What follows belongs to an exercise in optimizing a design on an open flow for small area, a short achievable clock period and few clock cycles; a production flow would make more cautious choices. Not every run is shown, and edits may drop behaviour that the tests do not exercise. No functional check of the RTL was part of any run shown here. Power and IR drop assume default switching activity.

--- flow/design.v ---
module signed_right_shift_mplier #(
    parameter N = 32
)(
    input                 clk,
    input                 rst_n,       
    input    [N-1:0]      mcand,
    input    [N-1:0]      mplier,
    output   [2*N-1:0]    product,
    output                done
);
    reg  [31:0] mc;           
    reg  [31:0] pl;           
    reg  [3:0]  e_one, e_two, e_neg;   
    reg  [32:0] S, C;         
    reg  [7:0]  sl, cl;       
    reg         cin;          
    reg  [31:0] ph;           
    reg         first;        
    reg  [2:0]  cnt;
    function [11:0] benc(input [8:0] b);
        integer k;
        reg x2, x1, x0;
        begin
            for (k = 0; k < 4; k = k + 1) begin
                x2 = b[2*k+2]; x1 = b[2*k+1]; x0 = b[2*k];
                benc[k]     = x1 ^ x0;                               
                benc[4+k]   = (x2 & ~x1 & ~x0) | (~x2 & x1 & x0);    
                benc[8+k]   = x2;                                    
            end
        end
    endfunction
    wire [11:0] enc_start = benc({mplier[7:0], 1'b0});
    wire [11:0] enc_next  = benc(pl[15:7]);
    wire [32:0] mx  = {mc[31], mc};
    wire [32:0] mx2 = {mc, 1'b0};
    wire [32:0] pp0, pp1, pp2, pp3;
    wire [32:0] sel0 = ({33{e_one[0]}} & mx) | ({33{e_two[0]}} & mx2);
    wire [32:0] sel1 = ({33{e_one[1]}} & mx) | ({33{e_two[1]}} & mx2);
    wire [32:0] sel2 = ({33{e_one[2]}} & mx) | ({33{e_two[2]}} & mx2);
    wire [32:0] sel3 = ({33{e_one[3]}} & mx) | ({33{e_two[3]}} & mx2);
    assign pp0 = (sel0 ^ {33{e_neg[0]}}) ^ {1'b1, 32'b0};
    assign pp1 = (sel1 ^ {33{e_neg[1]}}) ^ {1'b1, 32'b0};
    assign pp2 = (sel2 ^ {33{e_neg[2]}}) ^ {1'b1, 32'b0};
    assign pp3 = (sel3 ^ {33{e_neg[3]}}) ^ {1'b1, 32'b0};
    wire [32:0] negs;
    genvar g;
    generate
        for (g = 0; g < 33; g = g + 1) begin : g_negs
            if (g % 2 == 0 && g < 31) begin : g_e
                assign negs[g] = pl[g+1];
            end else begin : g_o
                assign negs[g] = 1'b0;
            end
        end
    endgenerate
    wire [32:0] hs = first ? negs : S;
    wire [32:0] hc = first ? {1'b1, 32'b0} : C;
    wire hs0_ = hs[4] ^ hc[4];
    wire hc0_ = hs[4] & hc[4];
    wire fs0 = hs[5] ^ hc[5] ^ pp0[5];
    wire fc0 = (hs[5] & hc[5]) | (hs[5] & pp0[5]) | (hc[5] & pp0[5]);
    wire fs1 = hs[6] ^ hc[6] ^ pp0[6];
    wire fc1 = (hs[6] & hc[6]) | (hs[6] & pp0[6]) | (hc[6] & pp0[6]);
    wire hs1_ = pp1[4] ^ pp2[2];
    wire hc1_ = pp1[4] & pp2[2];
    wire fs2 = hs[7] ^ hc[7] ^ pp0[7];
    wire fc2 = (hs[7] & hc[7]) | (hs[7] & pp0[7]) | (hc[7] & pp0[7]);
    wire fs3 = pp1[5] ^ pp2[3] ^ pp3[1];
    wire fc3 = (pp1[5] & pp2[3]) | (pp1[5] & pp3[1]) | (pp2[3] & pp3[1]);
    wire fs4 = hs[8] ^ hc[8] ^ pp0[8];
    wire fc4 = (hs[8] & hc[8]) | (hs[8] & pp0[8]) | (hc[8] & pp0[8]);
    wire fs5 = pp1[6] ^ pp2[4] ^ pp3[2];
    wire fc5 = (pp1[6] & pp2[4]) | (pp1[6] & pp3[2]) | (pp2[4] & pp3[2]);
    wire fs6 = hs[9] ^ hc[9] ^ pp0[9];
    wire fc6 = (hs[9] & hc[9]) | (hs[9] & pp0[9]) | (hc[9] & pp0[9]);
    wire fs7 = pp1[7] ^ pp2[5] ^ pp3[3];
    wire fc7 = (pp1[7] & pp2[5]) | (pp1[7] & pp3[3]) | (pp2[5] & pp3[3]);
    wire fs8 = hs[10] ^ hc[10] ^ pp0[10];
    wire fc8 = (hs[10] & hc[10]) | (hs[10] & pp0[10]) | (hc[10] & pp0[10]);
    wire fs9 = pp1[8] ^ pp2[6] ^ pp3[4];
    wire fc9 = (pp1[8] & pp2[6]) | (pp1[8] & pp3[4]) | (pp2[6] & pp3[4]);
    wire fs10 = hs[11] ^ hc[11] ^ pp0[11];
    wire fc10 = (hs[11] & hc[11]) | (hs[11] & pp0[11]) | (hc[11] & pp0[11]);
    wire fs11 = pp1[9] ^ pp2[7] ^ pp3[5];
    wire fc11 = (pp1[9] & pp2[7]) | (pp1[9] & pp3[5]) | (pp2[7] & pp3[5]);
    wire fs12 = hs[12] ^ hc[12] ^ pp0[12];
    wire fc12 = (hs[12] & hc[12]) | (hs[12] & pp0[12]) | (hc[12] & pp0[12]);
    wire fs13 = pp1[10] ^ pp2[8] ^ pp3[6];
    wire fc13 = (pp1[10] & pp2[8]) | (pp1[10] & pp3[6]) | (pp2[8] & pp3[6]);
    wire fs14 = hs[13] ^ hc[13] ^ pp0[13];
    wire fc14 = (hs[13] & hc[13]) | (hs[13] & pp0[13]) | (hc[13] & pp0[13]);
    wire fs15 = pp1[11] ^ pp2[9] ^ pp3[7];
    wire fc15 = (pp1[11] & pp2[9]) | (pp1[11] & pp3[7]) | (pp2[9] & pp3[7]);
    wire fs16 = hs[14] ^ hc[14] ^ pp0[14];
    wire fc16 = (hs[14] & hc[14]) | (hs[14] & pp0[14]) | (hc[14] & pp0[14]);
    wire fs17 = pp1[12] ^ pp2[10] ^ pp3[8];
    wire fc17 = (pp1[12] & pp2[10]) | (pp1[12] & pp3[8]) | (pp2[10] & pp3[8]);
    wire fs18 = hs[15] ^ hc[15] ^ pp0[15];
    wire fc18 = (hs[15] & hc[15]) | (hs[15] & pp0[15]) | (hc[15] & pp0[15]);
    wire fs19 = pp1[13] ^ pp2[11] ^ pp3[9];
    wire fc19 = (pp1[13] & pp2[11]) | (pp1[13] & pp3[9]) | (pp2[11] & pp3[9]);
    wire fs20 = hs[16] ^ hc[16] ^ pp0[16];
    wire fc20 = (hs[16] & hc[16]) | (hs[16] & pp0[16]) | (hc[16] & pp0[16]);
    wire fs21 = pp1[14] ^ pp2[12] ^ pp3[10];
    wire fc21 = (pp1[14] & pp2[12]) | (pp1[14] & pp3[10]) | (pp2[12] & pp3[10]);
    wire fs22 = hs[17] ^ hc[17] ^ pp0[17];
    wire fc22 = (hs[17] & hc[17]) | (hs[17] & pp0[17]) | (hc[17] & pp0[17]);
    wire fs23 = pp1[15] ^ pp2[13] ^ pp3[11];
    wire fc23 = (pp1[15] & pp2[13]) | (pp1[15] & pp3[11]) | (pp2[13] & pp3[11]);
    wire fs24 = hs[18] ^ hc[18] ^ pp0[18];
    wire fc24 = (hs[18] & hc[18]) | (hs[18] & pp0[18]) | (hc[18] & pp0[18]);
    wire fs25 = pp1[16] ^ pp2[14] ^ pp3[12];
    wire fc25 = (pp1[16] & pp2[14]) | (pp1[16] & pp3[12]) | (pp2[14] & pp3[12]);
    wire fs26 = hs[19] ^ hc[19] ^ pp0[19];
    wire fc26 = (hs[19] & hc[19]) | (hs[19] & pp0[19]) | (hc[19] & pp0[19]);
    wire fs27 = pp1[17] ^ pp2[15] ^ pp3[13];
    wire fc27 = (pp1[17] & pp2[15]) | (pp1[17] & pp3[13]) | (pp2[15] & pp3[13]);
    wire fs28 = hs[20] ^ hc[20] ^ pp0[20];
    wire fc28 = (hs[20] & hc[20]) | (hs[20] & pp0[20]) | (hc[20] & pp0[20]);
    wire fs29 = pp1[18] ^ pp2[16] ^ pp3[14];
    wire fc29 = (pp1[18] & pp2[16]) | (pp1[18] & pp3[14]) | (pp2[16] & pp3[14]);
    wire fs30 = hs[21] ^ hc[21] ^ pp0[21];
    wire fc30 = (hs[21] & hc[21]) | (hs[21] & pp0[21]) | (hc[21] & pp0[21]);
    wire fs31 = pp1[19] ^ pp2[17] ^ pp3[15];
    wire fc31 = (pp1[19] & pp2[17]) | (pp1[19] & pp3[15]) | (pp2[17] & pp3[15]);
    wire fs32 = hs[22] ^ hc[22] ^ pp0[22];
    wire fc32 = (hs[22] & hc[22]) | (hs[22] & pp0[22]) | (hc[22] & pp0[22]);
    wire fs33 = pp1[20] ^ pp2[18] ^ pp3[16];
    wire fc33 = (pp1[20] & pp2[18]) | (pp1[20] & pp3[16]) | (pp2[18] & pp3[16]);
    wire fs34 = hs[23] ^ hc[23] ^ pp0[23];
    wire fc34 = (hs[23] & hc[23]) | (hs[23] & pp0[23]) | (hc[23] & pp0[23]);
    wire fs35 = pp1[21] ^ pp2[19] ^ pp3[17];
    wire fc35 = (pp1[21] & pp2[19]) | (pp1[21] & pp3[17]) | (pp2[19] & pp3[17]);
    wire fs36 = hs[24] ^ hc[24] ^ pp0[24];
    wire fc36 = (hs[24] & hc[24]) | (hs[24] & pp0[24]) | (hc[24] & pp0[24]);
    wire fs37 = pp1[22] ^ pp2[20] ^ pp3[18];
    wire fc37 = (pp1[22] & pp2[20]) | (pp1[22] & pp3[18]) | (pp2[20] & pp3[18]);
    wire fs38 = hs[25] ^ hc[25] ^ pp0[25];
    wire fc38 = (hs[25] & hc[25]) | (hs[25] & pp0[25]) | (hc[25] & pp0[25]);
    wire fs39 = pp1[23] ^ pp2[21] ^ pp3[19];
    wire fc39 = (pp1[23] & pp2[21]) | (pp1[23] & pp3[19]) | (pp2[21] & pp3[19]);
    wire fs40 = hs[26] ^ hc[26] ^ pp0[26];
    wire fc40 = (hs[26] & hc[26]) | (hs[26] & pp0[26]) | (hc[26] & pp0[26]);
    wire fs41 = pp1[24] ^ pp2[22] ^ pp3[20];
    wire fc41 = (pp1[24] & pp2[22]) | (pp1[24] & pp3[20]) | (pp2[22] & pp3[20]);
    wire fs42 = hs[27] ^ hc[27] ^ pp0[27];
    wire fc42 = (hs[27] & hc[27]) | (hs[27] & pp0[27]) | (hc[27] & pp0[27]);
    wire fs43 = pp1[25] ^ pp2[23] ^ pp3[21];
    wire fc43 = (pp1[25] & pp2[23]) | (pp1[25] & pp3[21]) | (pp2[23] & pp3[21]);
    wire fs44 = hs[28] ^ hc[28] ^ pp0[28];
    wire fc44 = (hs[28] & hc[28]) | (hs[28] & pp0[28]) | (hc[28] & pp0[28]);
    wire fs45 = pp1[26] ^ pp2[24] ^ pp3[22];
    wire fc45 = (pp1[26] & pp2[24]) | (pp1[26] & pp3[22]) | (pp2[24] & pp3[22]);
    wire fs46 = hs[29] ^ hc[29] ^ pp0[29];
    wire fc46 = (hs[29] & hc[29]) | (hs[29] & pp0[29]) | (hc[29] & pp0[29]);
    wire fs47 = pp1[27] ^ pp2[25] ^ pp3[23];
    wire fc47 = (pp1[27] & pp2[25]) | (pp1[27] & pp3[23]) | (pp2[25] & pp3[23]);
    wire fs48 = hs[30] ^ hc[30] ^ pp0[30];
    wire fc48 = (hs[30] & hc[30]) | (hs[30] & pp0[30]) | (hc[30] & pp0[30]);
    wire fs49 = pp1[28] ^ pp2[26] ^ pp3[24];
    wire fc49 = (pp1[28] & pp2[26]) | (pp1[28] & pp3[24]) | (pp2[26] & pp3[24]);
    wire fs50 = hs[31] ^ hc[31] ^ pp0[31];
    wire fc50 = (hs[31] & hc[31]) | (hs[31] & pp0[31]) | (hc[31] & pp0[31]);
    wire fs51 = pp1[29] ^ pp2[27] ^ pp3[25];
    wire fc51 = (pp1[29] & pp2[27]) | (pp1[29] & pp3[25]) | (pp2[27] & pp3[25]);
    wire fs52 = hs[32] ^ hc[32] ^ pp0[32];
    wire fc52 = (hs[32] & hc[32]) | (hs[32] & pp0[32]) | (hc[32] & pp0[32]);
    wire fs53 = pp1[30] ^ pp2[28] ^ pp3[26];
    wire fc53 = (pp1[30] & pp2[28]) | (pp1[30] & pp3[26]) | (pp2[28] & pp3[26]);
    wire fs54 = 1'b1 ^ pp1[31] ^ pp2[29];
    wire fc54 = (1'b1 & pp1[31]) | (1'b1 & pp2[29]) | (pp1[31] & pp2[29]);
    wire hs2_ = hs[2] ^ hc[2];
    wire hc2_ = hs[2] & hc[2];
    wire fs55 = hs[3] ^ hc[3] ^ pp0[3];
    wire fc55 = (hs[3] & hc[3]) | (hs[3] & pp0[3]) | (hc[3] & pp0[3]);
    wire fs56 = hs0_ ^ pp0[4] ^ pp1[2];
    wire fc56 = (hs0_ & pp0[4]) | (hs0_ & pp1[2]) | (pp0[4] & pp1[2]);
    wire fs57 = hc0_ ^ pp1[3] ^ pp2[1];
    wire fc57 = (hc0_ & pp1[3]) | (hc0_ & pp2[1]) | (pp1[3] & pp2[1]);
    wire fs58 = pp3[0] ^ hs1_ ^ fc0;
    wire fc58 = (pp3[0] & hs1_) | (pp3[0] & fc0) | (hs1_ & fc0);
    wire fs59 = hc1_ ^ fc1 ^ fs2;
    wire fc59 = (hc1_ & fc1) | (hc1_ & fs2) | (fc1 & fs2);
    wire fs60 = fc2 ^ fc3 ^ fs4;
    wire fc60 = (fc2 & fc3) | (fc2 & fs4) | (fc3 & fs4);
    wire fs61 = fc4 ^ fc5 ^ fs6;
    wire fc61 = (fc4 & fc5) | (fc4 & fs6) | (fc5 & fs6);
    wire fs62 = fc6 ^ fc7 ^ fs8;
    wire fc62 = (fc6 & fc7) | (fc6 & fs8) | (fc7 & fs8);
    wire fs63 = fc8 ^ fc9 ^ fs10;
    wire fc63 = (fc8 & fc9) | (fc8 & fs10) | (fc9 & fs10);
    wire fs64 = fc10 ^ fc11 ^ fs12;
    wire fc64 = (fc10 & fc11) | (fc10 & fs12) | (fc11 & fs12);
    wire fs65 = fc12 ^ fc13 ^ fs14;
    wire fc65 = (fc12 & fc13) | (fc12 & fs14) | (fc13 & fs14);
    wire fs66 = fc14 ^ fc15 ^ fs16;
    wire fc66 = (fc14 & fc15) | (fc14 & fs16) | (fc15 & fs16);
    wire fs67 = fc16 ^ fc17 ^ fs18;
    wire fc67 = (fc16 & fc17) | (fc16 & fs18) | (fc17 & fs18);
    wire fs68 = fc18 ^ fc19 ^ fs20;
    wire fc68 = (fc18 & fc19) | (fc18 & fs20) | (fc19 & fs20);
    wire fs69 = fc20 ^ fc21 ^ fs22;
    wire fc69 = (fc20 & fc21) | (fc20 & fs22) | (fc21 & fs22);
    wire fs70 = fc22 ^ fc23 ^ fs24;
    wire fc70 = (fc22 & fc23) | (fc22 & fs24) | (fc23 & fs24);
    wire fs71 = fc24 ^ fc25 ^ fs26;
    wire fc71 = (fc24 & fc25) | (fc24 & fs26) | (fc25 & fs26);
    wire fs72 = fc26 ^ fc27 ^ fs28;
    wire fc72 = (fc26 & fc27) | (fc26 & fs28) | (fc27 & fs28);
    wire fs73 = fc28 ^ fc29 ^ fs30;
    wire fc73 = (fc28 & fc29) | (fc28 & fs30) | (fc29 & fs30);
    wire fs74 = fc30 ^ fc31 ^ fs32;
    wire fc74 = (fc30 & fc31) | (fc30 & fs32) | (fc31 & fs32);
    wire fs75 = fc32 ^ fc33 ^ fs34;
    wire fc75 = (fc32 & fc33) | (fc32 & fs34) | (fc33 & fs34);
    wire fs76 = fc34 ^ fc35 ^ fs36;
    wire fc76 = (fc34 & fc35) | (fc34 & fs36) | (fc35 & fs36);
    wire fs77 = fc36 ^ fc37 ^ fs38;
    wire fc77 = (fc36 & fc37) | (fc36 & fs38) | (fc37 & fs38);
    wire fs78 = fc38 ^ fc39 ^ fs40;
    wire fc78 = (fc38 & fc39) | (fc38 & fs40) | (fc39 & fs40);
    wire fs79 = fc40 ^ fc41 ^ fs42;
    wire fc79 = (fc40 & fc41) | (fc40 & fs42) | (fc41 & fs42);
    wire fs80 = fc42 ^ fc43 ^ fs44;
    wire fc80 = (fc42 & fc43) | (fc42 & fs44) | (fc43 & fs44);
    wire fs81 = fc44 ^ fc45 ^ fs46;
    wire fc81 = (fc44 & fc45) | (fc44 & fs46) | (fc45 & fs46);
    wire fs82 = fc46 ^ fc47 ^ fs48;
    wire fc82 = (fc46 & fc47) | (fc46 & fs48) | (fc47 & fs48);
    wire fs83 = fc48 ^ fc49 ^ fs50;
    wire fc83 = (fc48 & fc49) | (fc48 & fs50) | (fc49 & fs50);
    wire fs84 = fc50 ^ fc51 ^ fs52;
    wire fc84 = (fc50 & fc51) | (fc50 & fs52) | (fc51 & fs52);
    wire fs85 = pp3[27] ^ fc52 ^ fc53;
    wire fc85 = (pp3[27] & fc52) | (pp3[27] & fc53) | (fc52 & fc53);
    wire fs86 = pp1[32] ^ pp2[30] ^ pp3[28];
    wire fc86 = (pp1[32] & pp2[30]) | (pp1[32] & pp3[28]) | (pp2[30] & pp3[28]);
    wire hs3_ = 1'b1 ^ pp2[31];
    wire hc3_ = 1'b1 & pp2[31];
    wire hs4_ = hs[0] ^ hc[0];
    wire hc4_ = hs[0] & hc[0];
    wire fs87 = hs[1] ^ hc[1] ^ pp0[1];
    wire fc87 = (hs[1] & hc[1]) | (hs[1] & pp0[1]) | (hc[1] & pp0[1]);
    wire fs88 = hs2_ ^ pp0[2] ^ pp1[0];
    wire fc88 = (hs2_ & pp0[2]) | (hs2_ & pp1[0]) | (pp0[2] & pp1[0]);
    wire fs89 = hc2_ ^ pp1[1] ^ fs55;
    wire fc89 = (hc2_ & pp1[1]) | (hc2_ & fs55) | (pp1[1] & fs55);
    wire fs90 = pp2[0] ^ fc55 ^ fs56;
    wire fc90 = (pp2[0] & fc55) | (pp2[0] & fs56) | (fc55 & fs56);
    wire fs91 = fc56 ^ fs0 ^ fs57;
    wire fc91 = (fc56 & fs0) | (fc56 & fs57) | (fs0 & fs57);
    wire fs92 = fc57 ^ fs1 ^ fs58;
    wire fc92 = (fc57 & fs1) | (fc57 & fs58) | (fs1 & fs58);
    wire fs93 = fs3 ^ fc58 ^ fs59;
    wire fc93 = (fs3 & fc58) | (fs3 & fs59) | (fc58 & fs59);
    wire fs94 = fs5 ^ fc59 ^ fs60;
    wire fc94 = (fs5 & fc59) | (fs5 & fs60) | (fc59 & fs60);
    wire fs95 = fs7 ^ fc60 ^ fs61;
    wire fc95 = (fs7 & fc60) | (fs7 & fs61) | (fc60 & fs61);
    wire fs96 = fs9 ^ fc61 ^ fs62;
    wire fc96 = (fs9 & fc61) | (fs9 & fs62) | (fc61 & fs62);
    wire fs97 = fs11 ^ fc62 ^ fs63;
    wire fc97 = (fs11 & fc62) | (fs11 & fs63) | (fc62 & fs63);
    wire fs98 = fs13 ^ fc63 ^ fs64;
    wire fc98 = (fs13 & fc63) | (fs13 & fs64) | (fc63 & fs64);
    wire fs99 = fs15 ^ fc64 ^ fs65;
    wire fc99 = (fs15 & fc64) | (fs15 & fs65) | (fc64 & fs65);
    wire fs100 = fs17 ^ fc65 ^ fs66;
    wire fc100 = (fs17 & fc65) | (fs17 & fs66) | (fc65 & fs66);
    wire fs101 = fs19 ^ fc66 ^ fs67;
    wire fc101 = (fs19 & fc66) | (fs19 & fs67) | (fc66 & fs67);
    wire fs102 = fs21 ^ fc67 ^ fs68;
    wire fc102 = (fs21 & fc67) | (fs21 & fs68) | (fc67 & fs68);
    wire fs103 = fs23 ^ fc68 ^ fs69;
    wire fc103 = (fs23 & fc68) | (fs23 & fs69) | (fc68 & fs69);
    wire fs104 = fs25 ^ fc69 ^ fs70;
    wire fc104 = (fs25 & fc69) | (fs25 & fs70) | (fc69 & fs70);
    wire fs105 = fs27 ^ fc70 ^ fs71;
    wire fc105 = (fs27 & fc70) | (fs27 & fs71) | (fc70 & fs71);
    wire fs106 = fs29 ^ fc71 ^ fs72;
    wire fc106 = (fs29 & fc71) | (fs29 & fs72) | (fc71 & fs72);
    wire fs107 = fs31 ^ fc72 ^ fs73;
    wire fc107 = (fs31 & fc72) | (fs31 & fs73) | (fc72 & fs73);
    wire fs108 = fs33 ^ fc73 ^ fs74;
    wire fc108 = (fs33 & fc73) | (fs33 & fs74) | (fc73 & fs74);
    wire fs109 = fs35 ^ fc74 ^ fs75;
    wire fc109 = (fs35 & fc74) | (fs35 & fs75) | (fc74 & fs75);
    wire fs110 = fs37 ^ fc75 ^ fs76;
    wire fc110 = (fs37 & fc75) | (fs37 & fs76) | (fc75 & fs76);
    wire fs111 = fs39 ^ fc76 ^ fs77;
    wire fc111 = (fs39 & fc76) | (fs39 & fs77) | (fc76 & fs77);
    wire fs112 = fs41 ^ fc77 ^ fs78;
    wire fc112 = (fs41 & fc77) | (fs41 & fs78) | (fc77 & fs78);
    wire fs113 = fs43 ^ fc78 ^ fs79;
    wire fc113 = (fs43 & fc78) | (fs43 & fs79) | (fc78 & fs79);
    wire fs114 = fs45 ^ fc79 ^ fs80;
    wire fc114 = (fs45 & fc79) | (fs45 & fs80) | (fc79 & fs80);
    wire fs115 = fs47 ^ fc80 ^ fs81;
    wire fc115 = (fs47 & fc80) | (fs47 & fs81) | (fc80 & fs81);
    wire fs116 = fs49 ^ fc81 ^ fs82;
    wire fc116 = (fs49 & fc81) | (fs49 & fs82) | (fc81 & fs82);
    wire fs117 = fs51 ^ fc82 ^ fs83;
    wire fc117 = (fs51 & fc82) | (fs51 & fs83) | (fc82 & fs83);
    wire fs118 = fs53 ^ fc83 ^ fs84;
    wire fc118 = (fs53 & fc83) | (fs53 & fs84) | (fc83 & fs84);
    wire fs119 = fs54 ^ fs85 ^ fc84;
    wire fc119 = (fs54 & fs85) | (fs54 & fc84) | (fs85 & fc84);
    wire fs120 = fc54 ^ fs86 ^ fc85;
    wire fc120 = (fc54 & fs86) | (fc54 & fc85) | (fs86 & fc85);
    wire fs121 = pp3[29] ^ hs3_ ^ fc86;
    wire fc121 = (pp3[29] & hs3_) | (pp3[29] & fc86) | (hs3_ & fc86);
    wire fs122 = pp2[32] ^ pp3[30] ^ hc3_;
    wire fc122 = (pp2[32] & pp3[30]) | (pp2[32] & hc3_) | (pp3[30] & hc3_);
    wire hs5_ = 1'b1 ^ pp3[31];
    wire hc5_ = 1'b1 & pp3[31];
    wire [40:0] cs_s = {1'b0, 1'b1, pp3[32], hs5_, fs122, fs121, fs120, fs119, fs118, fs117, fs116, fs115, fs114, fs113, fs112, fs111, fs110, fs109, fs108, fs107, fs106, fs105, fs104, fs103, fs102, fs101, fs100, fs99, fs98, fs97, fs96, fs95, fs94, fs93, fs92, fs91, fs90, fs89, fs88, fs87, pp0[0]};
    wire [40:0] cs_c = {1'b0, 1'b0, hc5_, fc122, fc121, fc120, fc119, fc118, fc117, fc116, fc115, fc114, fc113, fc112, fc111, fc110, fc109, fc108, fc107, fc106, fc105, fc104, fc103, fc102, fc101, fc100, fc99, fc98, fc97, fc96, fc95, fc94, fc93, fc92, fc91, fc90, fc89, fc88, fc87, hc4_, hs4_};
    wire [39:0] fsum = {S[31:0], sl} + {C[31:0], cl} + {39'b0, cin};
    wire        cout = fsum[8] ^ S[0] ^ C[0];
    always @(posedge clk) begin
        first <= ~rst_n;
        if (!rst_n) begin
            mc    <= mcand;
            pl    <= mplier;
            e_one <= enc_start[3:0];
            e_two <= enc_start[7:4];
            e_neg <= enc_start[11:8];
            cnt   <= 3'd0;
        end else begin
            pl    <= {fsum[7:0], pl[31:8]};
            e_one <= enc_next[3:0];
            e_two <= enc_next[7:4];
            e_neg <= enc_next[11:8];
            cnt   <= cnt + 3'd1;
        end
        S   <= cs_s[40:8];
        C   <= cs_c[40:8];
        sl  <= cs_s[7:0];
        cl  <= cs_c[7:0];
        cin <= first ? 1'b0 : cout;
        ph  <= fsum[39:8];
    end
    assign product = {ph, pl};
    assign done    = (cnt == 3'd5);
endmodule
--- flow/run.sh ---
#!/bin/bash
# synth_recipe.tcl (not shown) runs the flow's synth.tcl, then flattens the netlist and writes it again
# the make line also repeats each setting of config.mk as NAME=value (left out here)
make -C /OpenROAD-flow-scripts/flow DESIGN_CONFIG=/design/flow/config.mk WORK_HOME=/design/flow/orfs CLKGATE_MAP_FILE= SYNTH_SCRIPT=/design/flow/synth_recipe.tcl finish
--- flow/config.mk ---
export PLATFORM = sky130hd
export DESIGN_NAME = signed_right_shift_mplier
export DESIGN_NICKNAME = signed_right_shift_mplier
export VERILOG_FILES = /design/flow/design.v
export SDC_FILE = /design/flow/constraint.sdc
export NUM_CORES = 4
export LEC_CHECK = 0
export CAP_MARGIN = 20
export CORE_MARGIN = 2
export CORE_UTILIZATION = 40
export SLEW_MARGIN = 20
--- flow/constraint.sdc ---
create_clock -name core_clock -period 5.0 [get_ports {clk}]
set_input_delay 1.0000 -clock core_clock [delete_from_list [all_inputs] [get_ports {clk}]]
set_output_delay 1.0000 -clock core_clock [all_outputs]
set_load 0.01 [all_outputs]
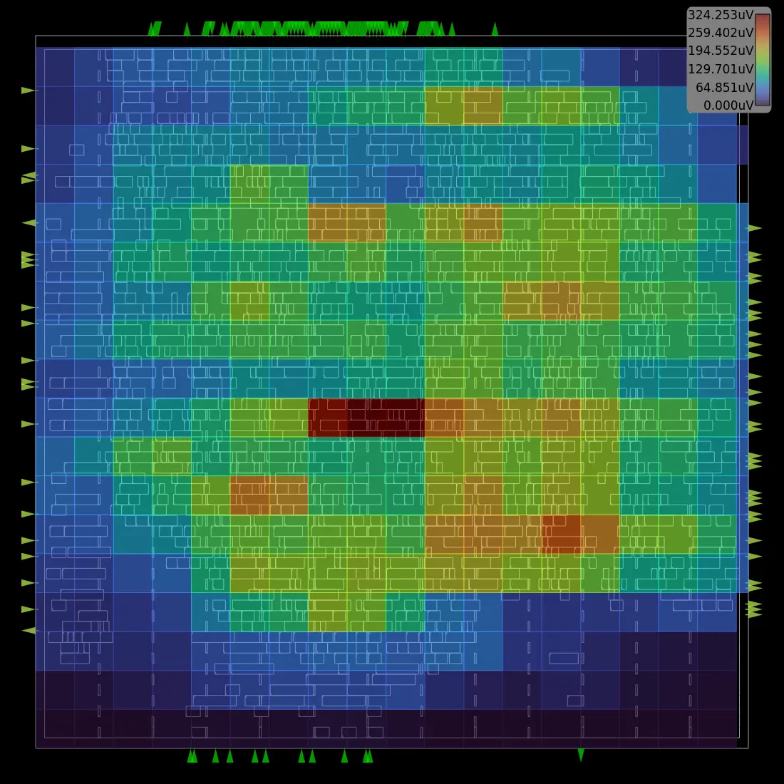
Fig. 1. IR drop map (run 1).
PD cells: 789 nW/um^2
Power Total: 0.0118 W
design internal power: 0.00628 W
net switching power: 0.00551 W

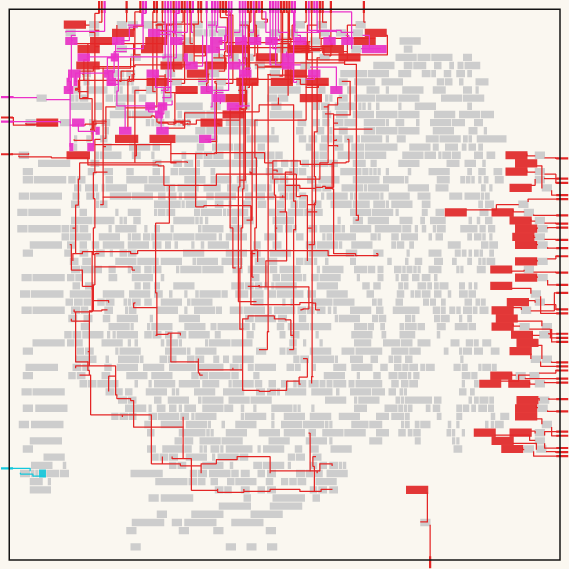
Fig. 2. I/O nets highlighted (run 1).
(3 px per micron)
| color | port | bits | direction | edge | end cells | buffers | wire |
|---|---|---|---|---|---|---|---|
| cyan | done | 1 | output | left | 1 | 1 | 16.4 microns |
| red | product | 64 | output | 31 right, 30 top, 2 left, 1 bottom | 64 | 65 | 4330 microns |
| magenta | mplier | 32 | input | 30 top, 2 left | 45 | 32 | 953 microns |
number of input and output port buffers inserted: 130
number of top-level design ports: 131

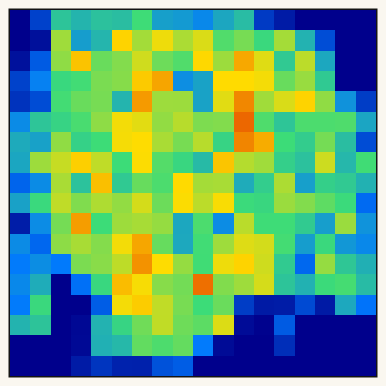
Fig. 3. Local utilization (run 1).
(2 px per micron) 18 x 18 tiles, from dark blue (low) to red (high), 0 to 100% covered.
nearly empty tiles: 14%
fullest tile: 88%
mean over tiles: 43%
tiles over 75% full: 7.7%
core area: 31600 sq um
Initial Util: 40.6%
share of the core filled with cells: 47.4%

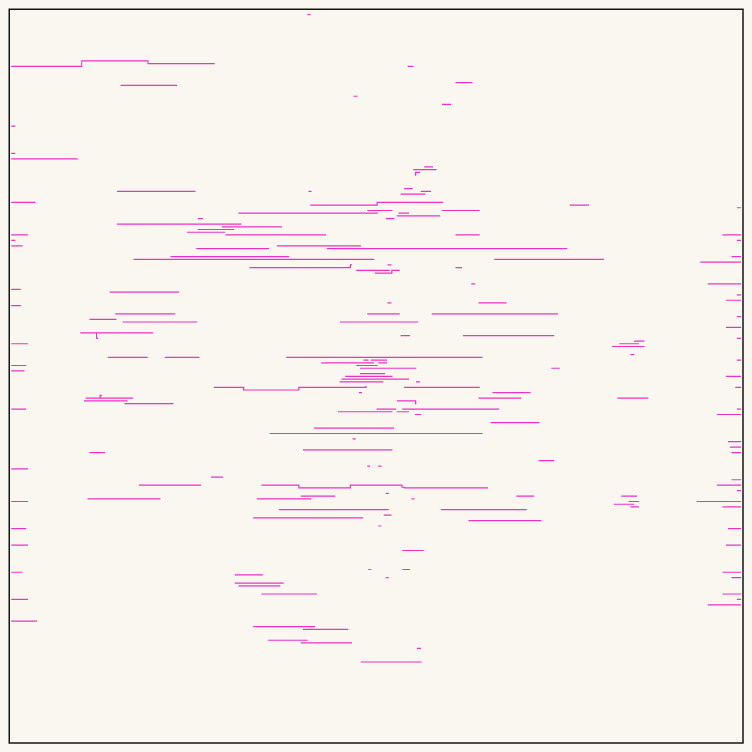
Fig. 4. The metal 3 layer (run 1).
(4 px per micron)
longest straight run: 59.8 microns
share of all routed wire: 4.9%
met3 capacity usage during global routing: 3.59%
wire length reported by the detailed router: 34700 microns

==> impl_table.tex, run 1 <==
\begin{tabular}{lr}
\hline
Metric & Value \\
\hline
\multicolumn{2}{l}{\textbf{Clock network}} \\
Number of levels the H-tree was split into & 4 \\
Worst-Skew Late Latency & 0.46 ns \\
\multicolumn{2}{l}{\textbf{Placement}} \\
Total placed instance area & 14300 sq um \\
\multicolumn{2}{l}{\textbf{Power}} \\
Clock network power share & 12.4\% \\
Peak supply drop & 0.365 mV \\
Sequential share of power & 24.6\% \\
\multicolumn{2}{l}{\textbf{Timing}} \\
Max-Slew Margin vs Limit & 25.5\% \\
\multicolumn{2}{l}{\textbf{Final layout}} \\
Commonest cells after routing, fill and taps aside & dfxtp\_1, inv\_1, clkdlybuf4s50\_1, a22oi\_1, fa\_1 \\
Count of buffers not belonging to the clock network in the layout & 145 \\
Cell area after layout & 14900 sq um \\
Antenna diode count & 1 \\
\multicolumn{2}{l}{\textbf{Yosys}} \\
Combinational family with the most area after synthesis & adder cells \\
Count of yosys warnings during synthesis & 1 \\
Share of the synthesized area in compound gates (AO/OA/AOI/OAI) & 14.8\% \\
Synthesized instance count & 1241 \\
Post-synth top area share & 24.2\% \\
Area share of xor/xnor cells in the synthesized design & 12.1\% \\
Multiplexer share of the synthesized area & 3.91\% \\
\multicolumn{2}{l}{\textbf{Detailed routing}} \\
Number of vias in the routed layout & 9072 \\
\multicolumn{2}{l}{\textbf{Min path}} \\
Hold Crit Endpoint & cnt[0]\$\_SDFF\_PN0\_ \\
Worst hold path cell count & 1 \\
\multicolumn{2}{l}{\textbf{Critical path}} \\
Worst path required time & 5.32 ns \\
Critical path's largest stage delay & 1.01 ns \\
Crit. Startpoint & e\_one[0]\$\_DFF\_P\_ \\
Critical path capture point & S[1]\$\_DFF\_P\_ \\
Library cell appearing most often on the critical path & fa\_1 \\
Crit path kind & reg2reg \\
\multicolumn{2}{l}{\textbf{Global route}} \\
Via count of the first global-routing pass & 9283 \\
Met1 demand-to-capacity share in global routing & 29.8\% \\
Largest net degree at the start of global routing & 49 \\
\multicolumn{2}{l}{\textbf{Status}} \\
Run status & complete, no violations \\
\multicolumn{2}{l}{\textbf{Die}} \\
Taps Inserted & 402 \\
\hline
\end{tabular}
Fig. 5: run 1, placement by cell class
(2 px per micron)
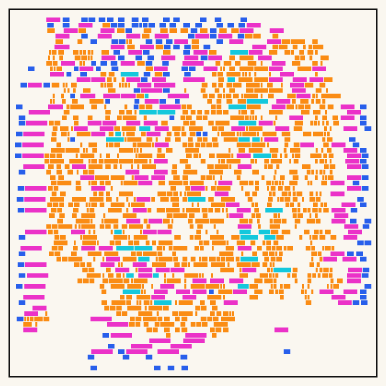

==> run 1 -> run 2 <==
--- a/flow/config.mk
+++ b/flow/config.mk
@@ -6,6 +6,8 @@
 export NUM_CORES = 4
 export LEC_CHECK = 0
+export ABC_CLOCK_PERIOD_IN_PS = 2000
 export CAP_MARGIN = 20
 export CORE_MARGIN = 2
 export CORE_UTILIZATION = 40
+export SETUP_SLACK_MARGIN = 2.8
 export SLEW_MARGIN = 20
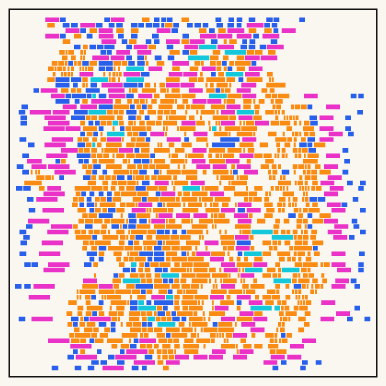
Fig. 6. Placement by cell class (run 2).
(2 px per micron)
| color | class | cells | share of their area |
|---|---|---|---|
| cyan | clock drivers and dummy loads | 32 | 4.0% |
| orange | combinational and other logic | 956 | 54% |
| magenta | flops | 187 | 24% |
| blue | other buffers and delay cells | 300 | 18% |
num rows: 65
share of the core filled with cells: 55.5%
cell area after layout: 17500 sq um
sequential fraction of total cell area: 23.6%

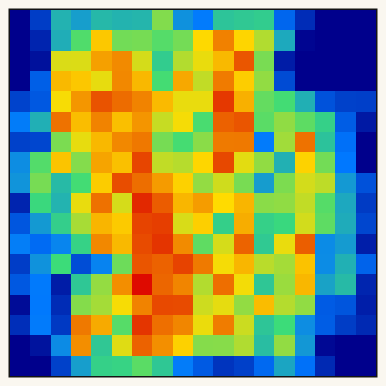
Fig. 7. Local utilization (run 2).
(2 px per micron) 18 x 18 tiles, from dark blue (low) to red (high), 0 to 100% covered.

==> run 2 against run 1 <==
Compared with the run above: combinational power rose by about 20%; cell count grew 9.0%; fmax rose by 18%; clock skew is 0.0068 ns lower; still clean on timing, DRC and antenna; synthesized cell count unchanged; largest cell class unchanged; sequential power fell by 3%; die area is the same; synthesized area did not move.
==> impl_table.tex, run 2 <==
\begin{tabular}{lr}
\hline
Metric & Value \\
\hline
\multicolumn{2}{l}{\textbf{Critical path}} \\
Capture instance of the worst register-to-register path & ph[30]\$\_DFF\_P\_ (was S[1]\$\_DFF\_P\_) \\
Worst path required time & 5.38 ns (was 5.32 ns) \\
Critical path's largest stage delay & 0.39 ns (was 1.01 ns) \\
Worst endpoint data arrival time & 3.13 ns (was 3.57 ns) \\
Crit path kind & reg2reg (unchanged) \\
Cell Chain, Critical Path & fa\_2 > fa\_2 > a21o\_1 > a221oi\_4 > or3\_4 > a21oi\_4 > buf\_6 > o21ai\_4 > o21bai\_4 > a221oi\_2 > xnor2\_1 (was a22oi\_1 > xnor2\_1 > fa\_1 > inv\_1 > fa\_1 > inv\_1 > fa\_1) \\
Crit. Startpoint & sl[0]\$\_DFF\_P\_ (was e\_one[0]\$\_DFF\_P\_) \\
Max FO, Critical Path & 3 (was 26) \\
Critical path capture point & ph[30]\$\_DFF\_P\_ (was S[1]\$\_DFF\_P\_) \\
\multicolumn{2}{l}{\textbf{Global route}} \\
Met1 demand-to-capacity share in global routing & 32.5\% (was 29.8\%) \\
Largest net degree at the start of global routing & 50 (was 49) \\
\multicolumn{2}{l}{\textbf{Clock network}} \\
Total clock sinks & 187 (unchanged) \\
Worst-Skew Late Latency & 0.45 ns (was 0.46 ns) \\
CTS tree & done (unchanged) \\
\multicolumn{2}{l}{\textbf{Placement}} \\
Number of input and output port buffers inserted & 130 (unchanged) \\
Total placed instance area & 14400 sq um (was 14300 sq um) \\
\multicolumn{2}{l}{\textbf{Yosys}} \\
Cell area after synthesis & 12800 sq um (unchanged) \\
Multiplexer share of the synthesized area & 3.91\% (unchanged) \\
Synthesis-stage register bit count & 187 (unchanged) \\
Synth area leader & dfxtp\_1 (unchanged) \\
Share of the synthesized area in compound gates (AO/OA/AOI/OAI) & 14.8\% (unchanged) \\
Synthesized instance count & 1241 (unchanged) \\
Basic-gate share of the synthesized area counting and, or, nand and nor cells & 6.54\% (unchanged) \\
Combinational family with the most area after synthesis & adder cells (unchanged) \\
Count of yosys warnings during synthesis & 1 (unchanged) \\
Post-synth top area share & 24.2\% (unchanged) \\
\multicolumn{2}{l}{\textbf{Final layout}} \\
Antenna diode count & 0 (was 1) \\
Number of sequential storage elements & 187 (unchanged) \\
Count of buffers not belonging to the clock network in the layout & 300 (was 145) \\
Commonest cells after routing, fill and taps aside & dfxtp\_1, xor2\_1, buf\_4, inv\_1, a22oi\_1 (was dfxtp\_1, inv\_1, clkdlybuf4s50\_1, a22oi\_1, fa\_1) \\
\multicolumn{2}{l}{\textbf{Die}} \\
Core area & 31600 sq um (unchanged) \\
Initial Util & 40.6\% (unchanged) \\
Taps Inserted & 402 (unchanged) \\
\multicolumn{2}{l}{\textbf{Min path}} \\
Hold Crit Endpoint & cnt[0]\$\_SDFF\_PN0\_ (unchanged) \\
\multicolumn{2}{l}{\textbf{Power}} \\
Power Total & 0.0133 W (was 0.0118 W) \\
Sequential share of power & 21.0\% (was 24.6\%) \\
Design internal power & 0.00736 W (was 0.00628 W) \\
PD cells & 760 nW/um\^{}2 (was 789 nW/um\^{}2) \\
Peak supply drop & 0.337 mV (was 0.365 mV) \\
Net switching power & 0.00595 W (was 0.00551 W) \\
Clock network power share & 11.9\% (was 12.4\%) \\
\multicolumn{2}{l}{\textbf{Timing}} \\
Setup Viol. Count Final & 0 (unchanged) \\
Final-report hold violation count & 0 (unchanged) \\
Max-Slew Margin vs Limit & 58.7\% (was 25.5\%) \\
\multicolumn{2}{l}{\textbf{Detailed routing}} \\
Met3 wire length & 2830 microns (was 1710 microns) \\
\multicolumn{2}{l}{\textbf{Status}} \\
Run status & complete, no violations (unchanged) \\
\hline
\end{tabular}
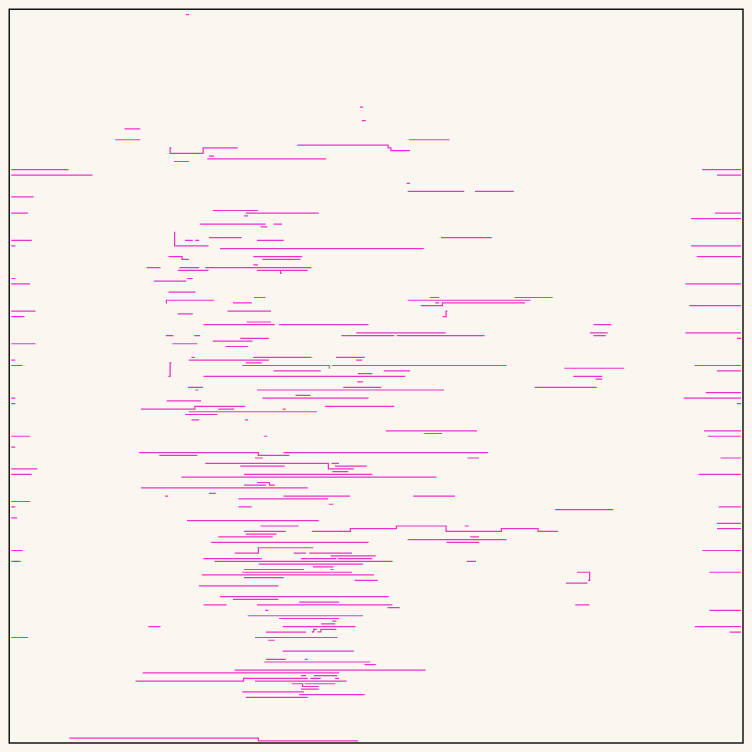
Fig. 8. The metal 3 layer (run 2).
(4 px per micron)
met3 capacity usage during global routing: 4.85%
wire length reported by the detailed router: 38500 microns
number of vias in the routed layout: 10.0k

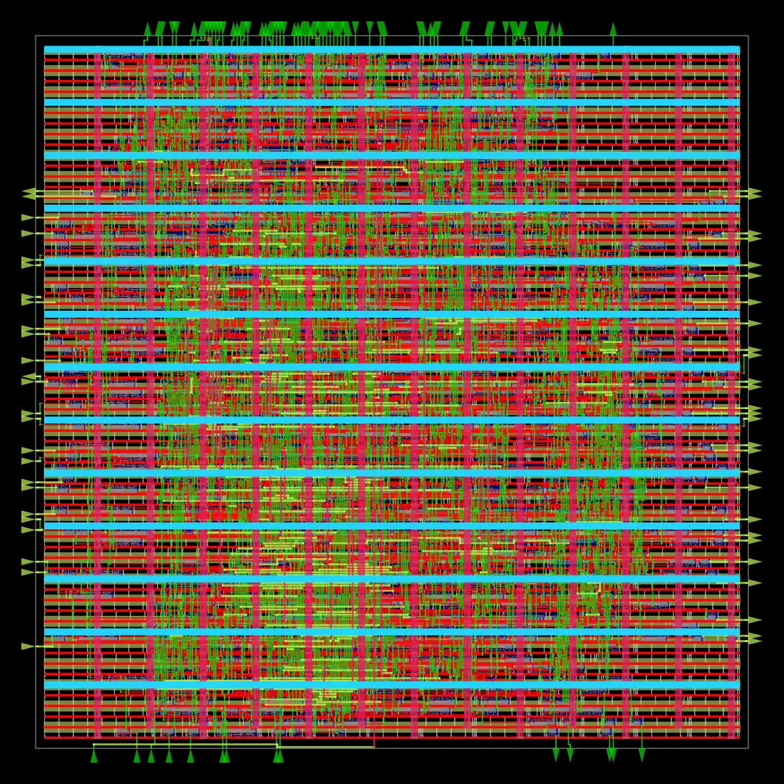
Fig. 9. Top view of the die (run 2).
Die X-Extent: 183 microns
vertical extent of the die: 183 microns
die outline area: 33500 sq um
non-filler cells in the finished layout: 1877

Fig. 10: run 2, I/O nets highlighted
(3 px per micron)
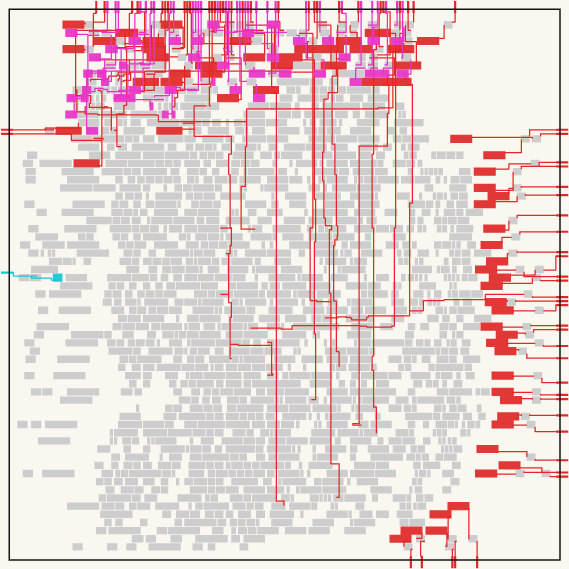

==> run 3: a larger rewrite; changed files in full <==
==> flow/design.v <==
module signed_right_shift_mplier #(
    parameter N = 32
)(
    input                 clk,
    input                 rst_n,       
    input    [N-1:0]      mcand,
    input    [N-1:0]      mplier,
    output   [2*N-1:0]    product,
    output                done
);
    reg  [31:0] mc;           
    reg  [31:0] pl;           
    reg  [3:0]  e_one, e_two, e_neg;   
    reg  [32:0] S, C;         
    reg  [7:0]  sl, cl;       
    reg         cin;          
    reg  [31:0] ph;           
    reg         first;        
    reg  [2:0]  cnt;
    function [11:0] benc(input [8:0] b);
        integer k;
        reg x2, x1, x0;
        begin
            for (k = 0; k < 4; k = k + 1) begin
                x2 = b[2*k+2]; x1 = b[2*k+1]; x0 = b[2*k];
                benc[k]     = x1 ^ x0;                               
                benc[4+k]   = (x2 & ~x1 & ~x0) | (~x2 & x1 & x0);    
                benc[8+k]   = x2;                                    
            end
        end
    endfunction
    wire [11:0] enc_start = benc({mplier[7:0], 1'b0});
    wire [11:0] enc_next  = benc(pl[15:7]);
    wire [32:0] mx  = {mc[31], mc};
    wire [32:0] mx2 = {mc, 1'b0};
    wire [32:0] pp0, pp1, pp2, pp3;
    wire [32:0] sel0 = ({33{e_one[0]}} & mx) | ({33{e_two[0]}} & mx2);
    wire [32:0] sel1 = ({33{e_one[1]}} & mx) | ({33{e_two[1]}} & mx2);
    wire [32:0] sel2 = ({33{e_one[2]}} & mx) | ({33{e_two[2]}} & mx2);
    wire [32:0] sel3 = ({33{e_one[3]}} & mx) | ({33{e_two[3]}} & mx2);
    assign pp0 = (sel0 ^ {33{e_neg[0]}}) ^ {1'b1, 32'b0};
    assign pp1 = (sel1 ^ {33{e_neg[1]}}) ^ {1'b1, 32'b0};
    assign pp2 = (sel2 ^ {33{e_neg[2]}}) ^ {1'b1, 32'b0};
    assign pp3 = (sel3 ^ {33{e_neg[3]}}) ^ {1'b1, 32'b0};
    wire [32:0] negs;
    genvar g;
    generate
        for (g = 0; g < 33; g = g + 1) begin : g_negs
            if (g % 2 == 0 && g < 31) begin : g_e
                assign negs[g] = pl[g+1];
            end else begin : g_o
                assign negs[g] = 1'b0;
            end
        end
    endgenerate
    wire [32:0] hs = first ? negs : S;
    wire [32:0] hc = first ? {1'b1, 32'b0} : C;
    wire hs0_ = hs[4] ^ hc[4];
    wire hc0_ = hs[4] & hc[4];
    wire fs0, fc0;
    csa_fa u_fa0 (.a(hs[5]), .b(hc[5]), .c(pp0[5]), .s(fs0), .co(fc0));
    wire fs1, fc1;
    csa_fa u_fa1 (.a(hs[6]), .b(hc[6]), .c(pp0[6]), .s(fs1), .co(fc1));
    wire hs1_ = pp1[4] ^ pp2[2];
    wire hc1_ = pp1[4] & pp2[2];
    wire fs2, fc2;
    csa_fa u_fa2 (.a(hs[7]), .b(hc[7]), .c(pp0[7]), .s(fs2), .co(fc2));
    wire fs3, fc3;
    csa_fa u_fa3 (.a(pp1[5]), .b(pp2[3]), .c(pp3[1]), .s(fs3), .co(fc3));
    wire fs4, fc4;
    csa_fa u_fa4 (.a(hs[8]), .b(hc[8]), .c(pp0[8]), .s(fs4), .co(fc4));
    wire fs5, fc5;
    csa_fa u_fa5 (.a(pp1[6]), .b(pp2[4]), .c(pp3[2]), .s(fs5), .co(fc5));
    wire fs6, fc6;
    csa_fa u_fa6 (.a(hs[9]), .b(hc[9]), .c(pp0[9]), .s(fs6), .co(fc6));
    wire fs7, fc7;
    csa_fa u_fa7 (.a(pp1[7]), .b(pp2[5]), .c(pp3[3]), .s(fs7), .co(fc7));
    wire fs8, fc8;
    csa_fa u_fa8 (.a(hs[10]), .b(hc[10]), .c(pp0[10]), .s(fs8), .co(fc8));
    wire fs9, fc9;
    csa_fa u_fa9 (.a(pp1[8]), .b(pp2[6]), .c(pp3[4]), .s(fs9), .co(fc9));
    wire fs10, fc10;
    csa_fa u_fa10 (.a(hs[11]), .b(hc[11]), .c(pp0[11]), .s(fs10), .co(fc10));
    wire fs11, fc11;
    csa_fa u_fa11 (.a(pp1[9]), .b(pp2[7]), .c(pp3[5]), .s(fs11), .co(fc11));
    wire fs12, fc12;
    csa_fa u_fa12 (.a(hs[12]), .b(hc[12]), .c(pp0[12]), .s(fs12), .co(fc12));
    wire fs13, fc13;
    csa_fa u_fa13 (.a(pp1[10]), .b(pp2[8]), .c(pp3[6]), .s(fs13), .co(fc13));
    wire fs14, fc14;
    csa_fa u_fa14 (.a(hs[13]), .b(hc[13]), .c(pp0[13]), .s(fs14), .co(fc14));
    wire fs15, fc15;
    csa_fa u_fa15 (.a(pp1[11]), .b(pp2[9]), .c(pp3[7]), .s(fs15), .co(fc15));
    wire fs16, fc16;
    csa_fa u_fa16 (.a(hs[14]), .b(hc[14]), .c(pp0[14]), .s(fs16), .co(fc16));
    wire fs17, fc17;
    csa_fa u_fa17 (.a(pp1[12]), .b(pp2[10]), .c(pp3[8]), .s(fs17), .co(fc17));
    wire fs18, fc18;
    csa_fa u_fa18 (.a(hs[15]), .b(hc[15]), .c(pp0[15]), .s(fs18), .co(fc18));
    wire fs19, fc19;
    csa_fa u_fa19 (.a(pp1[13]), .b(pp2[11]), .c(pp3[9]), .s(fs19), .co(fc19));
    wire fs20, fc20;
    csa_fa u_fa20 (.a(hs[16]), .b(hc[16]), .c(pp0[16]), .s(fs20), .co(fc20));
    wire fs21, fc21;
    csa_fa u_fa21 (.a(pp1[14]), .b(pp2[12]), .c(pp3[10]), .s(fs21), .co(fc21));
    wire fs22, fc22;
    csa_fa u_fa22 (.a(hs[17]), .b(hc[17]), .c(pp0[17]), .s(fs22), .co(fc22));
    wire fs23, fc23;
    csa_fa u_fa23 (.a(pp1[15]), .b(pp2[13]), .c(pp3[11]), .s(fs23), .co(fc23));
    wire fs24, fc24;
    csa_fa u_fa24 (.a(hs[18]), .b(hc[18]), .c(pp0[18]), .s(fs24), .co(fc24));
    wire fs25, fc25;
    csa_fa u_fa25 (.a(pp1[16]), .b(pp2[14]), .c(pp3[12]), .s(fs25), .co(fc25));
    wire fs26, fc26;
    csa_fa u_fa26 (.a(hs[19]), .b(hc[19]), .c(pp0[19]), .s(fs26), .co(fc26));
    wire fs27, fc27;
    csa_fa u_fa27 (.a(pp1[17]), .b(pp2[15]), .c(pp3[13]), .s(fs27), .co(fc27));
    wire fs28, fc28;
    csa_fa u_fa28 (.a(hs[20]), .b(hc[20]), .c(pp0[20]), .s(fs28), .co(fc28));
    wire fs29, fc29;
    csa_fa u_fa29 (.a(pp1[18]), .b(pp2[16]), .c(pp3[14]), .s(fs29), .co(fc29));
    wire fs30, fc30;
    csa_fa u_fa30 (.a(hs[21]), .b(hc[21]), .c(pp0[21]), .s(fs30), .co(fc30));
    wire fs31, fc31;
    csa_fa u_fa31 (.a(pp1[19]), .b(pp2[17]), .c(pp3[15]), .s(fs31), .co(fc31));
    wire fs32, fc32;
    csa_fa u_fa32 (.a(hs[22]), .b(hc[22]), .c(pp0[22]), .s(fs32), .co(fc32));
    wire fs33, fc33;
    csa_fa u_fa33 (.a(pp1[20]), .b(pp2[18]), .c(pp3[16]), .s(fs33), .co(fc33));
    wire fs34, fc34;
    csa_fa u_fa34 (.a(hs[23]), .b(hc[23]), .c(pp0[23]), .s(fs34), .co(fc34));
    wire fs35, fc35;
    csa_fa u_fa35 (.a(pp1[21]), .b(pp2[19]), .c(pp3[17]), .s(fs35), .co(fc35));
    wire fs36, fc36;
    csa_fa u_fa36 (.a(hs[24]), .b(hc[24]), .c(pp0[24]), .s(fs36), .co(fc36));
    wire fs37, fc37;
    csa_fa u_fa37 (.a(pp1[22]), .b(pp2[20]), .c(pp3[18]), .s(fs37), .co(fc37));
    wire fs38, fc38;
    csa_fa u_fa38 (.a(hs[25]), .b(hc[25]), .c(pp0[25]), .s(fs38), .co(fc38));
    wire fs39, fc39;
    csa_fa u_fa39 (.a(pp1[23]), .b(pp2[21]), .c(pp3[19]), .s(fs39), .co(fc39));
    wire fs40, fc40;
    csa_fa u_fa40 (.a(hs[26]), .b(hc[26]), .c(pp0[26]), .s(fs40), .co(fc40));
    wire fs41, fc41;
    csa_fa u_fa41 (.a(pp1[24]), .b(pp2[22]), .c(pp3[20]), .s(fs41), .co(fc41));
    wire fs42, fc42;
    csa_fa u_fa42 (.a(hs[27]), .b(hc[27]), .c(pp0[27]), .s(fs42), .co(fc42));
    wire fs43, fc43;
    csa_fa u_fa43 (.a(pp1[25]), .b(pp2[23]), .c(pp3[21]), .s(fs43), .co(fc43));
    wire fs44, fc44;
    csa_fa u_fa44 (.a(hs[28]), .b(hc[28]), .c(pp0[28]), .s(fs44), .co(fc44));
    wire fs45, fc45;
    csa_fa u_fa45 (.a(pp1[26]), .b(pp2[24]), .c(pp3[22]), .s(fs45), .co(fc45));
    wire fs46, fc46;
    csa_fa u_fa46 (.a(hs[29]), .b(hc[29]), .c(pp0[29]), .s(fs46), .co(fc46));
    wire fs47, fc47;
    csa_fa u_fa47 (.a(pp1[27]), .b(pp2[25]), .c(pp3[23]), .s(fs47), .co(fc47));
    wire fs48, fc48;
    csa_fa u_fa48 (.a(hs[30]), .b(hc[30]), .c(pp0[30]), .s(fs48), .co(fc48));
    wire fs49, fc49;
    csa_fa u_fa49 (.a(pp1[28]), .b(pp2[26]), .c(pp3[24]), .s(fs49), .co(fc49));
    wire fs50, fc50;
    csa_fa u_fa50 (.a(hs[31]), .b(hc[31]), .c(pp0[31]), .s(fs50), .co(fc50));
    wire fs51, fc51;
    csa_fa u_fa51 (.a(pp1[29]), .b(pp2[27]), .c(pp3[25]), .s(fs51), .co(fc51));
    wire fs52, fc52;
    csa_fa u_fa52 (.a(hs[32]), .b(hc[32]), .c(pp0[32]), .s(fs52), .co(fc52));
    wire fs53, fc53;
    csa_fa u_fa53 (.a(pp1[30]), .b(pp2[28]), .c(pp3[26]), .s(fs53), .co(fc53));
    wire fs54 = ~(pp1[31] ^ pp2[29]);
    wire fc54 = pp1[31] | pp2[29];
    wire hs2_ = hs[2] ^ hc[2];
    wire hc2_ = hs[2] & hc[2];
    wire fs55, fc55;
    csa_fa u_fa55 (.a(hs[3]), .b(hc[3]), .c(pp0[3]), .s(fs55), .co(fc55));
    wire fs56, fc56;
    csa_fa u_fa56 (.a(hs0_), .b(pp0[4]), .c(pp1[2]), .s(fs56), .co(fc56));
    wire fs57, fc57;
    csa_fa u_fa57 (.a(hc0_), .b(pp1[3]), .c(pp2[1]), .s(fs57), .co(fc57));
    wire fs58, fc58;
    csa_fa u_fa58 (.a(pp3[0]), .b(hs1_), .c(fc0), .s(fs58), .co(fc58));
    wire fs59, fc59;
    csa_fa u_fa59 (.a(hc1_), .b(fc1), .c(fs2), .s(fs59), .co(fc59));
    wire fs60, fc60;
    csa_fa u_fa60 (.a(fc2), .b(fc3), .c(fs4), .s(fs60), .co(fc60));
    wire fs61, fc61;
    csa_fa u_fa61 (.a(fc4), .b(fc5), .c(fs6), .s(fs61), .co(fc61));
    wire fs62, fc62;
    csa_fa u_fa62 (.a(fc6), .b(fc7), .c(fs8), .s(fs62), .co(fc62));
    wire fs63, fc63;
    csa_fa u_fa63 (.a(fc8), .b(fc9), .c(fs10), .s(fs63), .co(fc63));
    wire fs64, fc64;
    csa_fa u_fa64 (.a(fc10), .b(fc11), .c(fs12), .s(fs64), .co(fc64));
    wire fs65, fc65;
    csa_fa u_fa65 (.a(fc12), .b(fc13), .c(fs14), .s(fs65), .co(fc65));
    wire fs66, fc66;
    csa_fa u_fa66 (.a(fc14), .b(fc15), .c(fs16), .s(fs66), .co(fc66));
    wire fs67, fc67;
    csa_fa u_fa67 (.a(fc16), .b(fc17), .c(fs18), .s(fs67), .co(fc67));
    wire fs68, fc68;
    csa_fa u_fa68 (.a(fc18), .b(fc19), .c(fs20), .s(fs68), .co(fc68));
    wire fs69, fc69;
    csa_fa u_fa69 (.a(fc20), .b(fc21), .c(fs22), .s(fs69), .co(fc69));
    wire fs70, fc70;
    csa_fa u_fa70 (.a(fc22), .b(fc23), .c(fs24), .s(fs70), .co(fc70));
    wire fs71, fc71;
    csa_fa u_fa71 (.a(fc24), .b(fc25), .c(fs26), .s(fs71), .co(fc71));
    wire fs72, fc72;
    csa_fa u_fa72 (.a(fc26), .b(fc27), .c(fs28), .s(fs72), .co(fc72));
    wire fs73, fc73;
    csa_fa u_fa73 (.a(fc28), .b(fc29), .c(fs30), .s(fs73), .co(fc73));
    wire fs74, fc74;
    csa_fa u_fa74 (.a(fc30), .b(fc31), .c(fs32), .s(fs74), .co(fc74));
    wire fs75, fc75;
    csa_fa u_fa75 (.a(fc32), .b(fc33), .c(fs34), .s(fs75), .co(fc75));
    wire fs76, fc76;
    csa_fa u_fa76 (.a(fc34), .b(fc35), .c(fs36), .s(fs76), .co(fc76));
    wire fs77, fc77;
    csa_fa u_fa77 (.a(fc36), .b(fc37), .c(fs38), .s(fs77), .co(fc77));
    wire fs78, fc78;
    csa_fa u_fa78 (.a(fc38), .b(fc39), .c(fs40), .s(fs78), .co(fc78));
    wire fs79, fc79;
    csa_fa u_fa79 (.a(fc40), .b(fc41), .c(fs42), .s(fs79), .co(fc79));
    wire fs80, fc80;
    csa_fa u_fa80 (.a(fc42), .b(fc43), .c(fs44), .s(fs80), .co(fc80));
    wire fs81, fc81;
    csa_fa u_fa81 (.a(fc44), .b(fc45), .c(fs46), .s(fs81), .co(fc81));
    wire fs82, fc82;
    csa_fa u_fa82 (.a(fc46), .b(fc47), .c(fs48), .s(fs82), .co(fc82));
    wire fs83, fc83;
    csa_fa u_fa83 (.a(fc48), .b(fc49), .c(fs50), .s(fs83), .co(fc83));
    wire fs84, fc84;
    csa_fa u_fa84 (.a(fc50), .b(fc51), .c(fs52), .s(fs84), .co(fc84));
    wire fs85, fc85;
    csa_fa u_fa85 (.a(pp3[27]), .b(fc52), .c(fc53), .s(fs85), .co(fc85));
    wire fs86, fc86;
    csa_fa u_fa86 (.a(pp1[32]), .b(pp2[30]), .c(pp3[28]), .s(fs86), .co(fc86));
    wire hs3_ = 1'b1 ^ pp2[31];
    wire hc3_ = 1'b1 & pp2[31];
    wire hs4_ = hs[0] ^ hc[0];
    wire hc4_ = hs[0] & hc[0];
    wire fs87, fc87;
    csa_fa u_fa87 (.a(hs[1]), .b(hc[1]), .c(pp0[1]), .s(fs87), .co(fc87));
    wire fs88, fc88;
    csa_fa u_fa88 (.a(hs2_), .b(pp0[2]), .c(pp1[0]), .s(fs88), .co(fc88));
    wire fs89, fc89;
    csa_fa u_fa89 (.a(hc2_), .b(pp1[1]), .c(fs55), .s(fs89), .co(fc89));
    wire fs90, fc90;
    csa_fa u_fa90 (.a(pp2[0]), .b(fc55), .c(fs56), .s(fs90), .co(fc90));
    wire fs91, fc91;
    csa_fa u_fa91 (.a(fc56), .b(fs0), .c(fs57), .s(fs91), .co(fc91));
    wire fs92, fc92;
    csa_fa u_fa92 (.a(fc57), .b(fs1), .c(fs58), .s(fs92), .co(fc92));
    wire fs93, fc93;
    csa_fa u_fa93 (.a(fs3), .b(fc58), .c(fs59), .s(fs93), .co(fc93));
    wire fs94, fc94;
    csa_fa u_fa94 (.a(fs5), .b(fc59), .c(fs60), .s(fs94), .co(fc94));
    wire fs95, fc95;
    csa_fa u_fa95 (.a(fs7), .b(fc60), .c(fs61), .s(fs95), .co(fc95));
    wire fs96, fc96;
    csa_fa u_fa96 (.a(fs9), .b(fc61), .c(fs62), .s(fs96), .co(fc96));
    wire fs97, fc97;
    csa_fa u_fa97 (.a(fs11), .b(fc62), .c(fs63), .s(fs97), .co(fc97));
    wire fs98, fc98;
    csa_fa u_fa98 (.a(fs13), .b(fc63), .c(fs64), .s(fs98), .co(fc98));
    wire fs99, fc99;
    csa_fa u_fa99 (.a(fs15), .b(fc64), .c(fs65), .s(fs99), .co(fc99));
    wire fs100, fc100;
    csa_fa u_fa100 (.a(fs17), .b(fc65), .c(fs66), .s(fs100), .co(fc100));
    wire fs101, fc101;
    csa_fa u_fa101 (.a(fs19), .b(fc66), .c(fs67), .s(fs101), .co(fc101));
    wire fs102, fc102;
    csa_fa u_fa102 (.a(fs21), .b(fc67), .c(fs68), .s(fs102), .co(fc102));
    wire fs103, fc103;
    csa_fa u_fa103 (.a(fs23), .b(fc68), .c(fs69), .s(fs103), .co(fc103));
    wire fs104, fc104;
    csa_fa u_fa104 (.a(fs25), .b(fc69), .c(fs70), .s(fs104), .co(fc104));
    wire fs105, fc105;
    csa_fa u_fa105 (.a(fs27), .b(fc70), .c(fs71), .s(fs105), .co(fc105));
    wire fs106, fc106;
    csa_fa u_fa106 (.a(fs29), .b(fc71), .c(fs72), .s(fs106), .co(fc106));
    wire fs107, fc107;
    csa_fa u_fa107 (.a(fs31), .b(fc72), .c(fs73), .s(fs107), .co(fc107));
    wire fs108, fc108;
    csa_fa u_fa108 (.a(fs33), .b(fc73), .c(fs74), .s(fs108), .co(fc108));
    wire fs109, fc109;
    csa_fa u_fa109 (.a(fs35), .b(fc74), .c(fs75), .s(fs109), .co(fc109));
    wire fs110, fc110;
    csa_fa u_fa110 (.a(fs37), .b(fc75), .c(fs76), .s(fs110), .co(fc110));
    wire fs111, fc111;
    csa_fa u_fa111 (.a(fs39), .b(fc76), .c(fs77), .s(fs111), .co(fc111));
    wire fs112, fc112;
    csa_fa u_fa112 (.a(fs41), .b(fc77), .c(fs78), .s(fs112), .co(fc112));
    wire fs113, fc113;
    csa_fa u_fa113 (.a(fs43), .b(fc78), .c(fs79), .s(fs113), .co(fc113));
    wire fs114, fc114;
    csa_fa u_fa114 (.a(fs45), .b(fc79), .c(fs80), .s(fs114), .co(fc114));
    wire fs115, fc115;
    csa_fa u_fa115 (.a(fs47), .b(fc80), .c(fs81), .s(fs115), .co(fc115));
    wire fs116, fc116;
    csa_fa u_fa116 (.a(fs49), .b(fc81), .c(fs82), .s(fs116), .co(fc116));
    wire fs117, fc117;
    csa_fa u_fa117 (.a(fs51), .b(fc82), .c(fs83), .s(fs117), .co(fc117));
    wire fs118, fc118;
    csa_fa u_fa118 (.a(fs53), .b(fc83), .c(fs84), .s(fs118), .co(fc118));
    wire fs119, fc119;
    csa_fa u_fa119 (.a(fs54), .b(fs85), .c(fc84), .s(fs119), .co(fc119));
    wire fs120, fc120;
    csa_fa u_fa120 (.a(fc54), .b(fs86), .c(fc85), .s(fs120), .co(fc120));
    wire fs121, fc121;
    csa_fa u_fa121 (.a(pp3[29]), .b(hs3_), .c(fc86), .s(fs121), .co(fc121));
    wire fs122, fc122;
    csa_fa u_fa122 (.a(pp2[32]), .b(pp3[30]), .c(hc3_), .s(fs122), .co(fc122));
    wire hs5_ = 1'b1 ^ pp3[31];
    wire hc5_ = 1'b1 & pp3[31];
    wire [40:0] cs_s = {1'b0, 1'b1, pp3[32], hs5_, fs122, fs121, fs120, fs119, fs118, fs117, fs116, fs115, fs114, fs113, fs112, fs111, fs110, fs109, fs108, fs107, fs106, fs105, fs104, fs103, fs102, fs101, fs100, fs99, fs98, fs97, fs96, fs95, fs94, fs93, fs92, fs91, fs90, fs89, fs88, fs87, pp0[0]};
    wire [40:0] cs_c = {1'b0, 1'b0, hc5_, fc122, fc121, fc120, fc119, fc118, fc117, fc116, fc115, fc114, fc113, fc112, fc111, fc110, fc109, fc108, fc107, fc106, fc105, fc104, fc103, fc102, fc101, fc100, fc99, fc98, fc97, fc96, fc95, fc94, fc93, fc92, fc91, fc90, fc89, fc88, fc87, hc4_, hs4_};
    wire [39:0] fsum = {S[31:0], sl} + {C[31:0], cl} + {39'b0, cin};
    wire        cout = fsum[8] ^ S[0] ^ C[0];
    always @(posedge clk) begin
        first <= ~rst_n;
        if (!rst_n) begin
            mc    <= mcand;
            pl    <= mplier;
            e_one <= enc_start[3:0];
            e_two <= enc_start[7:4];
            e_neg <= enc_start[11:8];
            cnt   <= 3'd0;
        end else begin
            pl    <= {fsum[7:0], pl[31:8]};
            e_one <= enc_next[3:0];
            e_two <= enc_next[7:4];
            e_neg <= enc_next[11:8];
            cnt   <= cnt + 3'd1;
        end
        S   <= cs_s[40:8];
        C   <= cs_c[40:8];
        sl  <= cs_s[7:0];
        cl  <= cs_c[7:0];
        cin <= first ? 1'b0 : cout;
        ph  <= fsum[39:8];
    end
    assign product = {ph, pl};
    assign done    = (cnt == 3'd5);
endmodule
module csa_fa (
    input  a,
    input  b,
    input  c,
    output s,
    output co
);
    assign s  = a ^ b ^ c;
    assign co = (a & b) | (a & c) | (b & c);
endmodule
==> flow/config.mk <==
export PLATFORM = sky130hd
export DESIGN_NAME = signed_right_shift_mplier
export DESIGN_NICKNAME = signed_right_shift_mplier
export VERILOG_FILES = /design/flow/design.v
export SDC_FILE = /design/flow/constraint.sdc
export NUM_CORES = 4
export LEC_CHECK = 0
export CAP_MARGIN = 20
export CORE_MARGIN = 2
export CORE_UTILIZATION = 40
export SETUP_SLACK_MARGIN = 2.5
export SLEW_MARGIN = 20
export SYNTH_HIERARCHICAL = 1
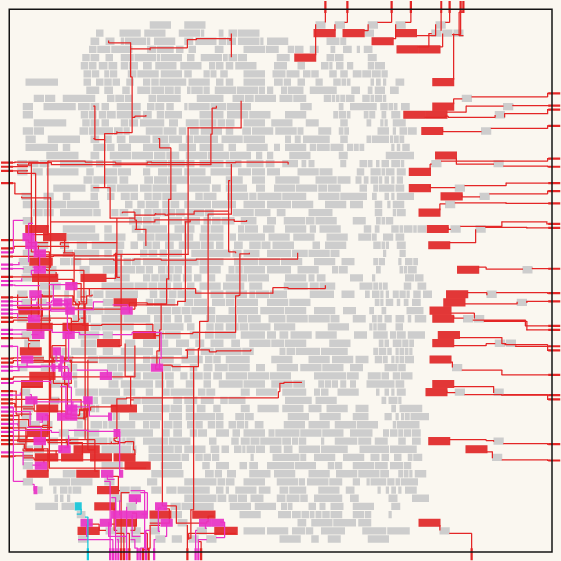
Fig. 11. I/O nets highlighted (run 3).
(3 px per micron)
| color | port | bits | direction | edge | end cells | buffers | wire |
|---|---|---|---|---|---|---|---|
| cyan | done | 1 | output | bottom | 1 | 1 | 15.1 microns |
| red | product | 64 | output | 25 left, 23 right, 8 bottom, 8 top | 64 | 65 | 3780 microns |
| magenta | mplier | 32 | input | 21 left, 11 bottom | 47 | 32 | 764 microns |

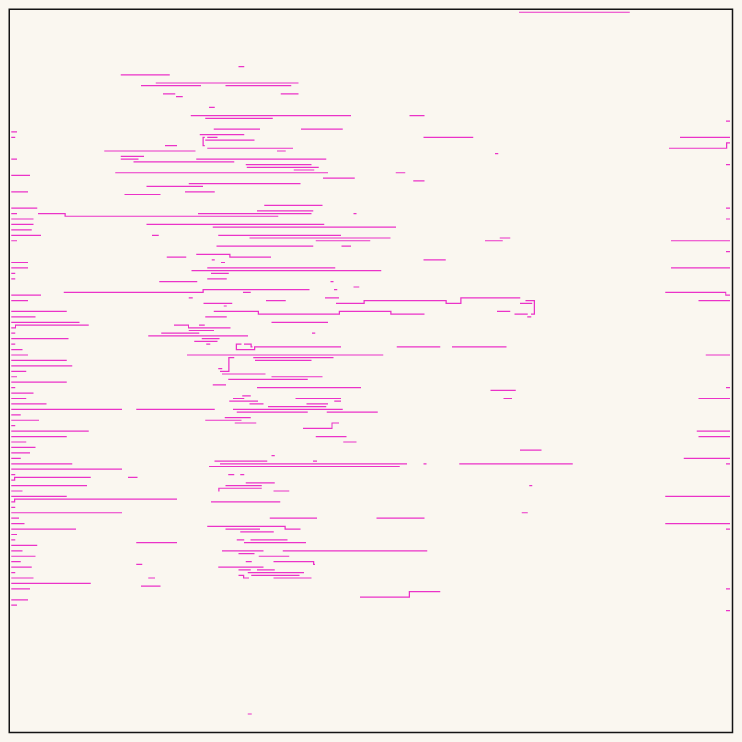
Fig. 12. The metal 3 layer (run 3).
(4 px per micron)
longest straight run: 53.1 microns
main direction: horizontal
wire length reported by the detailed router: 36200 microns
number of vias in the routed layout: 9370

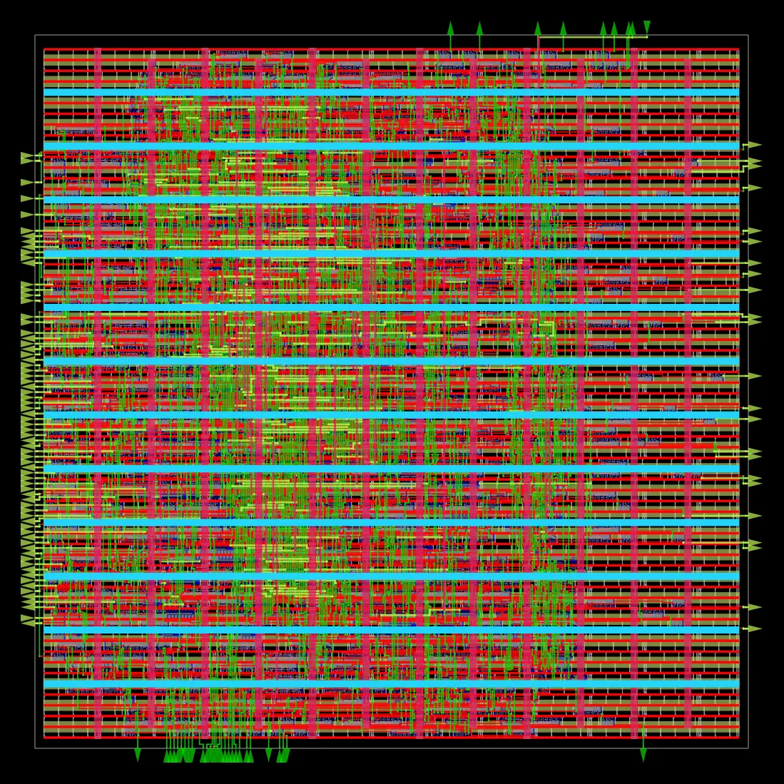
Fig. 13. Top view of the die (run 3).
non-filler cells in the finished layout: 1726
cell area after layout: 16600 sq um
vertical extent of the die: 180 microns
share of the core filled with cells: 54.2%
num rows: 64

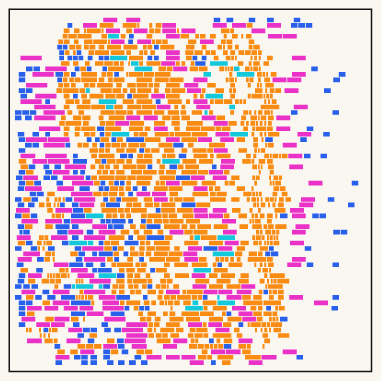
Fig. 14. Placement by cell class (run 3).
(2 px per micron)
sequential fraction of total cell area: 25.0%
core area: 30600 sq um

==> run 3 against run 2 <==
Compared with the run above: core utilization is 1.3 points lower; flip-flop and latch count is the same; die area down 2.9%; register-to-register slack better by 0.15 ns; clock skew increased by 0.0011 ns; first-iteration DRC count down 33%; synthesized cell count shrank 8.5%; critical path type unchanged; critical endpoint is now ph[24]$_DFF_P_.
==> impl_table.tex, run 3 <==
\begin{tabular}{lr}
\hline
Metric & Value \\
\hline
\multicolumn{2}{l}{\textbf{Status}} \\
Run status & complete, no violations (unchanged) \\
\multicolumn{2}{l}{\textbf{Yosys}} \\
Share of the synthesized area in compound gates (AO/OA/AOI/OAI) & 15.4\% (was 14.8\%) \\
Cell area after synthesis & 12500 sq um (was 12800 sq um) \\
Count of yosys warnings during synthesis & 7 (was 1) \\
Area share of xor/xnor cells in the synthesized design & 12.5\% (was 12.1\%) \\
Basic-gate share of the synthesized area counting and, or, nand and nor cells & 6.88\% (was 6.54\%) \\
Synthesized instance count & 1135 (was 1241) \\
\multicolumn{2}{l}{\textbf{Critical path}} \\
Worst endpoint data arrival time & 2.96 ns (was 3.13 ns) \\
Max FO, Critical Path & 3 (unchanged) \\
Cell Chain, Critical Path & fa\_2 > fa\_2 > a21o\_1 > a221oi\_4 > o21ai\_4 > a31oi\_4 > o21a\_1 > o21ai\_2 > a211oi\_2 (was fa\_2 > fa\_2 > a21o\_1 > a221oi\_4 > or3\_4 > a21oi\_4 > buf\_6 > o21ai\_4 > o21bai\_4 > a221oi\_2 > xnor2\_1) \\
Library cell appearing most often on the critical path & fa\_2 (unchanged) \\
Critical path capture point & ph[24]\$\_DFF\_P\_ (was ph[30]\$\_DFF\_P\_) \\
\multicolumn{2}{l}{\textbf{Clock network}} \\
CTS tree & done (unchanged) \\
Worst-Skew Late Latency & 0.45 ns (about the same) \\
Total clock sinks & 187 (unchanged) \\
\multicolumn{2}{l}{\textbf{Global route}} \\
Largest net degree at the start of global routing & 49 (was 50) \\
Met1 demand-to-capacity share in global routing & 31.4\% (was 32.5\%) \\
Via count of the first global-routing pass & 9538 (was 10.2k) \\
\multicolumn{2}{l}{\textbf{Power}} \\
Sequential share of power & 22.3\% (was 21.0\%) \\
Clock network power share & 10.9\% (was 11.9\%) \\
Power Total & 0.0126 W (was 0.0133 W) \\
\multicolumn{2}{l}{\textbf{Die}} \\
Number of top-level design ports & 131 (unchanged) \\
\multicolumn{2}{l}{\textbf{Detailed routing}} \\
Met3 wire length & 2770 microns (was 2830 microns) \\
\multicolumn{2}{l}{\textbf{Timing}} \\
Final-report hold violation count & 0 (unchanged) \\
Max-Slew Margin vs Limit & 36.2\% (was 58.7\%) \\
\multicolumn{2}{l}{\textbf{Placement}} \\
Total placed instance area & 14000 sq um (was 14400 sq um) \\
\hline
\end{tabular}
Fig. 15: run 3, local utilization
(2 px per micron) 18 x 18 tiles, from dark blue (low) to red (high), 0 to 100% covered.
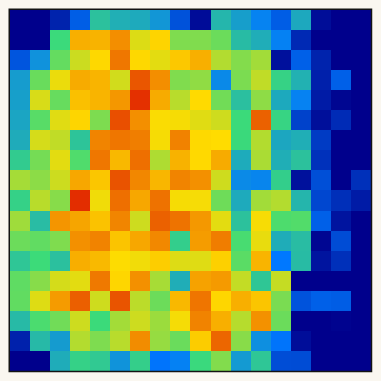

==> run 3 -> run 4 <==
--- a/flow/config.mk
+++ b/flow/config.mk
@@ -9,5 +9,4 @@
 export CORE_MARGIN = 2
 export CORE_UTILIZATION = 40
-export SETUP_SLACK_MARGIN = 2.5
 export SLEW_MARGIN = 20
 export SYNTH_HIERARCHICAL = 1
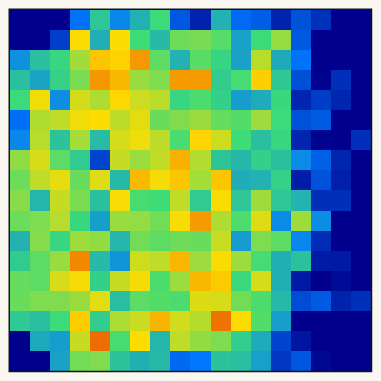
Fig. 16. Local utilization (run 4).
(2 px per micron) 18 x 18 tiles, from dark blue (low) to red (high), 0 to 100% covered.
mean over tiles: 43%
fullest tile: 88%
tiles over 75% full: 7.1%
Initial Util: 40.7%
share of the core filled with cells: 47.4%

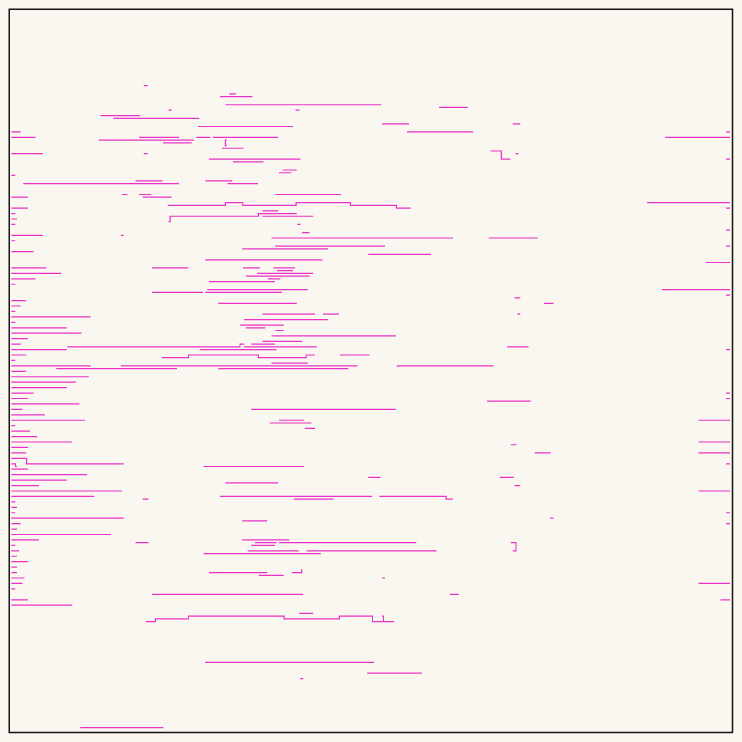
Fig. 17. The metal 3 layer (run 4).
(4 px per micron)
number of vias in the routed layout: 8711
wire length reported by the detailed router: 32600 microns
met3 capacity usage during global routing: 4.73%

==> run 4 against run 3 <==
Compared with the run above: non-clock buffer count down 115; combinational power is 16% lower; clock power down 7%; die area did not move; synthesized cell count unchanged; critical path type unchanged; flip-flop and latch count did not move; highest routed layer unchanged.
==> impl_table.tex, run 4 <==
\begin{tabular}{lr}
\hline
Metric & Value \\
\hline
\multicolumn{2}{l}{\textbf{Clock network}} \\
Number of levels the H-tree was split into & 4 (unchanged) \\
Total clock sinks & 187 (unchanged) \\
CTS tree & done (unchanged) \\
Worst-Skew Late Latency & 0.45 ns (about the same) \\
\multicolumn{2}{l}{\textbf{Final layout}} \\
Count of buffers not belonging to the clock network in the layout & 142 (was 257) \\
Number of sequential storage elements & 187 (unchanged) \\
Non-filler cells in the finished layout & 1611 (was 1726) \\
Commonest cells after routing, fill and taps aside & xnor2\_1, dfxtp\_1, clkdlybuf4s50\_1, a22oi\_1, fa\_1 (was xnor2\_1, clkdlybuf4s50\_1, dfxtp\_1, buf\_4, fa\_1) \\
\multicolumn{2}{l}{\textbf{Yosys}} \\
Synthesized instance count & 1135 (unchanged) \\
Basic-gate share of the synthesized area counting and, or, nand and nor cells & 6.88\% (unchanged) \\
Cell area after synthesis & 12500 sq um (unchanged) \\
Synth area leader & dfxtp\_1 (unchanged) \\
Share of the synthesized area in compound gates (AO/OA/AOI/OAI) & 15.4\% (unchanged) \\
Post-synth top area share & 24.9\% (unchanged) \\
Count of yosys warnings during synthesis & 7 (unchanged) \\
Combinational family with the most area after synthesis & adder cells (unchanged) \\
\multicolumn{2}{l}{\textbf{Power}} \\
PD cells & 780 nW/um\^{}2 (was 758 nW/um\^{}2) \\
Sequential share of power & 26.1\% (was 22.3\%) \\
Clock network power share & 11.3\% (was 10.9\%) \\
Power Total & 0.0113 W (was 0.0126 W) \\
Peak supply drop & 0.301 mV (was 0.269 mV) \\
\multicolumn{2}{l}{\textbf{Die}} \\
Num rows & 64 (unchanged) \\
Vertical extent of the die & 180 microns (unchanged) \\
Number of top-level design ports & 131 (unchanged) \\
Taps Inserted & 396 (unchanged) \\
\multicolumn{2}{l}{\textbf{Timing}} \\
Setup Viol. Count Final & 0 (unchanged) \\
Max-Slew Margin vs Limit & 36.0\% (was 36.2\%) \\
Final-report hold violation count & 0 (unchanged) \\
\multicolumn{2}{l}{\textbf{Critical path}} \\
Worst path required time & 5.36 ns (about the same) \\
Crit path kind & reg2reg (unchanged) \\
Critical path capture point & ph[24]\$\_DFF\_P\_ (unchanged) \\
Capture instance of the worst register-to-register path & ph[24]\$\_DFF\_P\_ (unchanged) \\
Max FO, Critical Path & 4 (was 3) \\
Critical path's largest stage delay & 0.46 ns (was 0.40 ns) \\
Worst endpoint data arrival time & 3.37 ns (was 2.96 ns) \\
Crit. Startpoint & sl[0]\$\_DFF\_P\_ (unchanged) \\
\multicolumn{2}{l}{\textbf{Placement}} \\
Number of input and output port buffers inserted & 130 (unchanged) \\
Total placed instance area & 14000 sq um (about the same) \\
\multicolumn{2}{l}{\textbf{Status}} \\
Run status & complete, no violations (unchanged) \\
\multicolumn{2}{l}{\textbf{Min path}} \\
Hold Crit Endpoint & cnt[0]\$\_SDFF\_PN0\_ (unchanged) \\
Worst hold path cell count & 1 (unchanged) \\
\multicolumn{2}{l}{\textbf{Global route}} \\
Via count of the first global-routing pass & 9002 (was 9538) \\
Met1 demand-to-capacity share in global routing & 30.7\% (was 31.4\%) \\
\hline
\end{tabular}
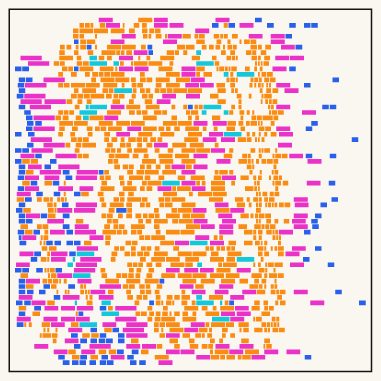
Fig. 18. Placement by cell class (run 4).
(2 px per micron)
| color | class | cells | share of their area |
|---|---|---|---|
| cyan | clock drivers and dummy loads | 32 | 3.8% |
| magenta | flops | 187 | 29% |
| blue | other buffers and delay cells | 142 | 10% |
| orange | combinational and other logic | 854 | 57% |
cell area after layout: 14500 sq um
sequential fraction of total cell area: 28.2%

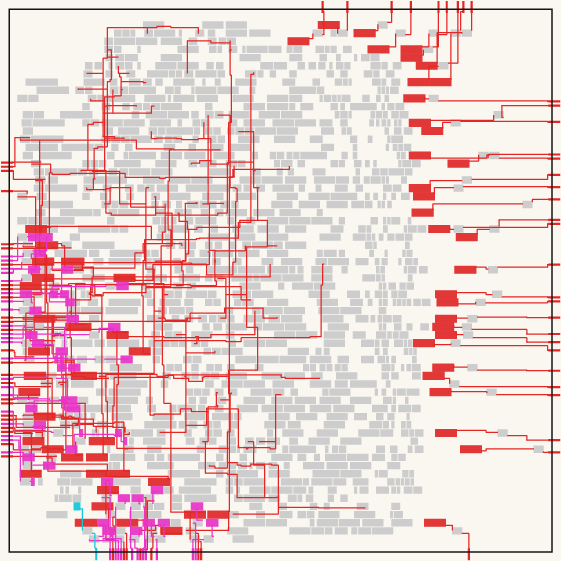
Fig. 19. I/O nets highlighted (run 4).
(3 px per micron)

Fig. 20: run 4, top view of the die
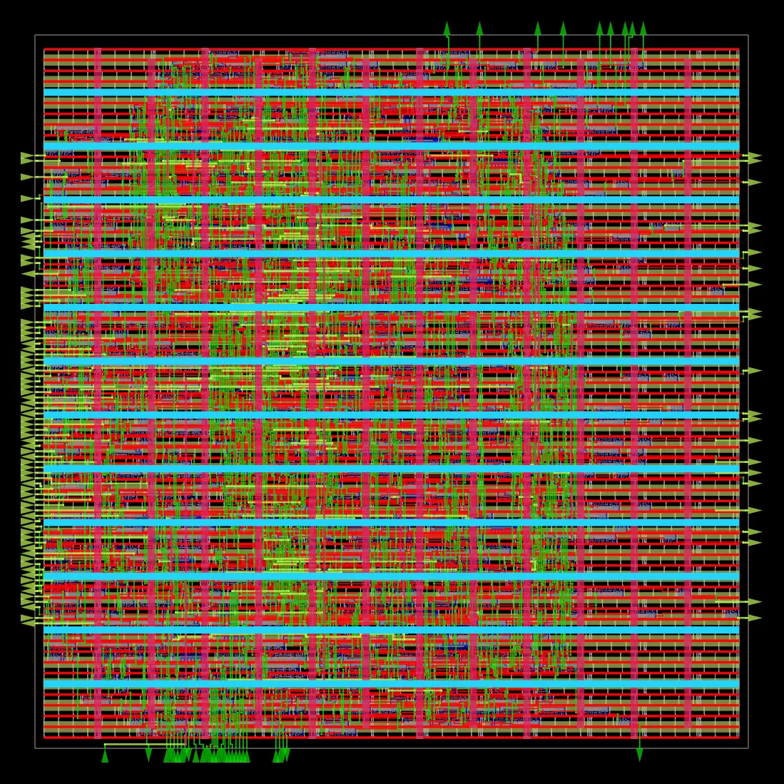

==> run 4 -> run 5 <==
--- a/flow/design.v
+++ b/flow/design.v
@@ -238,83 +238,83 @@
     wire hs3_ = 1'b1 ^ pp2[31];
     wire hc3_ = 1'b1 & pp2[31];
-    wire hs4_ = hs[0] ^ hc[0];
-    wire hc4_ = hs[0] & hc[0];
     wire fs87, fc87;
-    csa_fa u_fa87 (.a(hs[1]), .b(hc[1]), .c(pp0[1]), .s(fs87), .co(fc87));
+    csa_fa u_fa87 (.a(hs[0]), .b(hc[0]), .c(pp0[0]), .s(fs87), .co(fc87));
     wire fs88, fc88;
-    csa_fa u_fa88 (.a(hs2_), .b(pp0[2]), .c(pp1[0]), .s(fs88), .co(fc88));
+    csa_fa u_fa88 (.a(hs[1]), .b(hc[1]), .c(pp0[1]), .s(fs88), .co(fc88));
     wire fs89, fc89;
-    csa_fa u_fa89 (.a(hc2_), .b(pp1[1]), .c(fs55), .s(fs89), .co(fc89));
+    csa_fa u_fa89 (.a(hs2_), .b(pp0[2]), .c(pp1[0]), .s(fs89), .co(fc89));
     wire fs90, fc90;
-    csa_fa u_fa90 (.a(pp2[0]), .b(fc55), .c(fs56), .s(fs90), .co(fc90));
+    csa_fa u_fa90 (.a(hc2_), .b(pp1[1]), .c(fs55), .s(fs90), .co(fc90));
     wire fs91, fc91;
-    csa_fa u_fa91 (.a(fc56), .b(fs0), .c(fs57), .s(fs91), .co(fc91));
+    csa_fa u_fa91 (.a(pp2[0]), .b(fc55), .c(fs56), .s(fs91), .co(fc91));
     wire fs92, fc92;
-    csa_fa u_fa92 (.a(fc57), .b(fs1), .c(fs58), .s(fs92), .co(fc92));
+    csa_fa u_fa92 (.a(fc56), .b(fs0), .c(fs57), .s(fs92), .co(fc92));
     wire fs93, fc93;
-    csa_fa u_fa93 (.a(fs3), .b(fc58), .c(fs59), .s(fs93), .co(fc93));
+    csa_fa u_fa93 (.a(fc57), .b(fs1), .c(fs58), .s(fs93), .co(fc93));
     wire fs94, fc94;
-    csa_fa u_fa94 (.a(fs5), .b(fc59), .c(fs60), .s(fs94), .co(fc94));
+    csa_fa u_fa94 (.a(fs3), .b(fc58), .c(fs59), .s(fs94), .co(fc94));
     wire fs95, fc95;
-    csa_fa u_fa95 (.a(fs7), .b(fc60), .c(fs61), .s(fs95), .co(fc95));
+    csa_fa u_fa95 (.a(fs5), .b(fc59), .c(fs60), .s(fs95), .co(fc95));
     wire fs96, fc96;
-    csa_fa u_fa96 (.a(fs9), .b(fc61), .c(fs62), .s(fs96), .co(fc96));
+    csa_fa u_fa96 (.a(fs7), .b(fc60), .c(fs61), .s(fs96), .co(fc96));
     wire fs97, fc97;
-    csa_fa u_fa97 (.a(fs11), .b(fc62), .c(fs63), .s(fs97), .co(fc97));
+    csa_fa u_fa97 (.a(fs9), .b(fc61), .c(fs62), .s(fs97), .co(fc97));
     wire fs98, fc98;
-    csa_fa u_fa98 (.a(fs13), .b(fc63), .c(fs64), .s(fs98), .co(fc98));
+    csa_fa u_fa98 (.a(fs11), .b(fc62), .c(fs63), .s(fs98), .co(fc98));
     wire fs99, fc99;
-    csa_fa u_fa99 (.a(fs15), .b(fc64), .c(fs65), .s(fs99), .co(fc99));
+    csa_fa u_fa99 (.a(fs13), .b(fc63), .c(fs64), .s(fs99), .co(fc99));
     wire fs100, fc100;
-    csa_fa u_fa100 (.a(fs17), .b(fc65), .c(fs66), .s(fs100), .co(fc100));
+    csa_fa u_fa100 (.a(fs15), .b(fc64), .c(fs65), .s(fs100), .co(fc100));
     wire fs101, fc101;
-    csa_fa u_fa101 (.a(fs19), .b(fc66), .c(fs67), .s(fs101), .co(fc101));
+    csa_fa u_fa101 (.a(fs17), .b(fc65), .c(fs66), .s(fs101), .co(fc101));
     wire fs102, fc102;
-    csa_fa u_fa102 (.a(fs21), .b(fc67), .c(fs68), .s(fs102), .co(fc102));
+    csa_fa u_fa102 (.a(fs19), .b(fc66), .c(fs67), .s(fs102), .co(fc102));
     wire fs103, fc103;
-    csa_fa u_fa103 (.a(fs23), .b(fc68), .c(fs69), .s(fs103), .co(fc103));
+    csa_fa u_fa103 (.a(fs21), .b(fc67), .c(fs68), .s(fs103), .co(fc103));
     wire fs104, fc104;
-    csa_fa u_fa104 (.a(fs25), .b(fc69), .c(fs70), .s(fs104), .co(fc104));
+    csa_fa u_fa104 (.a(fs23), .b(fc68), .c(fs69), .s(fs104), .co(fc104));
     wire fs105, fc105;
-    csa_fa u_fa105 (.a(fs27), .b(fc70), .c(fs71), .s(fs105), .co(fc105));
+    csa_fa u_fa105 (.a(fs25), .b(fc69), .c(fs70), .s(fs105), .co(fc105));
     wire fs106, fc106;
-    csa_fa u_fa106 (.a(fs29), .b(fc71), .c(fs72), .s(fs106), .co(fc106));
+    csa_fa u_fa106 (.a(fs27), .b(fc70), .c(fs71), .s(fs106), .co(fc106));
     wire fs107, fc107;
-    csa_fa u_fa107 (.a(fs31), .b(fc72), .c(fs73), .s(fs107), .co(fc107));
+    csa_fa u_fa107 (.a(fs29), .b(fc71), .c(fs72), .s(fs107), .co(fc107));
     wire fs108, fc108;
-    csa_fa u_fa108 (.a(fs33), .b(fc73), .c(fs74), .s(fs108), .co(fc108));
+    csa_fa u_fa108 (.a(fs31), .b(fc72), .c(fs73), .s(fs108), .co(fc108));
     wire fs109, fc109;
-    csa_fa u_fa109 (.a(fs35), .b(fc74), .c(fs75), .s(fs109), .co(fc109));
+    csa_fa u_fa109 (.a(fs33), .b(fc73), .c(fs74), .s(fs109), .co(fc109));
     wire fs110, fc110;
-    csa_fa u_fa110 (.a(fs37), .b(fc75), .c(fs76), .s(fs110), .co(fc110));
+    csa_fa u_fa110 (.a(fs35), .b(fc74), .c(fs75), .s(fs110), .co(fc110));
     wire fs111, fc111;
-    csa_fa u_fa111 (.a(fs39), .b(fc76), .c(fs77), .s(fs111), .co(fc111));
+    csa_fa u_fa111 (.a(fs37), .b(fc75), .c(fs76), .s(fs111), .co(fc111));
     wire fs112, fc112;
-    csa_fa u_fa112 (.a(fs41), .b(fc77), .c(fs78), .s(fs112), .co(fc112));
+    csa_fa u_fa112 (.a(fs39), .b(fc76), .c(fs77), .s(fs112), .co(fc112));
     wire fs113, fc113;
-    csa_fa u_fa113 (.a(fs43), .b(fc78), .c(fs79), .s(fs113), .co(fc113));
+    csa_fa u_fa113 (.a(fs41), .b(fc77), .c(fs78), .s(fs113), .co(fc113));
     wire fs114, fc114;
-    csa_fa u_fa114 (.a(fs45), .b(fc79), .c(fs80), .s(fs114), .co(fc114));
+    csa_fa u_fa114 (.a(fs43), .b(fc78), .c(fs79), .s(fs114), .co(fc114));
     wire fs115, fc115;
-    csa_fa u_fa115 (.a(fs47), .b(fc80), .c(fs81), .s(fs115), .co(fc115));
+    csa_fa u_fa115 (.a(fs45), .b(fc79), .c(fs80), .s(fs115), .co(fc115));
     wire fs116, fc116;
-    csa_fa u_fa116 (.a(fs49), .b(fc81), .c(fs82), .s(fs116), .co(fc116));
+    csa_fa u_fa116 (.a(fs47), .b(fc80), .c(fs81), .s(fs116), .co(fc116));
     wire fs117, fc117;
-    csa_fa u_fa117 (.a(fs51), .b(fc82), .c(fs83), .s(fs117), .co(fc117));
+    csa_fa u_fa117 (.a(fs49), .b(fc81), .c(fs82), .s(fs117), .co(fc117));
     wire fs118, fc118;
-    csa_fa u_fa118 (.a(fs53), .b(fc83), .c(fs84), .s(fs118), .co(fc118));
+    csa_fa u_fa118 (.a(fs51), .b(fc82), .c(fs83), .s(fs118), .co(fc118));
     wire fs119, fc119;
-    csa_fa u_fa119 (.a(fs54), .b(fs85), .c(fc84), .s(fs119), .co(fc119));
+    csa_fa u_fa119 (.a(fs53), .b(fc83), .c(fs84), .s(fs119), .co(fc119));
     wire fs120, fc120;
-    csa_fa u_fa120 (.a(fc54), .b(fs86), .c(fc85), .s(fs120), .co(fc120));
+    csa_fa u_fa120 (.a(fs54), .b(fs85), .c(fc84), .s(fs120), .co(fc120));
     wire fs121, fc121;
-    csa_fa u_fa121 (.a(pp3[29]), .b(hs3_), .c(fc86), .s(fs121), .co(fc121));
+    csa_fa u_fa121 (.a(fc54), .b(fs86), .c(fc85), .s(fs121), .co(fc121));
     wire fs122, fc122;
-    csa_fa u_fa122 (.a(pp2[32]), .b(pp3[30]), .c(hc3_), .s(fs122), .co(fc122));
-    wire hs5_ = 1'b1 ^ pp3[31];
-    wire hc5_ = 1'b1 & pp3[31];
-    wire [40:0] cs_s = {1'b0, 1'b1, pp3[32], hs5_, fs122, fs121, fs120, fs119, fs118, fs117, fs116, fs115, fs114, fs113, fs112, fs111, fs110, fs109, fs108, fs107, fs106, fs105, fs104, fs103, fs102, fs101, fs100, fs99, fs98, fs97, fs96, fs95, fs94, fs93, fs92, fs91, fs90, fs89, fs88, fs87, pp0[0]};
-    wire [40:0] cs_c = {1'b0, 1'b0, hc5_, fc122, fc121, fc120, fc119, fc118, fc117, fc116, fc115, fc114, fc113, fc112, fc111, fc110, fc109, fc108, fc107, fc106, fc105, fc104, fc103, fc102, fc101, fc100, fc99, fc98, fc97, fc96, fc95, fc94, fc93, fc92, fc91, fc90, fc89, fc88, fc87, hc4_, hs4_};
-    wire [39:0] fsum = {S[31:0], sl} + {C[31:0], cl} + {39'b0, cin};
+    csa_fa u_fa122 (.a(pp3[29]), .b(hs3_), .c(fc86), .s(fs122), .co(fc122));
+    wire fs123, fc123;
+    csa_fa u_fa123 (.a(pp2[32]), .b(pp3[30]), .c(hc3_), .s(fs123), .co(fc123));
+    wire hs4_ = 1'b1 ^ pp3[31];
+    wire hc4_ = 1'b1 & pp3[31];
+    wire [40:0] cs_s = {1'b0, 1'b1, pp3[32], hs4_, fs123, fs122, fs121, fs120, fs119, fs118, fs117, fs116, fs115, fs114, fs113, fs112, fs111, fs110, fs109, fs108, fs107, fs106, fs105, fs104, fs103, fs102, fs101, fs100, fs99, fs98, fs97, fs96, fs95, fs94, fs93, fs92, fs91, fs90, fs89, fs88, fs87};
+    wire [40:0] cs_c = {1'b0, 1'b0, hc4_, fc123, fc122, fc121, fc120, fc119, fc118, fc117, fc116, fc115, fc114, fc113, fc112, fc111, fc110, fc109, fc108, fc107, fc106, fc105, fc104, fc103, fc102, fc101, fc100, fc99, fc98, fc97, fc96, fc95, fc94, fc93, fc92, fc91, fc90, fc89, fc88, fc87, 1'b0};
+    wire [39:0] fsum = {S[31:0], sl} + {C[31:0], cl[7:1], cin};
     wire        cout = fsum[8] ^ S[0] ^ C[0];
     always @(posedge clk) begin
==> flow/flow/run.sh (new file) <==
#!/bin/bash
# Standard ORFS layout, but with small buffers on the ports instead of the
# delay cells buffer_ports picks by default.  Each tool's output is logged
# by ORFS under orfs/logs; make's own output goes to flow_make.log.
set -euo pipefail
export BUFFER_PORTS_ARGS="-buffer_cell sky130_fd_sc_hd__buf_1"
bash standard.sh > flow_make.log 2>&1
==> flow/standard.sh (new file) <==
#!/bin/bash
# synth_recipe.tcl (not shown) runs the flow's synth.tcl, then flattens the netlist and writes it again
# the make line also repeats each setting of config.mk as NAME=value (left out here)
make -C /OpenROAD-flow-scripts/flow DESIGN_CONFIG=/design/flow/config.mk WORK_HOME=/design/flow/orfs CLKGATE_MAP_FILE= SYNTH_SCRIPT=/design/flow/synth_recipe.tcl "${@:-finish}"
--- a/flow/config.mk
+++ b/flow/config.mk
@@ -9,4 +9,5 @@
 export CORE_MARGIN = 2
 export CORE_UTILIZATION = 40
+export SETUP_SLACK_MARGIN = 2.5
 export SLEW_MARGIN = 20
 export SYNTH_HIERARCHICAL = 1
removed: flow/run.sh
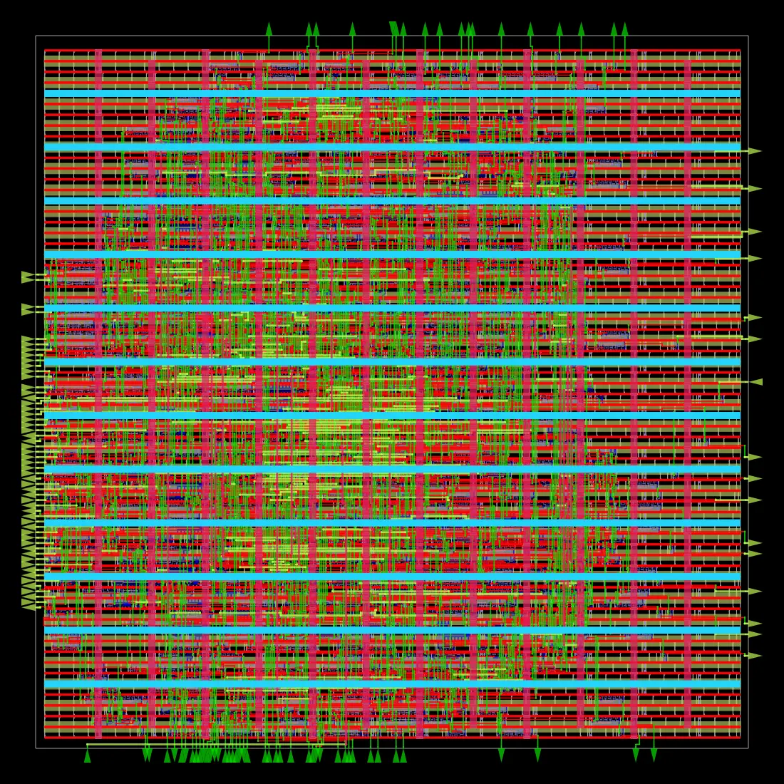
Fig. 21. Top view of the die (run 5).
vertical extent of the die: 181 microns
die outline area: 32600 sq um
Die X-Extent: 181 microns
non-filler cells in the finished layout: 1710
cell area after layout: 15200 sq um

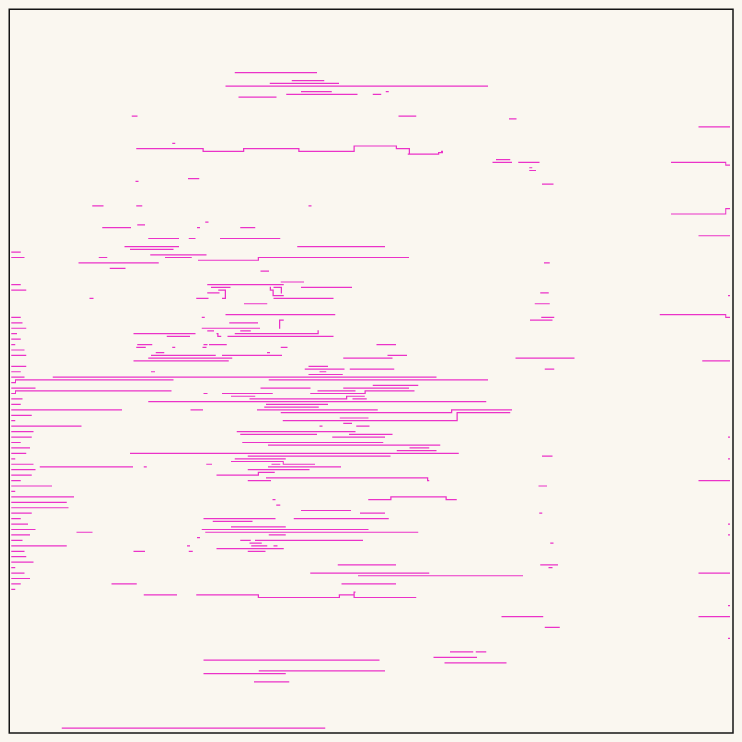
Fig. 22. The metal 3 layer (run 5).
(4 px per micron)
longest straight run: 95.7 microns
nets with wire on the layer: 192
share of all routed wire: 8.0%
wire length reported by the detailed router: 36300 microns
number of vias in the routed layout: 9461
met3 capacity usage during global routing: 5.98%

==> run 5 against run 4 <==
Compared with the run above: count of clock-buffer cells in the layout shrank 3; synthesized area increased by 0.13%; setup slack gained 0.45 ns; critical path depth is 3 lower; cell area increased by 4.7%; cell count up 6.1%; critical endpoint is now S[16]$_DFF_P_; critical path type unchanged; global-route usage is 1.9 points higher; largest power group unchanged; flip-flop and latch count shrank 1; routed wire length increased by 11%.
==> impl_table.tex, run 5 <==
\begin{tabular}{lr}
\hline
Metric & Value \\
\hline
\multicolumn{2}{l}{\textbf{Status}} \\
Run status & complete, no violations (unchanged) \\
\multicolumn{2}{l}{\textbf{Global route}} \\
Via count of the first global-routing pass & 9443 (was 9002) \\
Met1 demand-to-capacity share in global routing & 30.3\% (was 30.7\%) \\
Largest net degree at the start of global routing & 48 (was 51) \\
\multicolumn{2}{l}{\textbf{Die}} \\
Number of top-level design ports & 131 (unchanged) \\
Taps Inserted & 396 (unchanged) \\
Num rows & 64 (unchanged) \\
\multicolumn{2}{l}{\textbf{Min path}} \\
Worst hold path cell count & 1 (unchanged) \\
Hold Crit Endpoint & cnt[0]\$\_SDFF\_PN0\_ (unchanged) \\
Hold path startpoint & cnt[0]\$\_SDFF\_PN0\_ (unchanged) \\
\multicolumn{2}{l}{\textbf{Critical path}} \\
Worst endpoint data arrival time & 2.88 ns (was 3.37 ns) \\
Worst path required time & 5.32 ns (was 5.36 ns) \\
R2R depth & 6 (was 9) \\
Critical path capture point & S[16]\$\_DFF\_P\_ (was ph[24]\$\_DFF\_P\_) \\
Capture instance of the worst register-to-register path & S[16]\$\_DFF\_P\_ (was ph[24]\$\_DFF\_P\_) \\
Crit path kind & reg2reg (unchanged) \\
Max FO, Critical Path & 7 (was 4) \\
Cell Chain, Critical Path & buf\_4 > a22oi\_2 > xnor2\_1 > fa\_1 > fa\_1 > fa\_1 (was fa\_1 > fa\_1 > a21o\_1 > a221oi\_2 > o21ai\_2 > a31oi\_2 > o21a\_1 > o21ai\_0 > a211oi\_1) \\
Crit. Startpoint & mc[17]\$\_DFFE\_PN\_ (was sl[0]\$\_DFF\_P\_) \\
Library cell appearing most often on the critical path & fa\_1 (unchanged) \\
Critical path's largest stage delay & 0.54 ns (was 0.46 ns) \\
\multicolumn{2}{l}{\textbf{Power}} \\
Clock network power share & 11.4\% (was 11.3\%) \\
Net switching power & 0.00553 W (was 0.00501 W) \\
PD cells & 802 nW/um\^{}2 (was 780 nW/um\^{}2) \\
Peak supply drop & 0.252 mV (was 0.301 mV) \\
Sequential share of power & 22.9\% (was 26.1\%) \\
Design internal power & 0.00665 W (was 0.00630 W) \\
\multicolumn{2}{l}{\textbf{Placement}} \\
Number of input and output port buffers inserted & 130 (unchanged) \\
Total placed instance area & 13100 sq um (was 14000 sq um) \\
\multicolumn{2}{l}{\textbf{Yosys}} \\
Multiplexer share of the synthesized area & 3.97\% (was 4.25\%) \\
Cell area after synthesis & 12500 sq um (about the same) \\
Area share of xor/xnor cells in the synthesized design & 12.3\% (was 12.5\%) \\
Count of unique library cells instantiated by Yosys & 60 (unchanged) \\
Post-synth EDFFs & 32 (unchanged) \\
Count of yosys warnings during synthesis & 7 (unchanged) \\
Combinational family with the most area after synthesis & adder cells (unchanged) \\
Share of the synthesized area in compound gates (AO/OA/AOI/OAI) & 15.5\% (was 15.4\%) \\
Basic-gate share of the synthesized area counting and, or, nand and nor cells & 7.33\% (was 6.88\%) \\
Synth area leader & dfxtp\_1 (unchanged) \\
Synthesized instance count & 1150 (was 1135) \\
Synthesis-stage register bit count & 186 (was 187) \\
Post-synth top area share & 24.7\% (was 24.9\%) \\
\multicolumn{2}{l}{\textbf{Clock network}} \\
Total clock sinks & 186 (was 187) \\
Maximum count of clock buffers along a single path & 2 (unchanged) \\
CTS tree & done (unchanged) \\
Number of levels the H-tree was split into & 4 (unchanged) \\
Gates resized, CTS repair & 78 (was 0) \\
Worst-Skew Late Latency & 0.45 ns (about the same) \\
\multicolumn{2}{l}{\textbf{Timing}} \\
Final Slew Violations & 0 (unchanged) \\
Setup Viol. Count Final & 0 (unchanged) \\
Final-report hold violation count & 0 (unchanged) \\
Max-Slew Margin vs Limit & 62.5\% (was 36.0\%) \\
\multicolumn{2}{l}{\textbf{Final layout}} \\
Commonest cells after routing, fill and taps aside & xnor2\_1, dfxtp\_1, buf\_1, fa\_1, a22oi\_1 (was xnor2\_1, dfxtp\_1, clkdlybuf4s50\_1, a22oi\_1, fa\_1) \\
Antenna diode count & 0 (unchanged) \\
Count of buffers not belonging to the clock network in the layout & 234 (was 142) \\
Number of sequential storage elements & 186 (was 187) \\
Share of final-layout standard cells stronger than drive strength 1 & 22.3\% (was 9.47\%) \\
Inverters & 17 (was 19) \\
\multicolumn{2}{l}{\textbf{Detailed routing}} \\
Met3 wire length & 2900 microns (was 2300 microns) \\
\hline
\end{tabular}
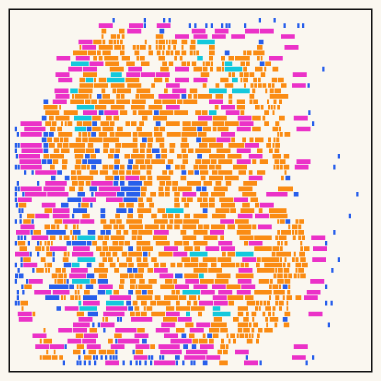
Fig. 23. Placement by cell class (run 5).
(2 px per micron)
| color | class | cells | share of their area |
|---|---|---|---|
| cyan | clock drivers and dummy loads | 32 | 4.1% |
| blue | other buffers and delay cells | 234 | 10% |
| magenta | flops | 186 | 28% |
| orange | combinational and other logic | 862 | 58% |
core area: 30700 sq um
share of the core filled with cells: 49.5%
sequential fraction of total cell area: 27.0%

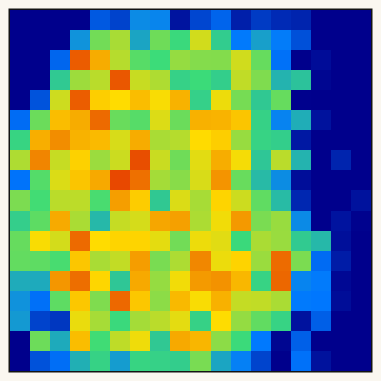
Fig. 24. Local utilization (run 5).
(2 px per micron) 18 x 18 tiles, from dark blue (low) to red (high), 0 to 100% covered.
Initial Util: 40.6%

Fig. 25: run 5, I/O nets highlighted
(3 px per micron)
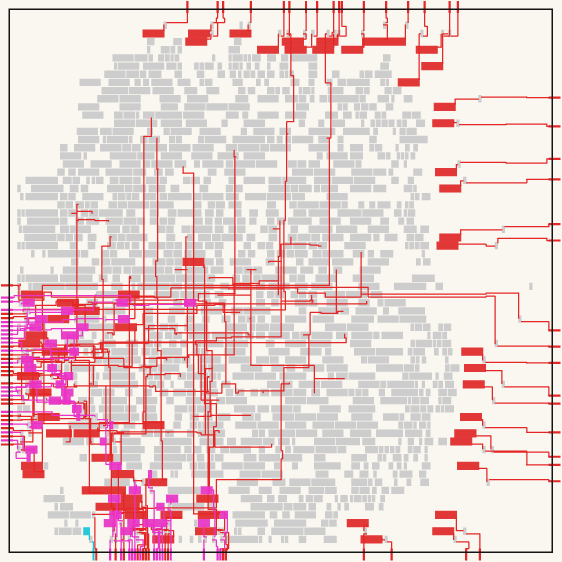

==> run 5 -> run 6 <==
--- a/flow/config.mk
+++ b/flow/config.mk
@@ -9,5 +9,5 @@
 export CORE_MARGIN = 2
 export CORE_UTILIZATION = 40
-export SETUP_SLACK_MARGIN = 2.5
+export SETUP_SLACK_MARGIN = 3.0
 export SLEW_MARGIN = 20
 export SYNTH_HIERARCHICAL = 1
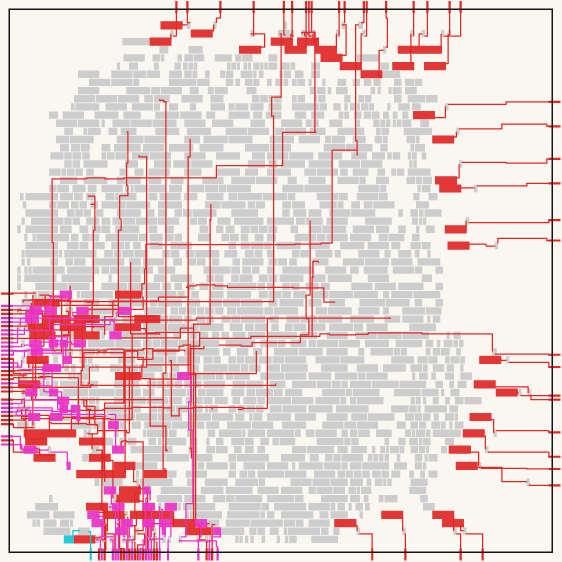
Fig. 26. I/O nets highlighted (run 6).
(3 px per micron)
| color | port | bits | direction | edge | end cells | buffers | wire |
|---|---|---|---|---|---|---|---|
| red | product | 64 | output | 18 top, 16 bottom, 16 left, 14 right | 64 | 68 | 3980 microns |
| cyan | done | 1 | output | bottom | 1 | 1 | 12.2 microns |
| magenta | mplier | 32 | input | 17 left, 15 bottom | 45 | 32 | 772 microns |

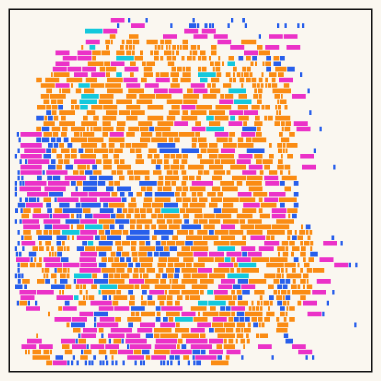
Fig. 27. Placement by cell class (run 6).
(2 px per micron)
| color | class | cells | share of their area |
|---|---|---|---|
| magenta | flops | 186 | 25% |
| orange | combinational and other logic | 862 | 57% |
| blue | other buffers and delay cells | 292 | 14% |
| cyan | clock drivers and dummy loads | 32 | 3.6% |
sequential fraction of total cell area: 24.5%
share of the core filled with cells: 55.6%
cell area after layout: 17000 sq um

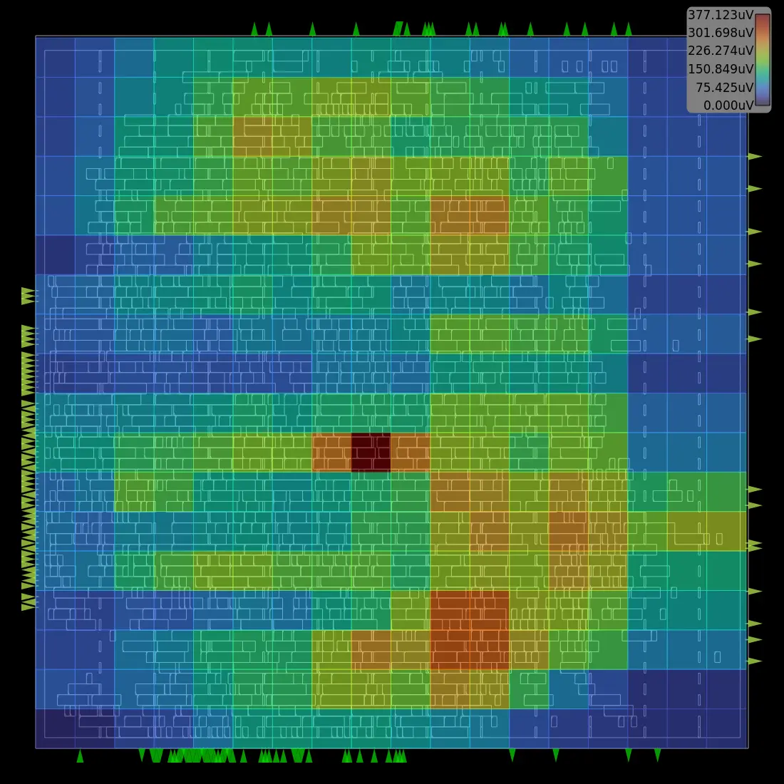
Fig. 28. IR drop map (run 6).
net switching power: 0.00605 W
design internal power: 0.00763 W
PD cells: 803 nW/um^2
Power Total: 0.0137 W

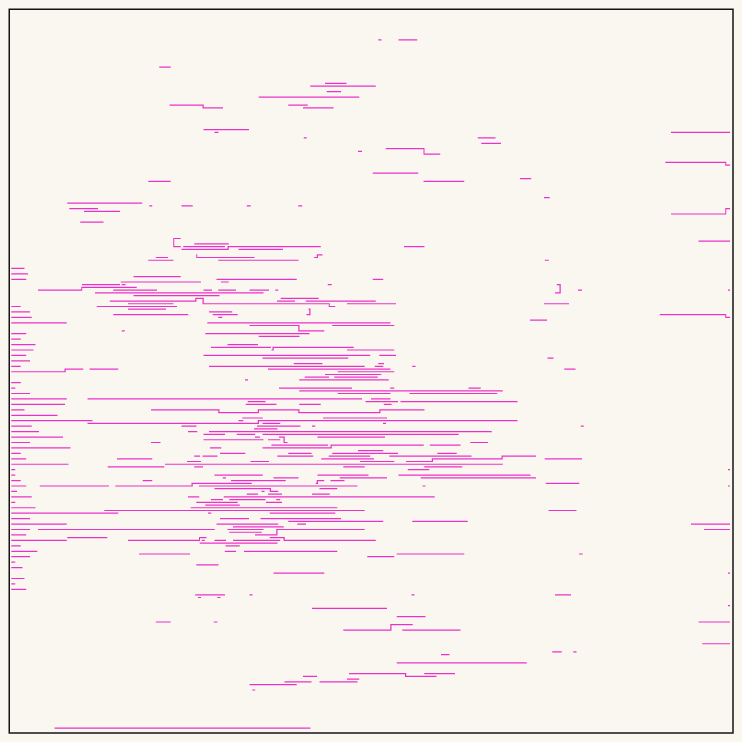
Fig. 29. The metal 3 layer (run 6).
(4 px per micron)
main direction: horizontal
longest straight run: 84.2 microns
share of all routed wire: 8.7%
nets with wire on the layer: 225
met3 capacity usage during global routing: 5.46%
number of vias in the routed layout: 10.1k
wire length reported by the detailed router: 40500 microns

==> run 6 against run 5 <==
Compared with the run above: die area is the same; via count is 6.2% higher; flip-flop and latch count stayed put; register-to-register slack barely moved; largest power group unchanged; highest routed layer unchanged.
==> impl_table.tex, run 6 <==
\begin{tabular}{lr}
\hline
Metric & Value \\
\hline
\multicolumn{2}{l}{\textbf{Status}} \\
Run status & complete, no violations (unchanged) \\
\multicolumn{2}{l}{\textbf{Yosys}} \\
Combinational family with the most area after synthesis & adder cells (unchanged) \\
Synthesized instance count & 1150 (unchanged) \\
Area share of xor/xnor cells in the synthesized design & 12.3\% (unchanged) \\
Multiplexer share of the synthesized area & 3.97\% (unchanged) \\
Basic-gate share of the synthesized area counting and, or, nand and nor cells & 7.33\% (unchanged) \\
Synthesis-stage register bit count & 186 (unchanged) \\
Synth area leader & dfxtp\_1 (unchanged) \\
Post-synth top area share & 24.7\% (unchanged) \\
\multicolumn{2}{l}{\textbf{Die}} \\
Number of top-level design ports & 131 (unchanged) \\
Die X-Extent & 181 microns (unchanged) \\
Initial Util & 40.6\% (unchanged) \\
Num rows & 64 (unchanged) \\
Core area & 30700 sq um (unchanged) \\
Vertical extent of the die & 181 microns (unchanged) \\
Taps Inserted & 396 (unchanged) \\
Die outline area & 32600 sq um (unchanged) \\
\multicolumn{2}{l}{\textbf{Final layout}} \\
Number of sequential storage elements & 186 (unchanged) \\
Commonest cells after routing, fill and taps aside & xnor2\_1, buf\_1, dfxtp\_1, buf\_4, fa\_2 (was xnor2\_1, dfxtp\_1, buf\_1, fa\_1, a22oi\_1) \\
Inverters & 17 (unchanged) \\
Non-filler cells in the finished layout & 1768 (was 1710) \\
\multicolumn{2}{l}{\textbf{Timing}} \\
Final-report hold violation count & 0 (unchanged) \\
Final Slew Violations & 0 (unchanged) \\
Max-Slew Margin vs Limit & 62.7\% (was 62.5\%) \\
Setup Viol. Count Final & 0 (unchanged) \\
\multicolumn{2}{l}{\textbf{Min path}} \\
Worst hold path cell count & 1 (unchanged) \\
Hold path startpoint & cnt[0]\$\_SDFF\_PN0\_ (unchanged) \\
\multicolumn{2}{l}{\textbf{Placement}} \\
Number of input and output port buffers inserted & 130 (unchanged) \\
\multicolumn{2}{l}{\textbf{Critical path}} \\
Capture instance of the worst register-to-register path & S[1]\$\_DFF\_P\_ (was S[16]\$\_DFF\_P\_) \\
Crit. Startpoint & e\_two[0]\$\_DFF\_P\_ (was mc[17]\$\_DFFE\_PN\_) \\
Worst endpoint data arrival time & 2.90 ns (was 2.88 ns) \\
Worst path required time & 5.33 ns (was 5.32 ns) \\
Critical path capture point & S[1]\$\_DFF\_P\_ (was S[16]\$\_DFF\_P\_) \\
Crit path kind & reg2reg (unchanged) \\
\multicolumn{2}{l}{\textbf{Clock network}} \\
Number of levels the H-tree was split into & 4 (unchanged) \\
Maximum count of clock buffers along a single path & 2 (unchanged) \\
Gates resized, CTS repair & 293 (was 78) \\
Worst-Skew Late Latency & 0.45 ns (about the same) \\
\multicolumn{2}{l}{\textbf{Power}} \\
Peak supply drop & 0.286 mV (was 0.252 mV) \\
Clock network power share & 10.2\% (was 11.4\%) \\
Sequential share of power & 20.9\% (was 22.9\%) \\
\multicolumn{2}{l}{\textbf{Global route}} \\
Met1 demand-to-capacity share in global routing & 32.3\% (was 30.3\%) \\
\multicolumn{2}{l}{\textbf{Detailed routing}} \\
Met3 wire length & 3530 microns (was 2900 microns) \\
\hline
\end{tabular}
Fig. 30: run 6, top view of the die
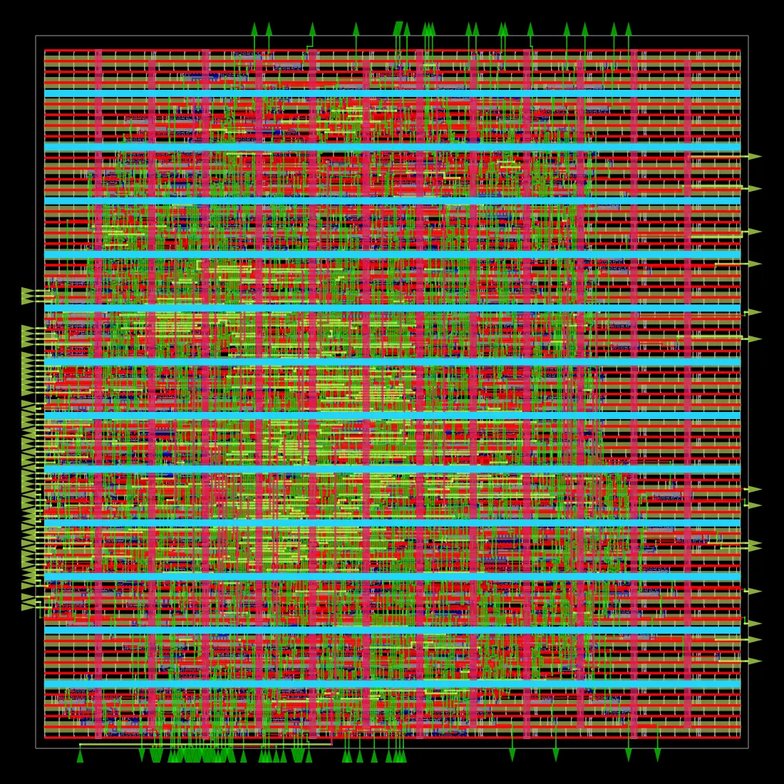

==> run 6 -> run 7 <==
==> flow/run.sh (new file) <==
#!/bin/bash
# synth_recipe.tcl (not shown) runs the flow's synth.tcl, then flattens the netlist and writes it again
# the make line also repeats each setting of config.mk as NAME=value (left out here)
make -C /OpenROAD-flow-scripts/flow DESIGN_CONFIG=/design/flow/config.mk WORK_HOME=/design/flow/orfs CLKGATE_MAP_FILE= SYNTH_SCRIPT=/design/flow/synth_recipe.tcl finish
--- a/flow/config.mk
+++ b/flow/config.mk
@@ -9,5 +9,5 @@
 export CORE_MARGIN = 2
 export CORE_UTILIZATION = 40
-export SETUP_SLACK_MARGIN = 3.0
+export SETUP_SLACK_MARGIN = 2.5
 export SLEW_MARGIN = 20
 export SYNTH_HIERARCHICAL = 1
removed: flow/flow/run.sh
removed: flow/standard.sh
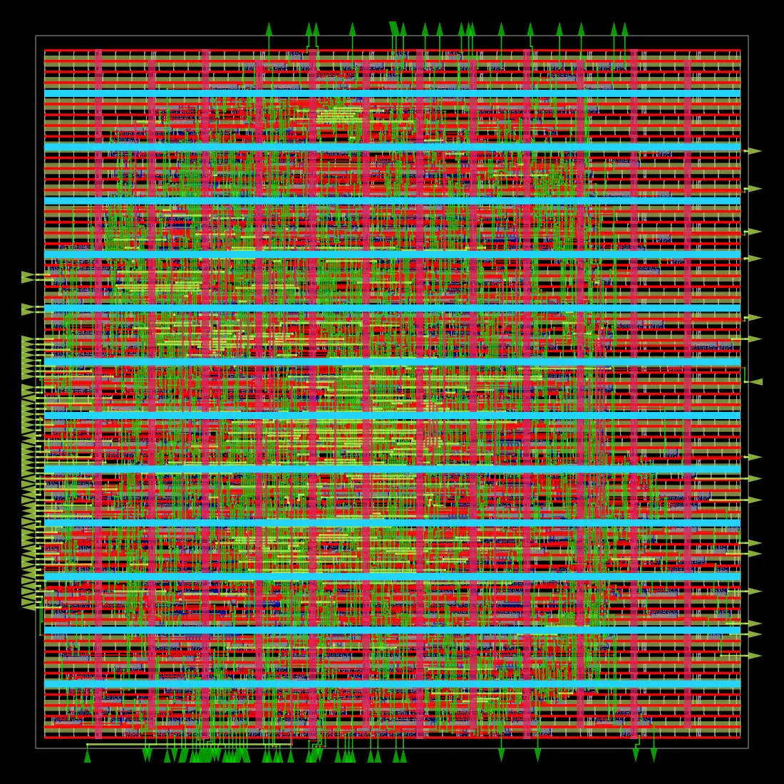
Fig. 31. Top view of the die (run 7).
share of the core filled with cells: 54.3%
wire length reported by the detailed router: 38400 microns

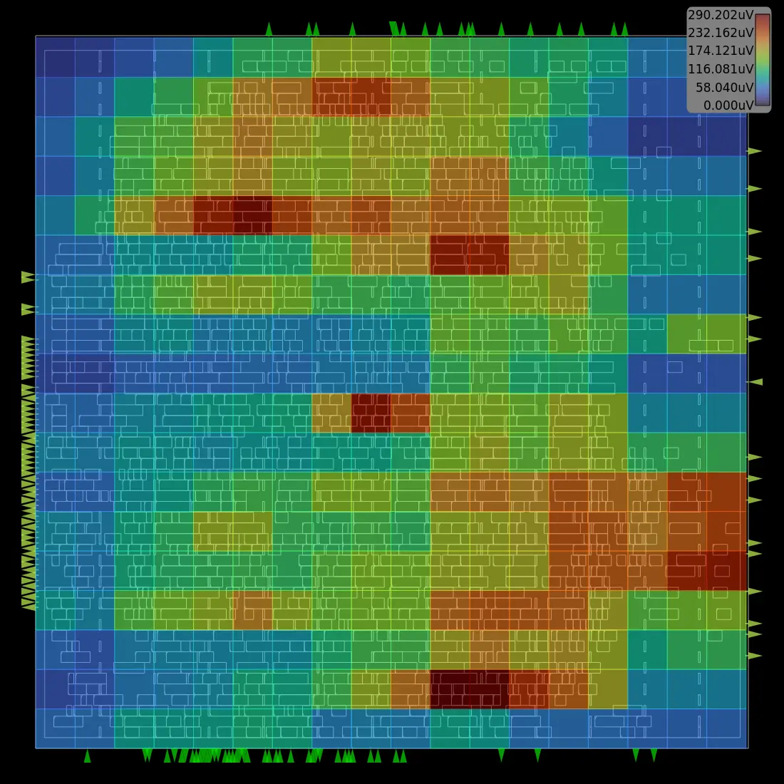
Fig. 32. IR drop map (run 7).
Power Total: 0.0127 W
design internal power: 0.00714 W
PD cells: 762 nW/um^2
net switching power: 0.00555 W

==> run 7 against run 6 <==
Compared with the run above: still clean; via count decreased by 4.1%; core utilization decreased by 1.3 points; non-clock buffer count decreased by 36; setup slack got worse by 0.051 ns; cell area decreased by 2.3%; register-to-register slack got worse by 0.05 ns; combinational power decreased by 9.3%; clock skew decreased by 0.0010 ns; clock power decreased by 6%; fmax decreased by 2.0%; count of clock-buffer cells in the layout unchanged; largest power group unchanged.
==> impl_table.tex, run 7 <==
\begin{tabular}{lr}
\hline
Metric & Value \\
\hline
\multicolumn{2}{l}{\textbf{Global route}} \\
Met1 demand-to-capacity share in global routing & 32.0\% (was 32.3\%) \\
Largest net degree at the start of global routing & 48 (unchanged) \\
\multicolumn{2}{l}{\textbf{Critical path}} \\
R2R depth & 6 (unchanged) \\
Crit. Startpoint & first\$\_DFF\_P\_ (was e\_two[0]\$\_DFF\_P\_) \\
Library cell appearing most often on the critical path & fa\_2 (unchanged) \\
Critical path capture point & S[8]\$\_DFF\_P\_ (was S[1]\$\_DFF\_P\_) \\
Crit path kind & reg2reg (unchanged) \\
Critical path's largest stage delay & 0.60 ns (was 0.63 ns) \\
\multicolumn{2}{l}{\textbf{Yosys}} \\
Synthesized instance count & 1150 (unchanged) \\
Count of unique library cells instantiated by Yosys & 60 (unchanged) \\
Synthesis-stage register bit count & 186 (unchanged) \\
Count of yosys warnings during synthesis & 7 (unchanged) \\
Post-synth EDFFs & 32 (unchanged) \\
Post-synth top area share & 24.7\% (unchanged) \\
\multicolumn{2}{l}{\textbf{Die}} \\
Number of top-level design ports & 131 (unchanged) \\
\multicolumn{2}{l}{\textbf{Min path}} \\
Worst hold path cell count & 1 (unchanged) \\
Hold path startpoint & cnt[0]\$\_SDFF\_PN0\_ (unchanged) \\
\multicolumn{2}{l}{\textbf{Clock network}} \\
CTS tree & done (unchanged) \\
Total clock sinks & 186 (unchanged) \\
Gates resized, CTS repair & 144 (was 293) \\
\multicolumn{2}{l}{\textbf{Timing}} \\
Final Slew Violations & 0 (unchanged) \\
\multicolumn{2}{l}{\textbf{Status}} \\
Run status & complete, no violations (unchanged) \\
\multicolumn{2}{l}{\textbf{Final layout}} \\
Number of sequential storage elements & 186 (unchanged) \\
Sequential fraction of total cell area & 24.8\% (was 24.5\%) \\
Share of final-layout standard cells stronger than drive strength 1 & 30.9\% (was 41.8\%) \\
Inverters & 17 (unchanged) \\
Commonest cells after routing, fill and taps aside & xnor2\_1, clkdlybuf4s50\_1, dfxtp\_1, buf\_4, a22oi\_1 (was xnor2\_1, buf\_1, dfxtp\_1, buf\_4, fa\_2) \\
\multicolumn{2}{l}{\textbf{Power}} \\
Sequential share of power & 22.3\% (was 20.9\%) \\
Peak supply drop & 0.274 mV (was 0.286 mV) \\
\multicolumn{2}{l}{\textbf{Detailed routing}} \\
Met3 wire length & 2920 microns (was 3530 microns) \\
\multicolumn{2}{l}{\textbf{Placement}} \\
Number of input and output port buffers inserted & 130 (unchanged) \\
\hline
\end{tabular}
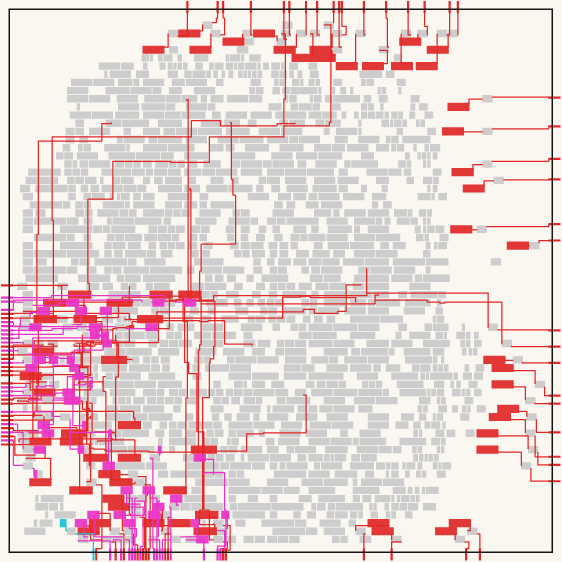
Fig. 33. I/O nets highlighted (run 7).
(3 px per micron)
| color | port | bits | direction | edge | end cells | buffers | wire |
|---|---|---|---|---|---|---|---|
| cyan | done | 1 | output | bottom | 1 | 1 | 13.8 microns |
| red | product | 64 | output | 17 left, 17 top, 15 bottom, 15 right | 64 | 64 | 3400 microns |
| magenta | mplier | 32 | input | 18 left, 14 bottom | 45 | 32 | 919 microns |

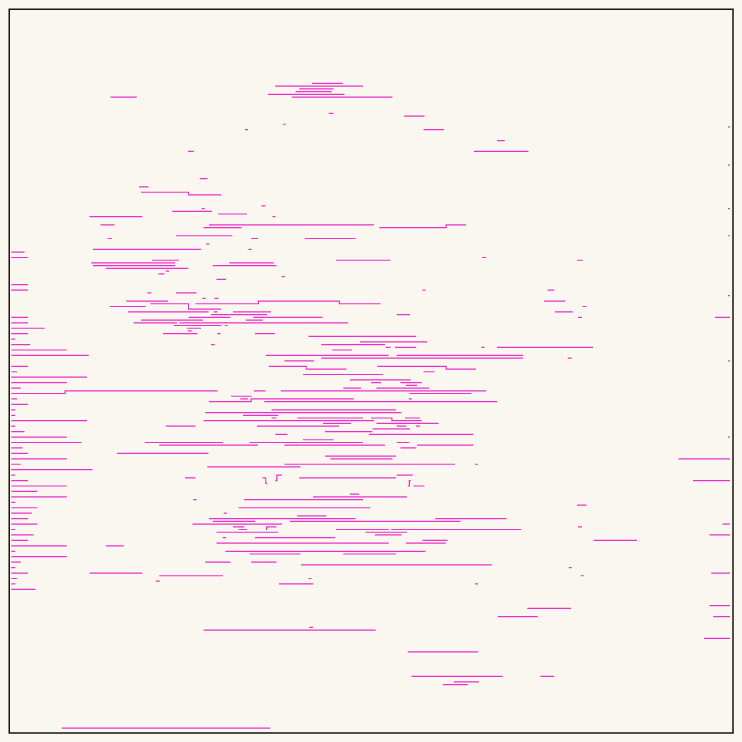
Fig. 34. The metal 3 layer (run 7).
(4 px per micron)
share of all routed wire: 7.6%
wire length on this layer: 2920 microns
longest straight run: 58.0 microns
main direction: horizontal
nets with wire on the layer: 204
number of vias in the routed layout: 9640
met3 capacity usage during global routing: 4.20%

## what the ideal ports hide
Ports are ideal in the flow. The routed layouts listed here were re-timed in OpenROAD. Step 1 sets driving cells, clkbuf_16 on the clock port and buf_2 on the other inputs (assumed; they add their load-dependent delay and slew). Step 2 also shifts input and output timing later by t, the mid clock arrival at the registers, as if the neighbouring blocks saw the same clock. Three values: no drivers, after step 1, after step 2; two values: the first two.
run	t, ns	setup WS [ns]	worst data-port slew with drivers (ns)
run 1	0.502	1.746 / 1.698 / 1.746	0.06
run 2	0.489	2.248 / 2.248 / 2.248	0.06
run 3	0.495	2.401 / 2.401 / 2.334	0.05
run 4	0.491	1.987 / 1.987 / 1.987	0.05
run 5	0.493	2.440 / 2.440 / 2.394	0.06
run 6	0.497	2.430 / 2.430 / 2.430	0.05
run 7	0.498	2.379 / 2.379 / 2.379	0.06
After both steps setup and hold are still met in every run listed. The setup slack of run 3, which loses most, moves by 0.000 ns with the drivers and by -0.067 ns with both steps.
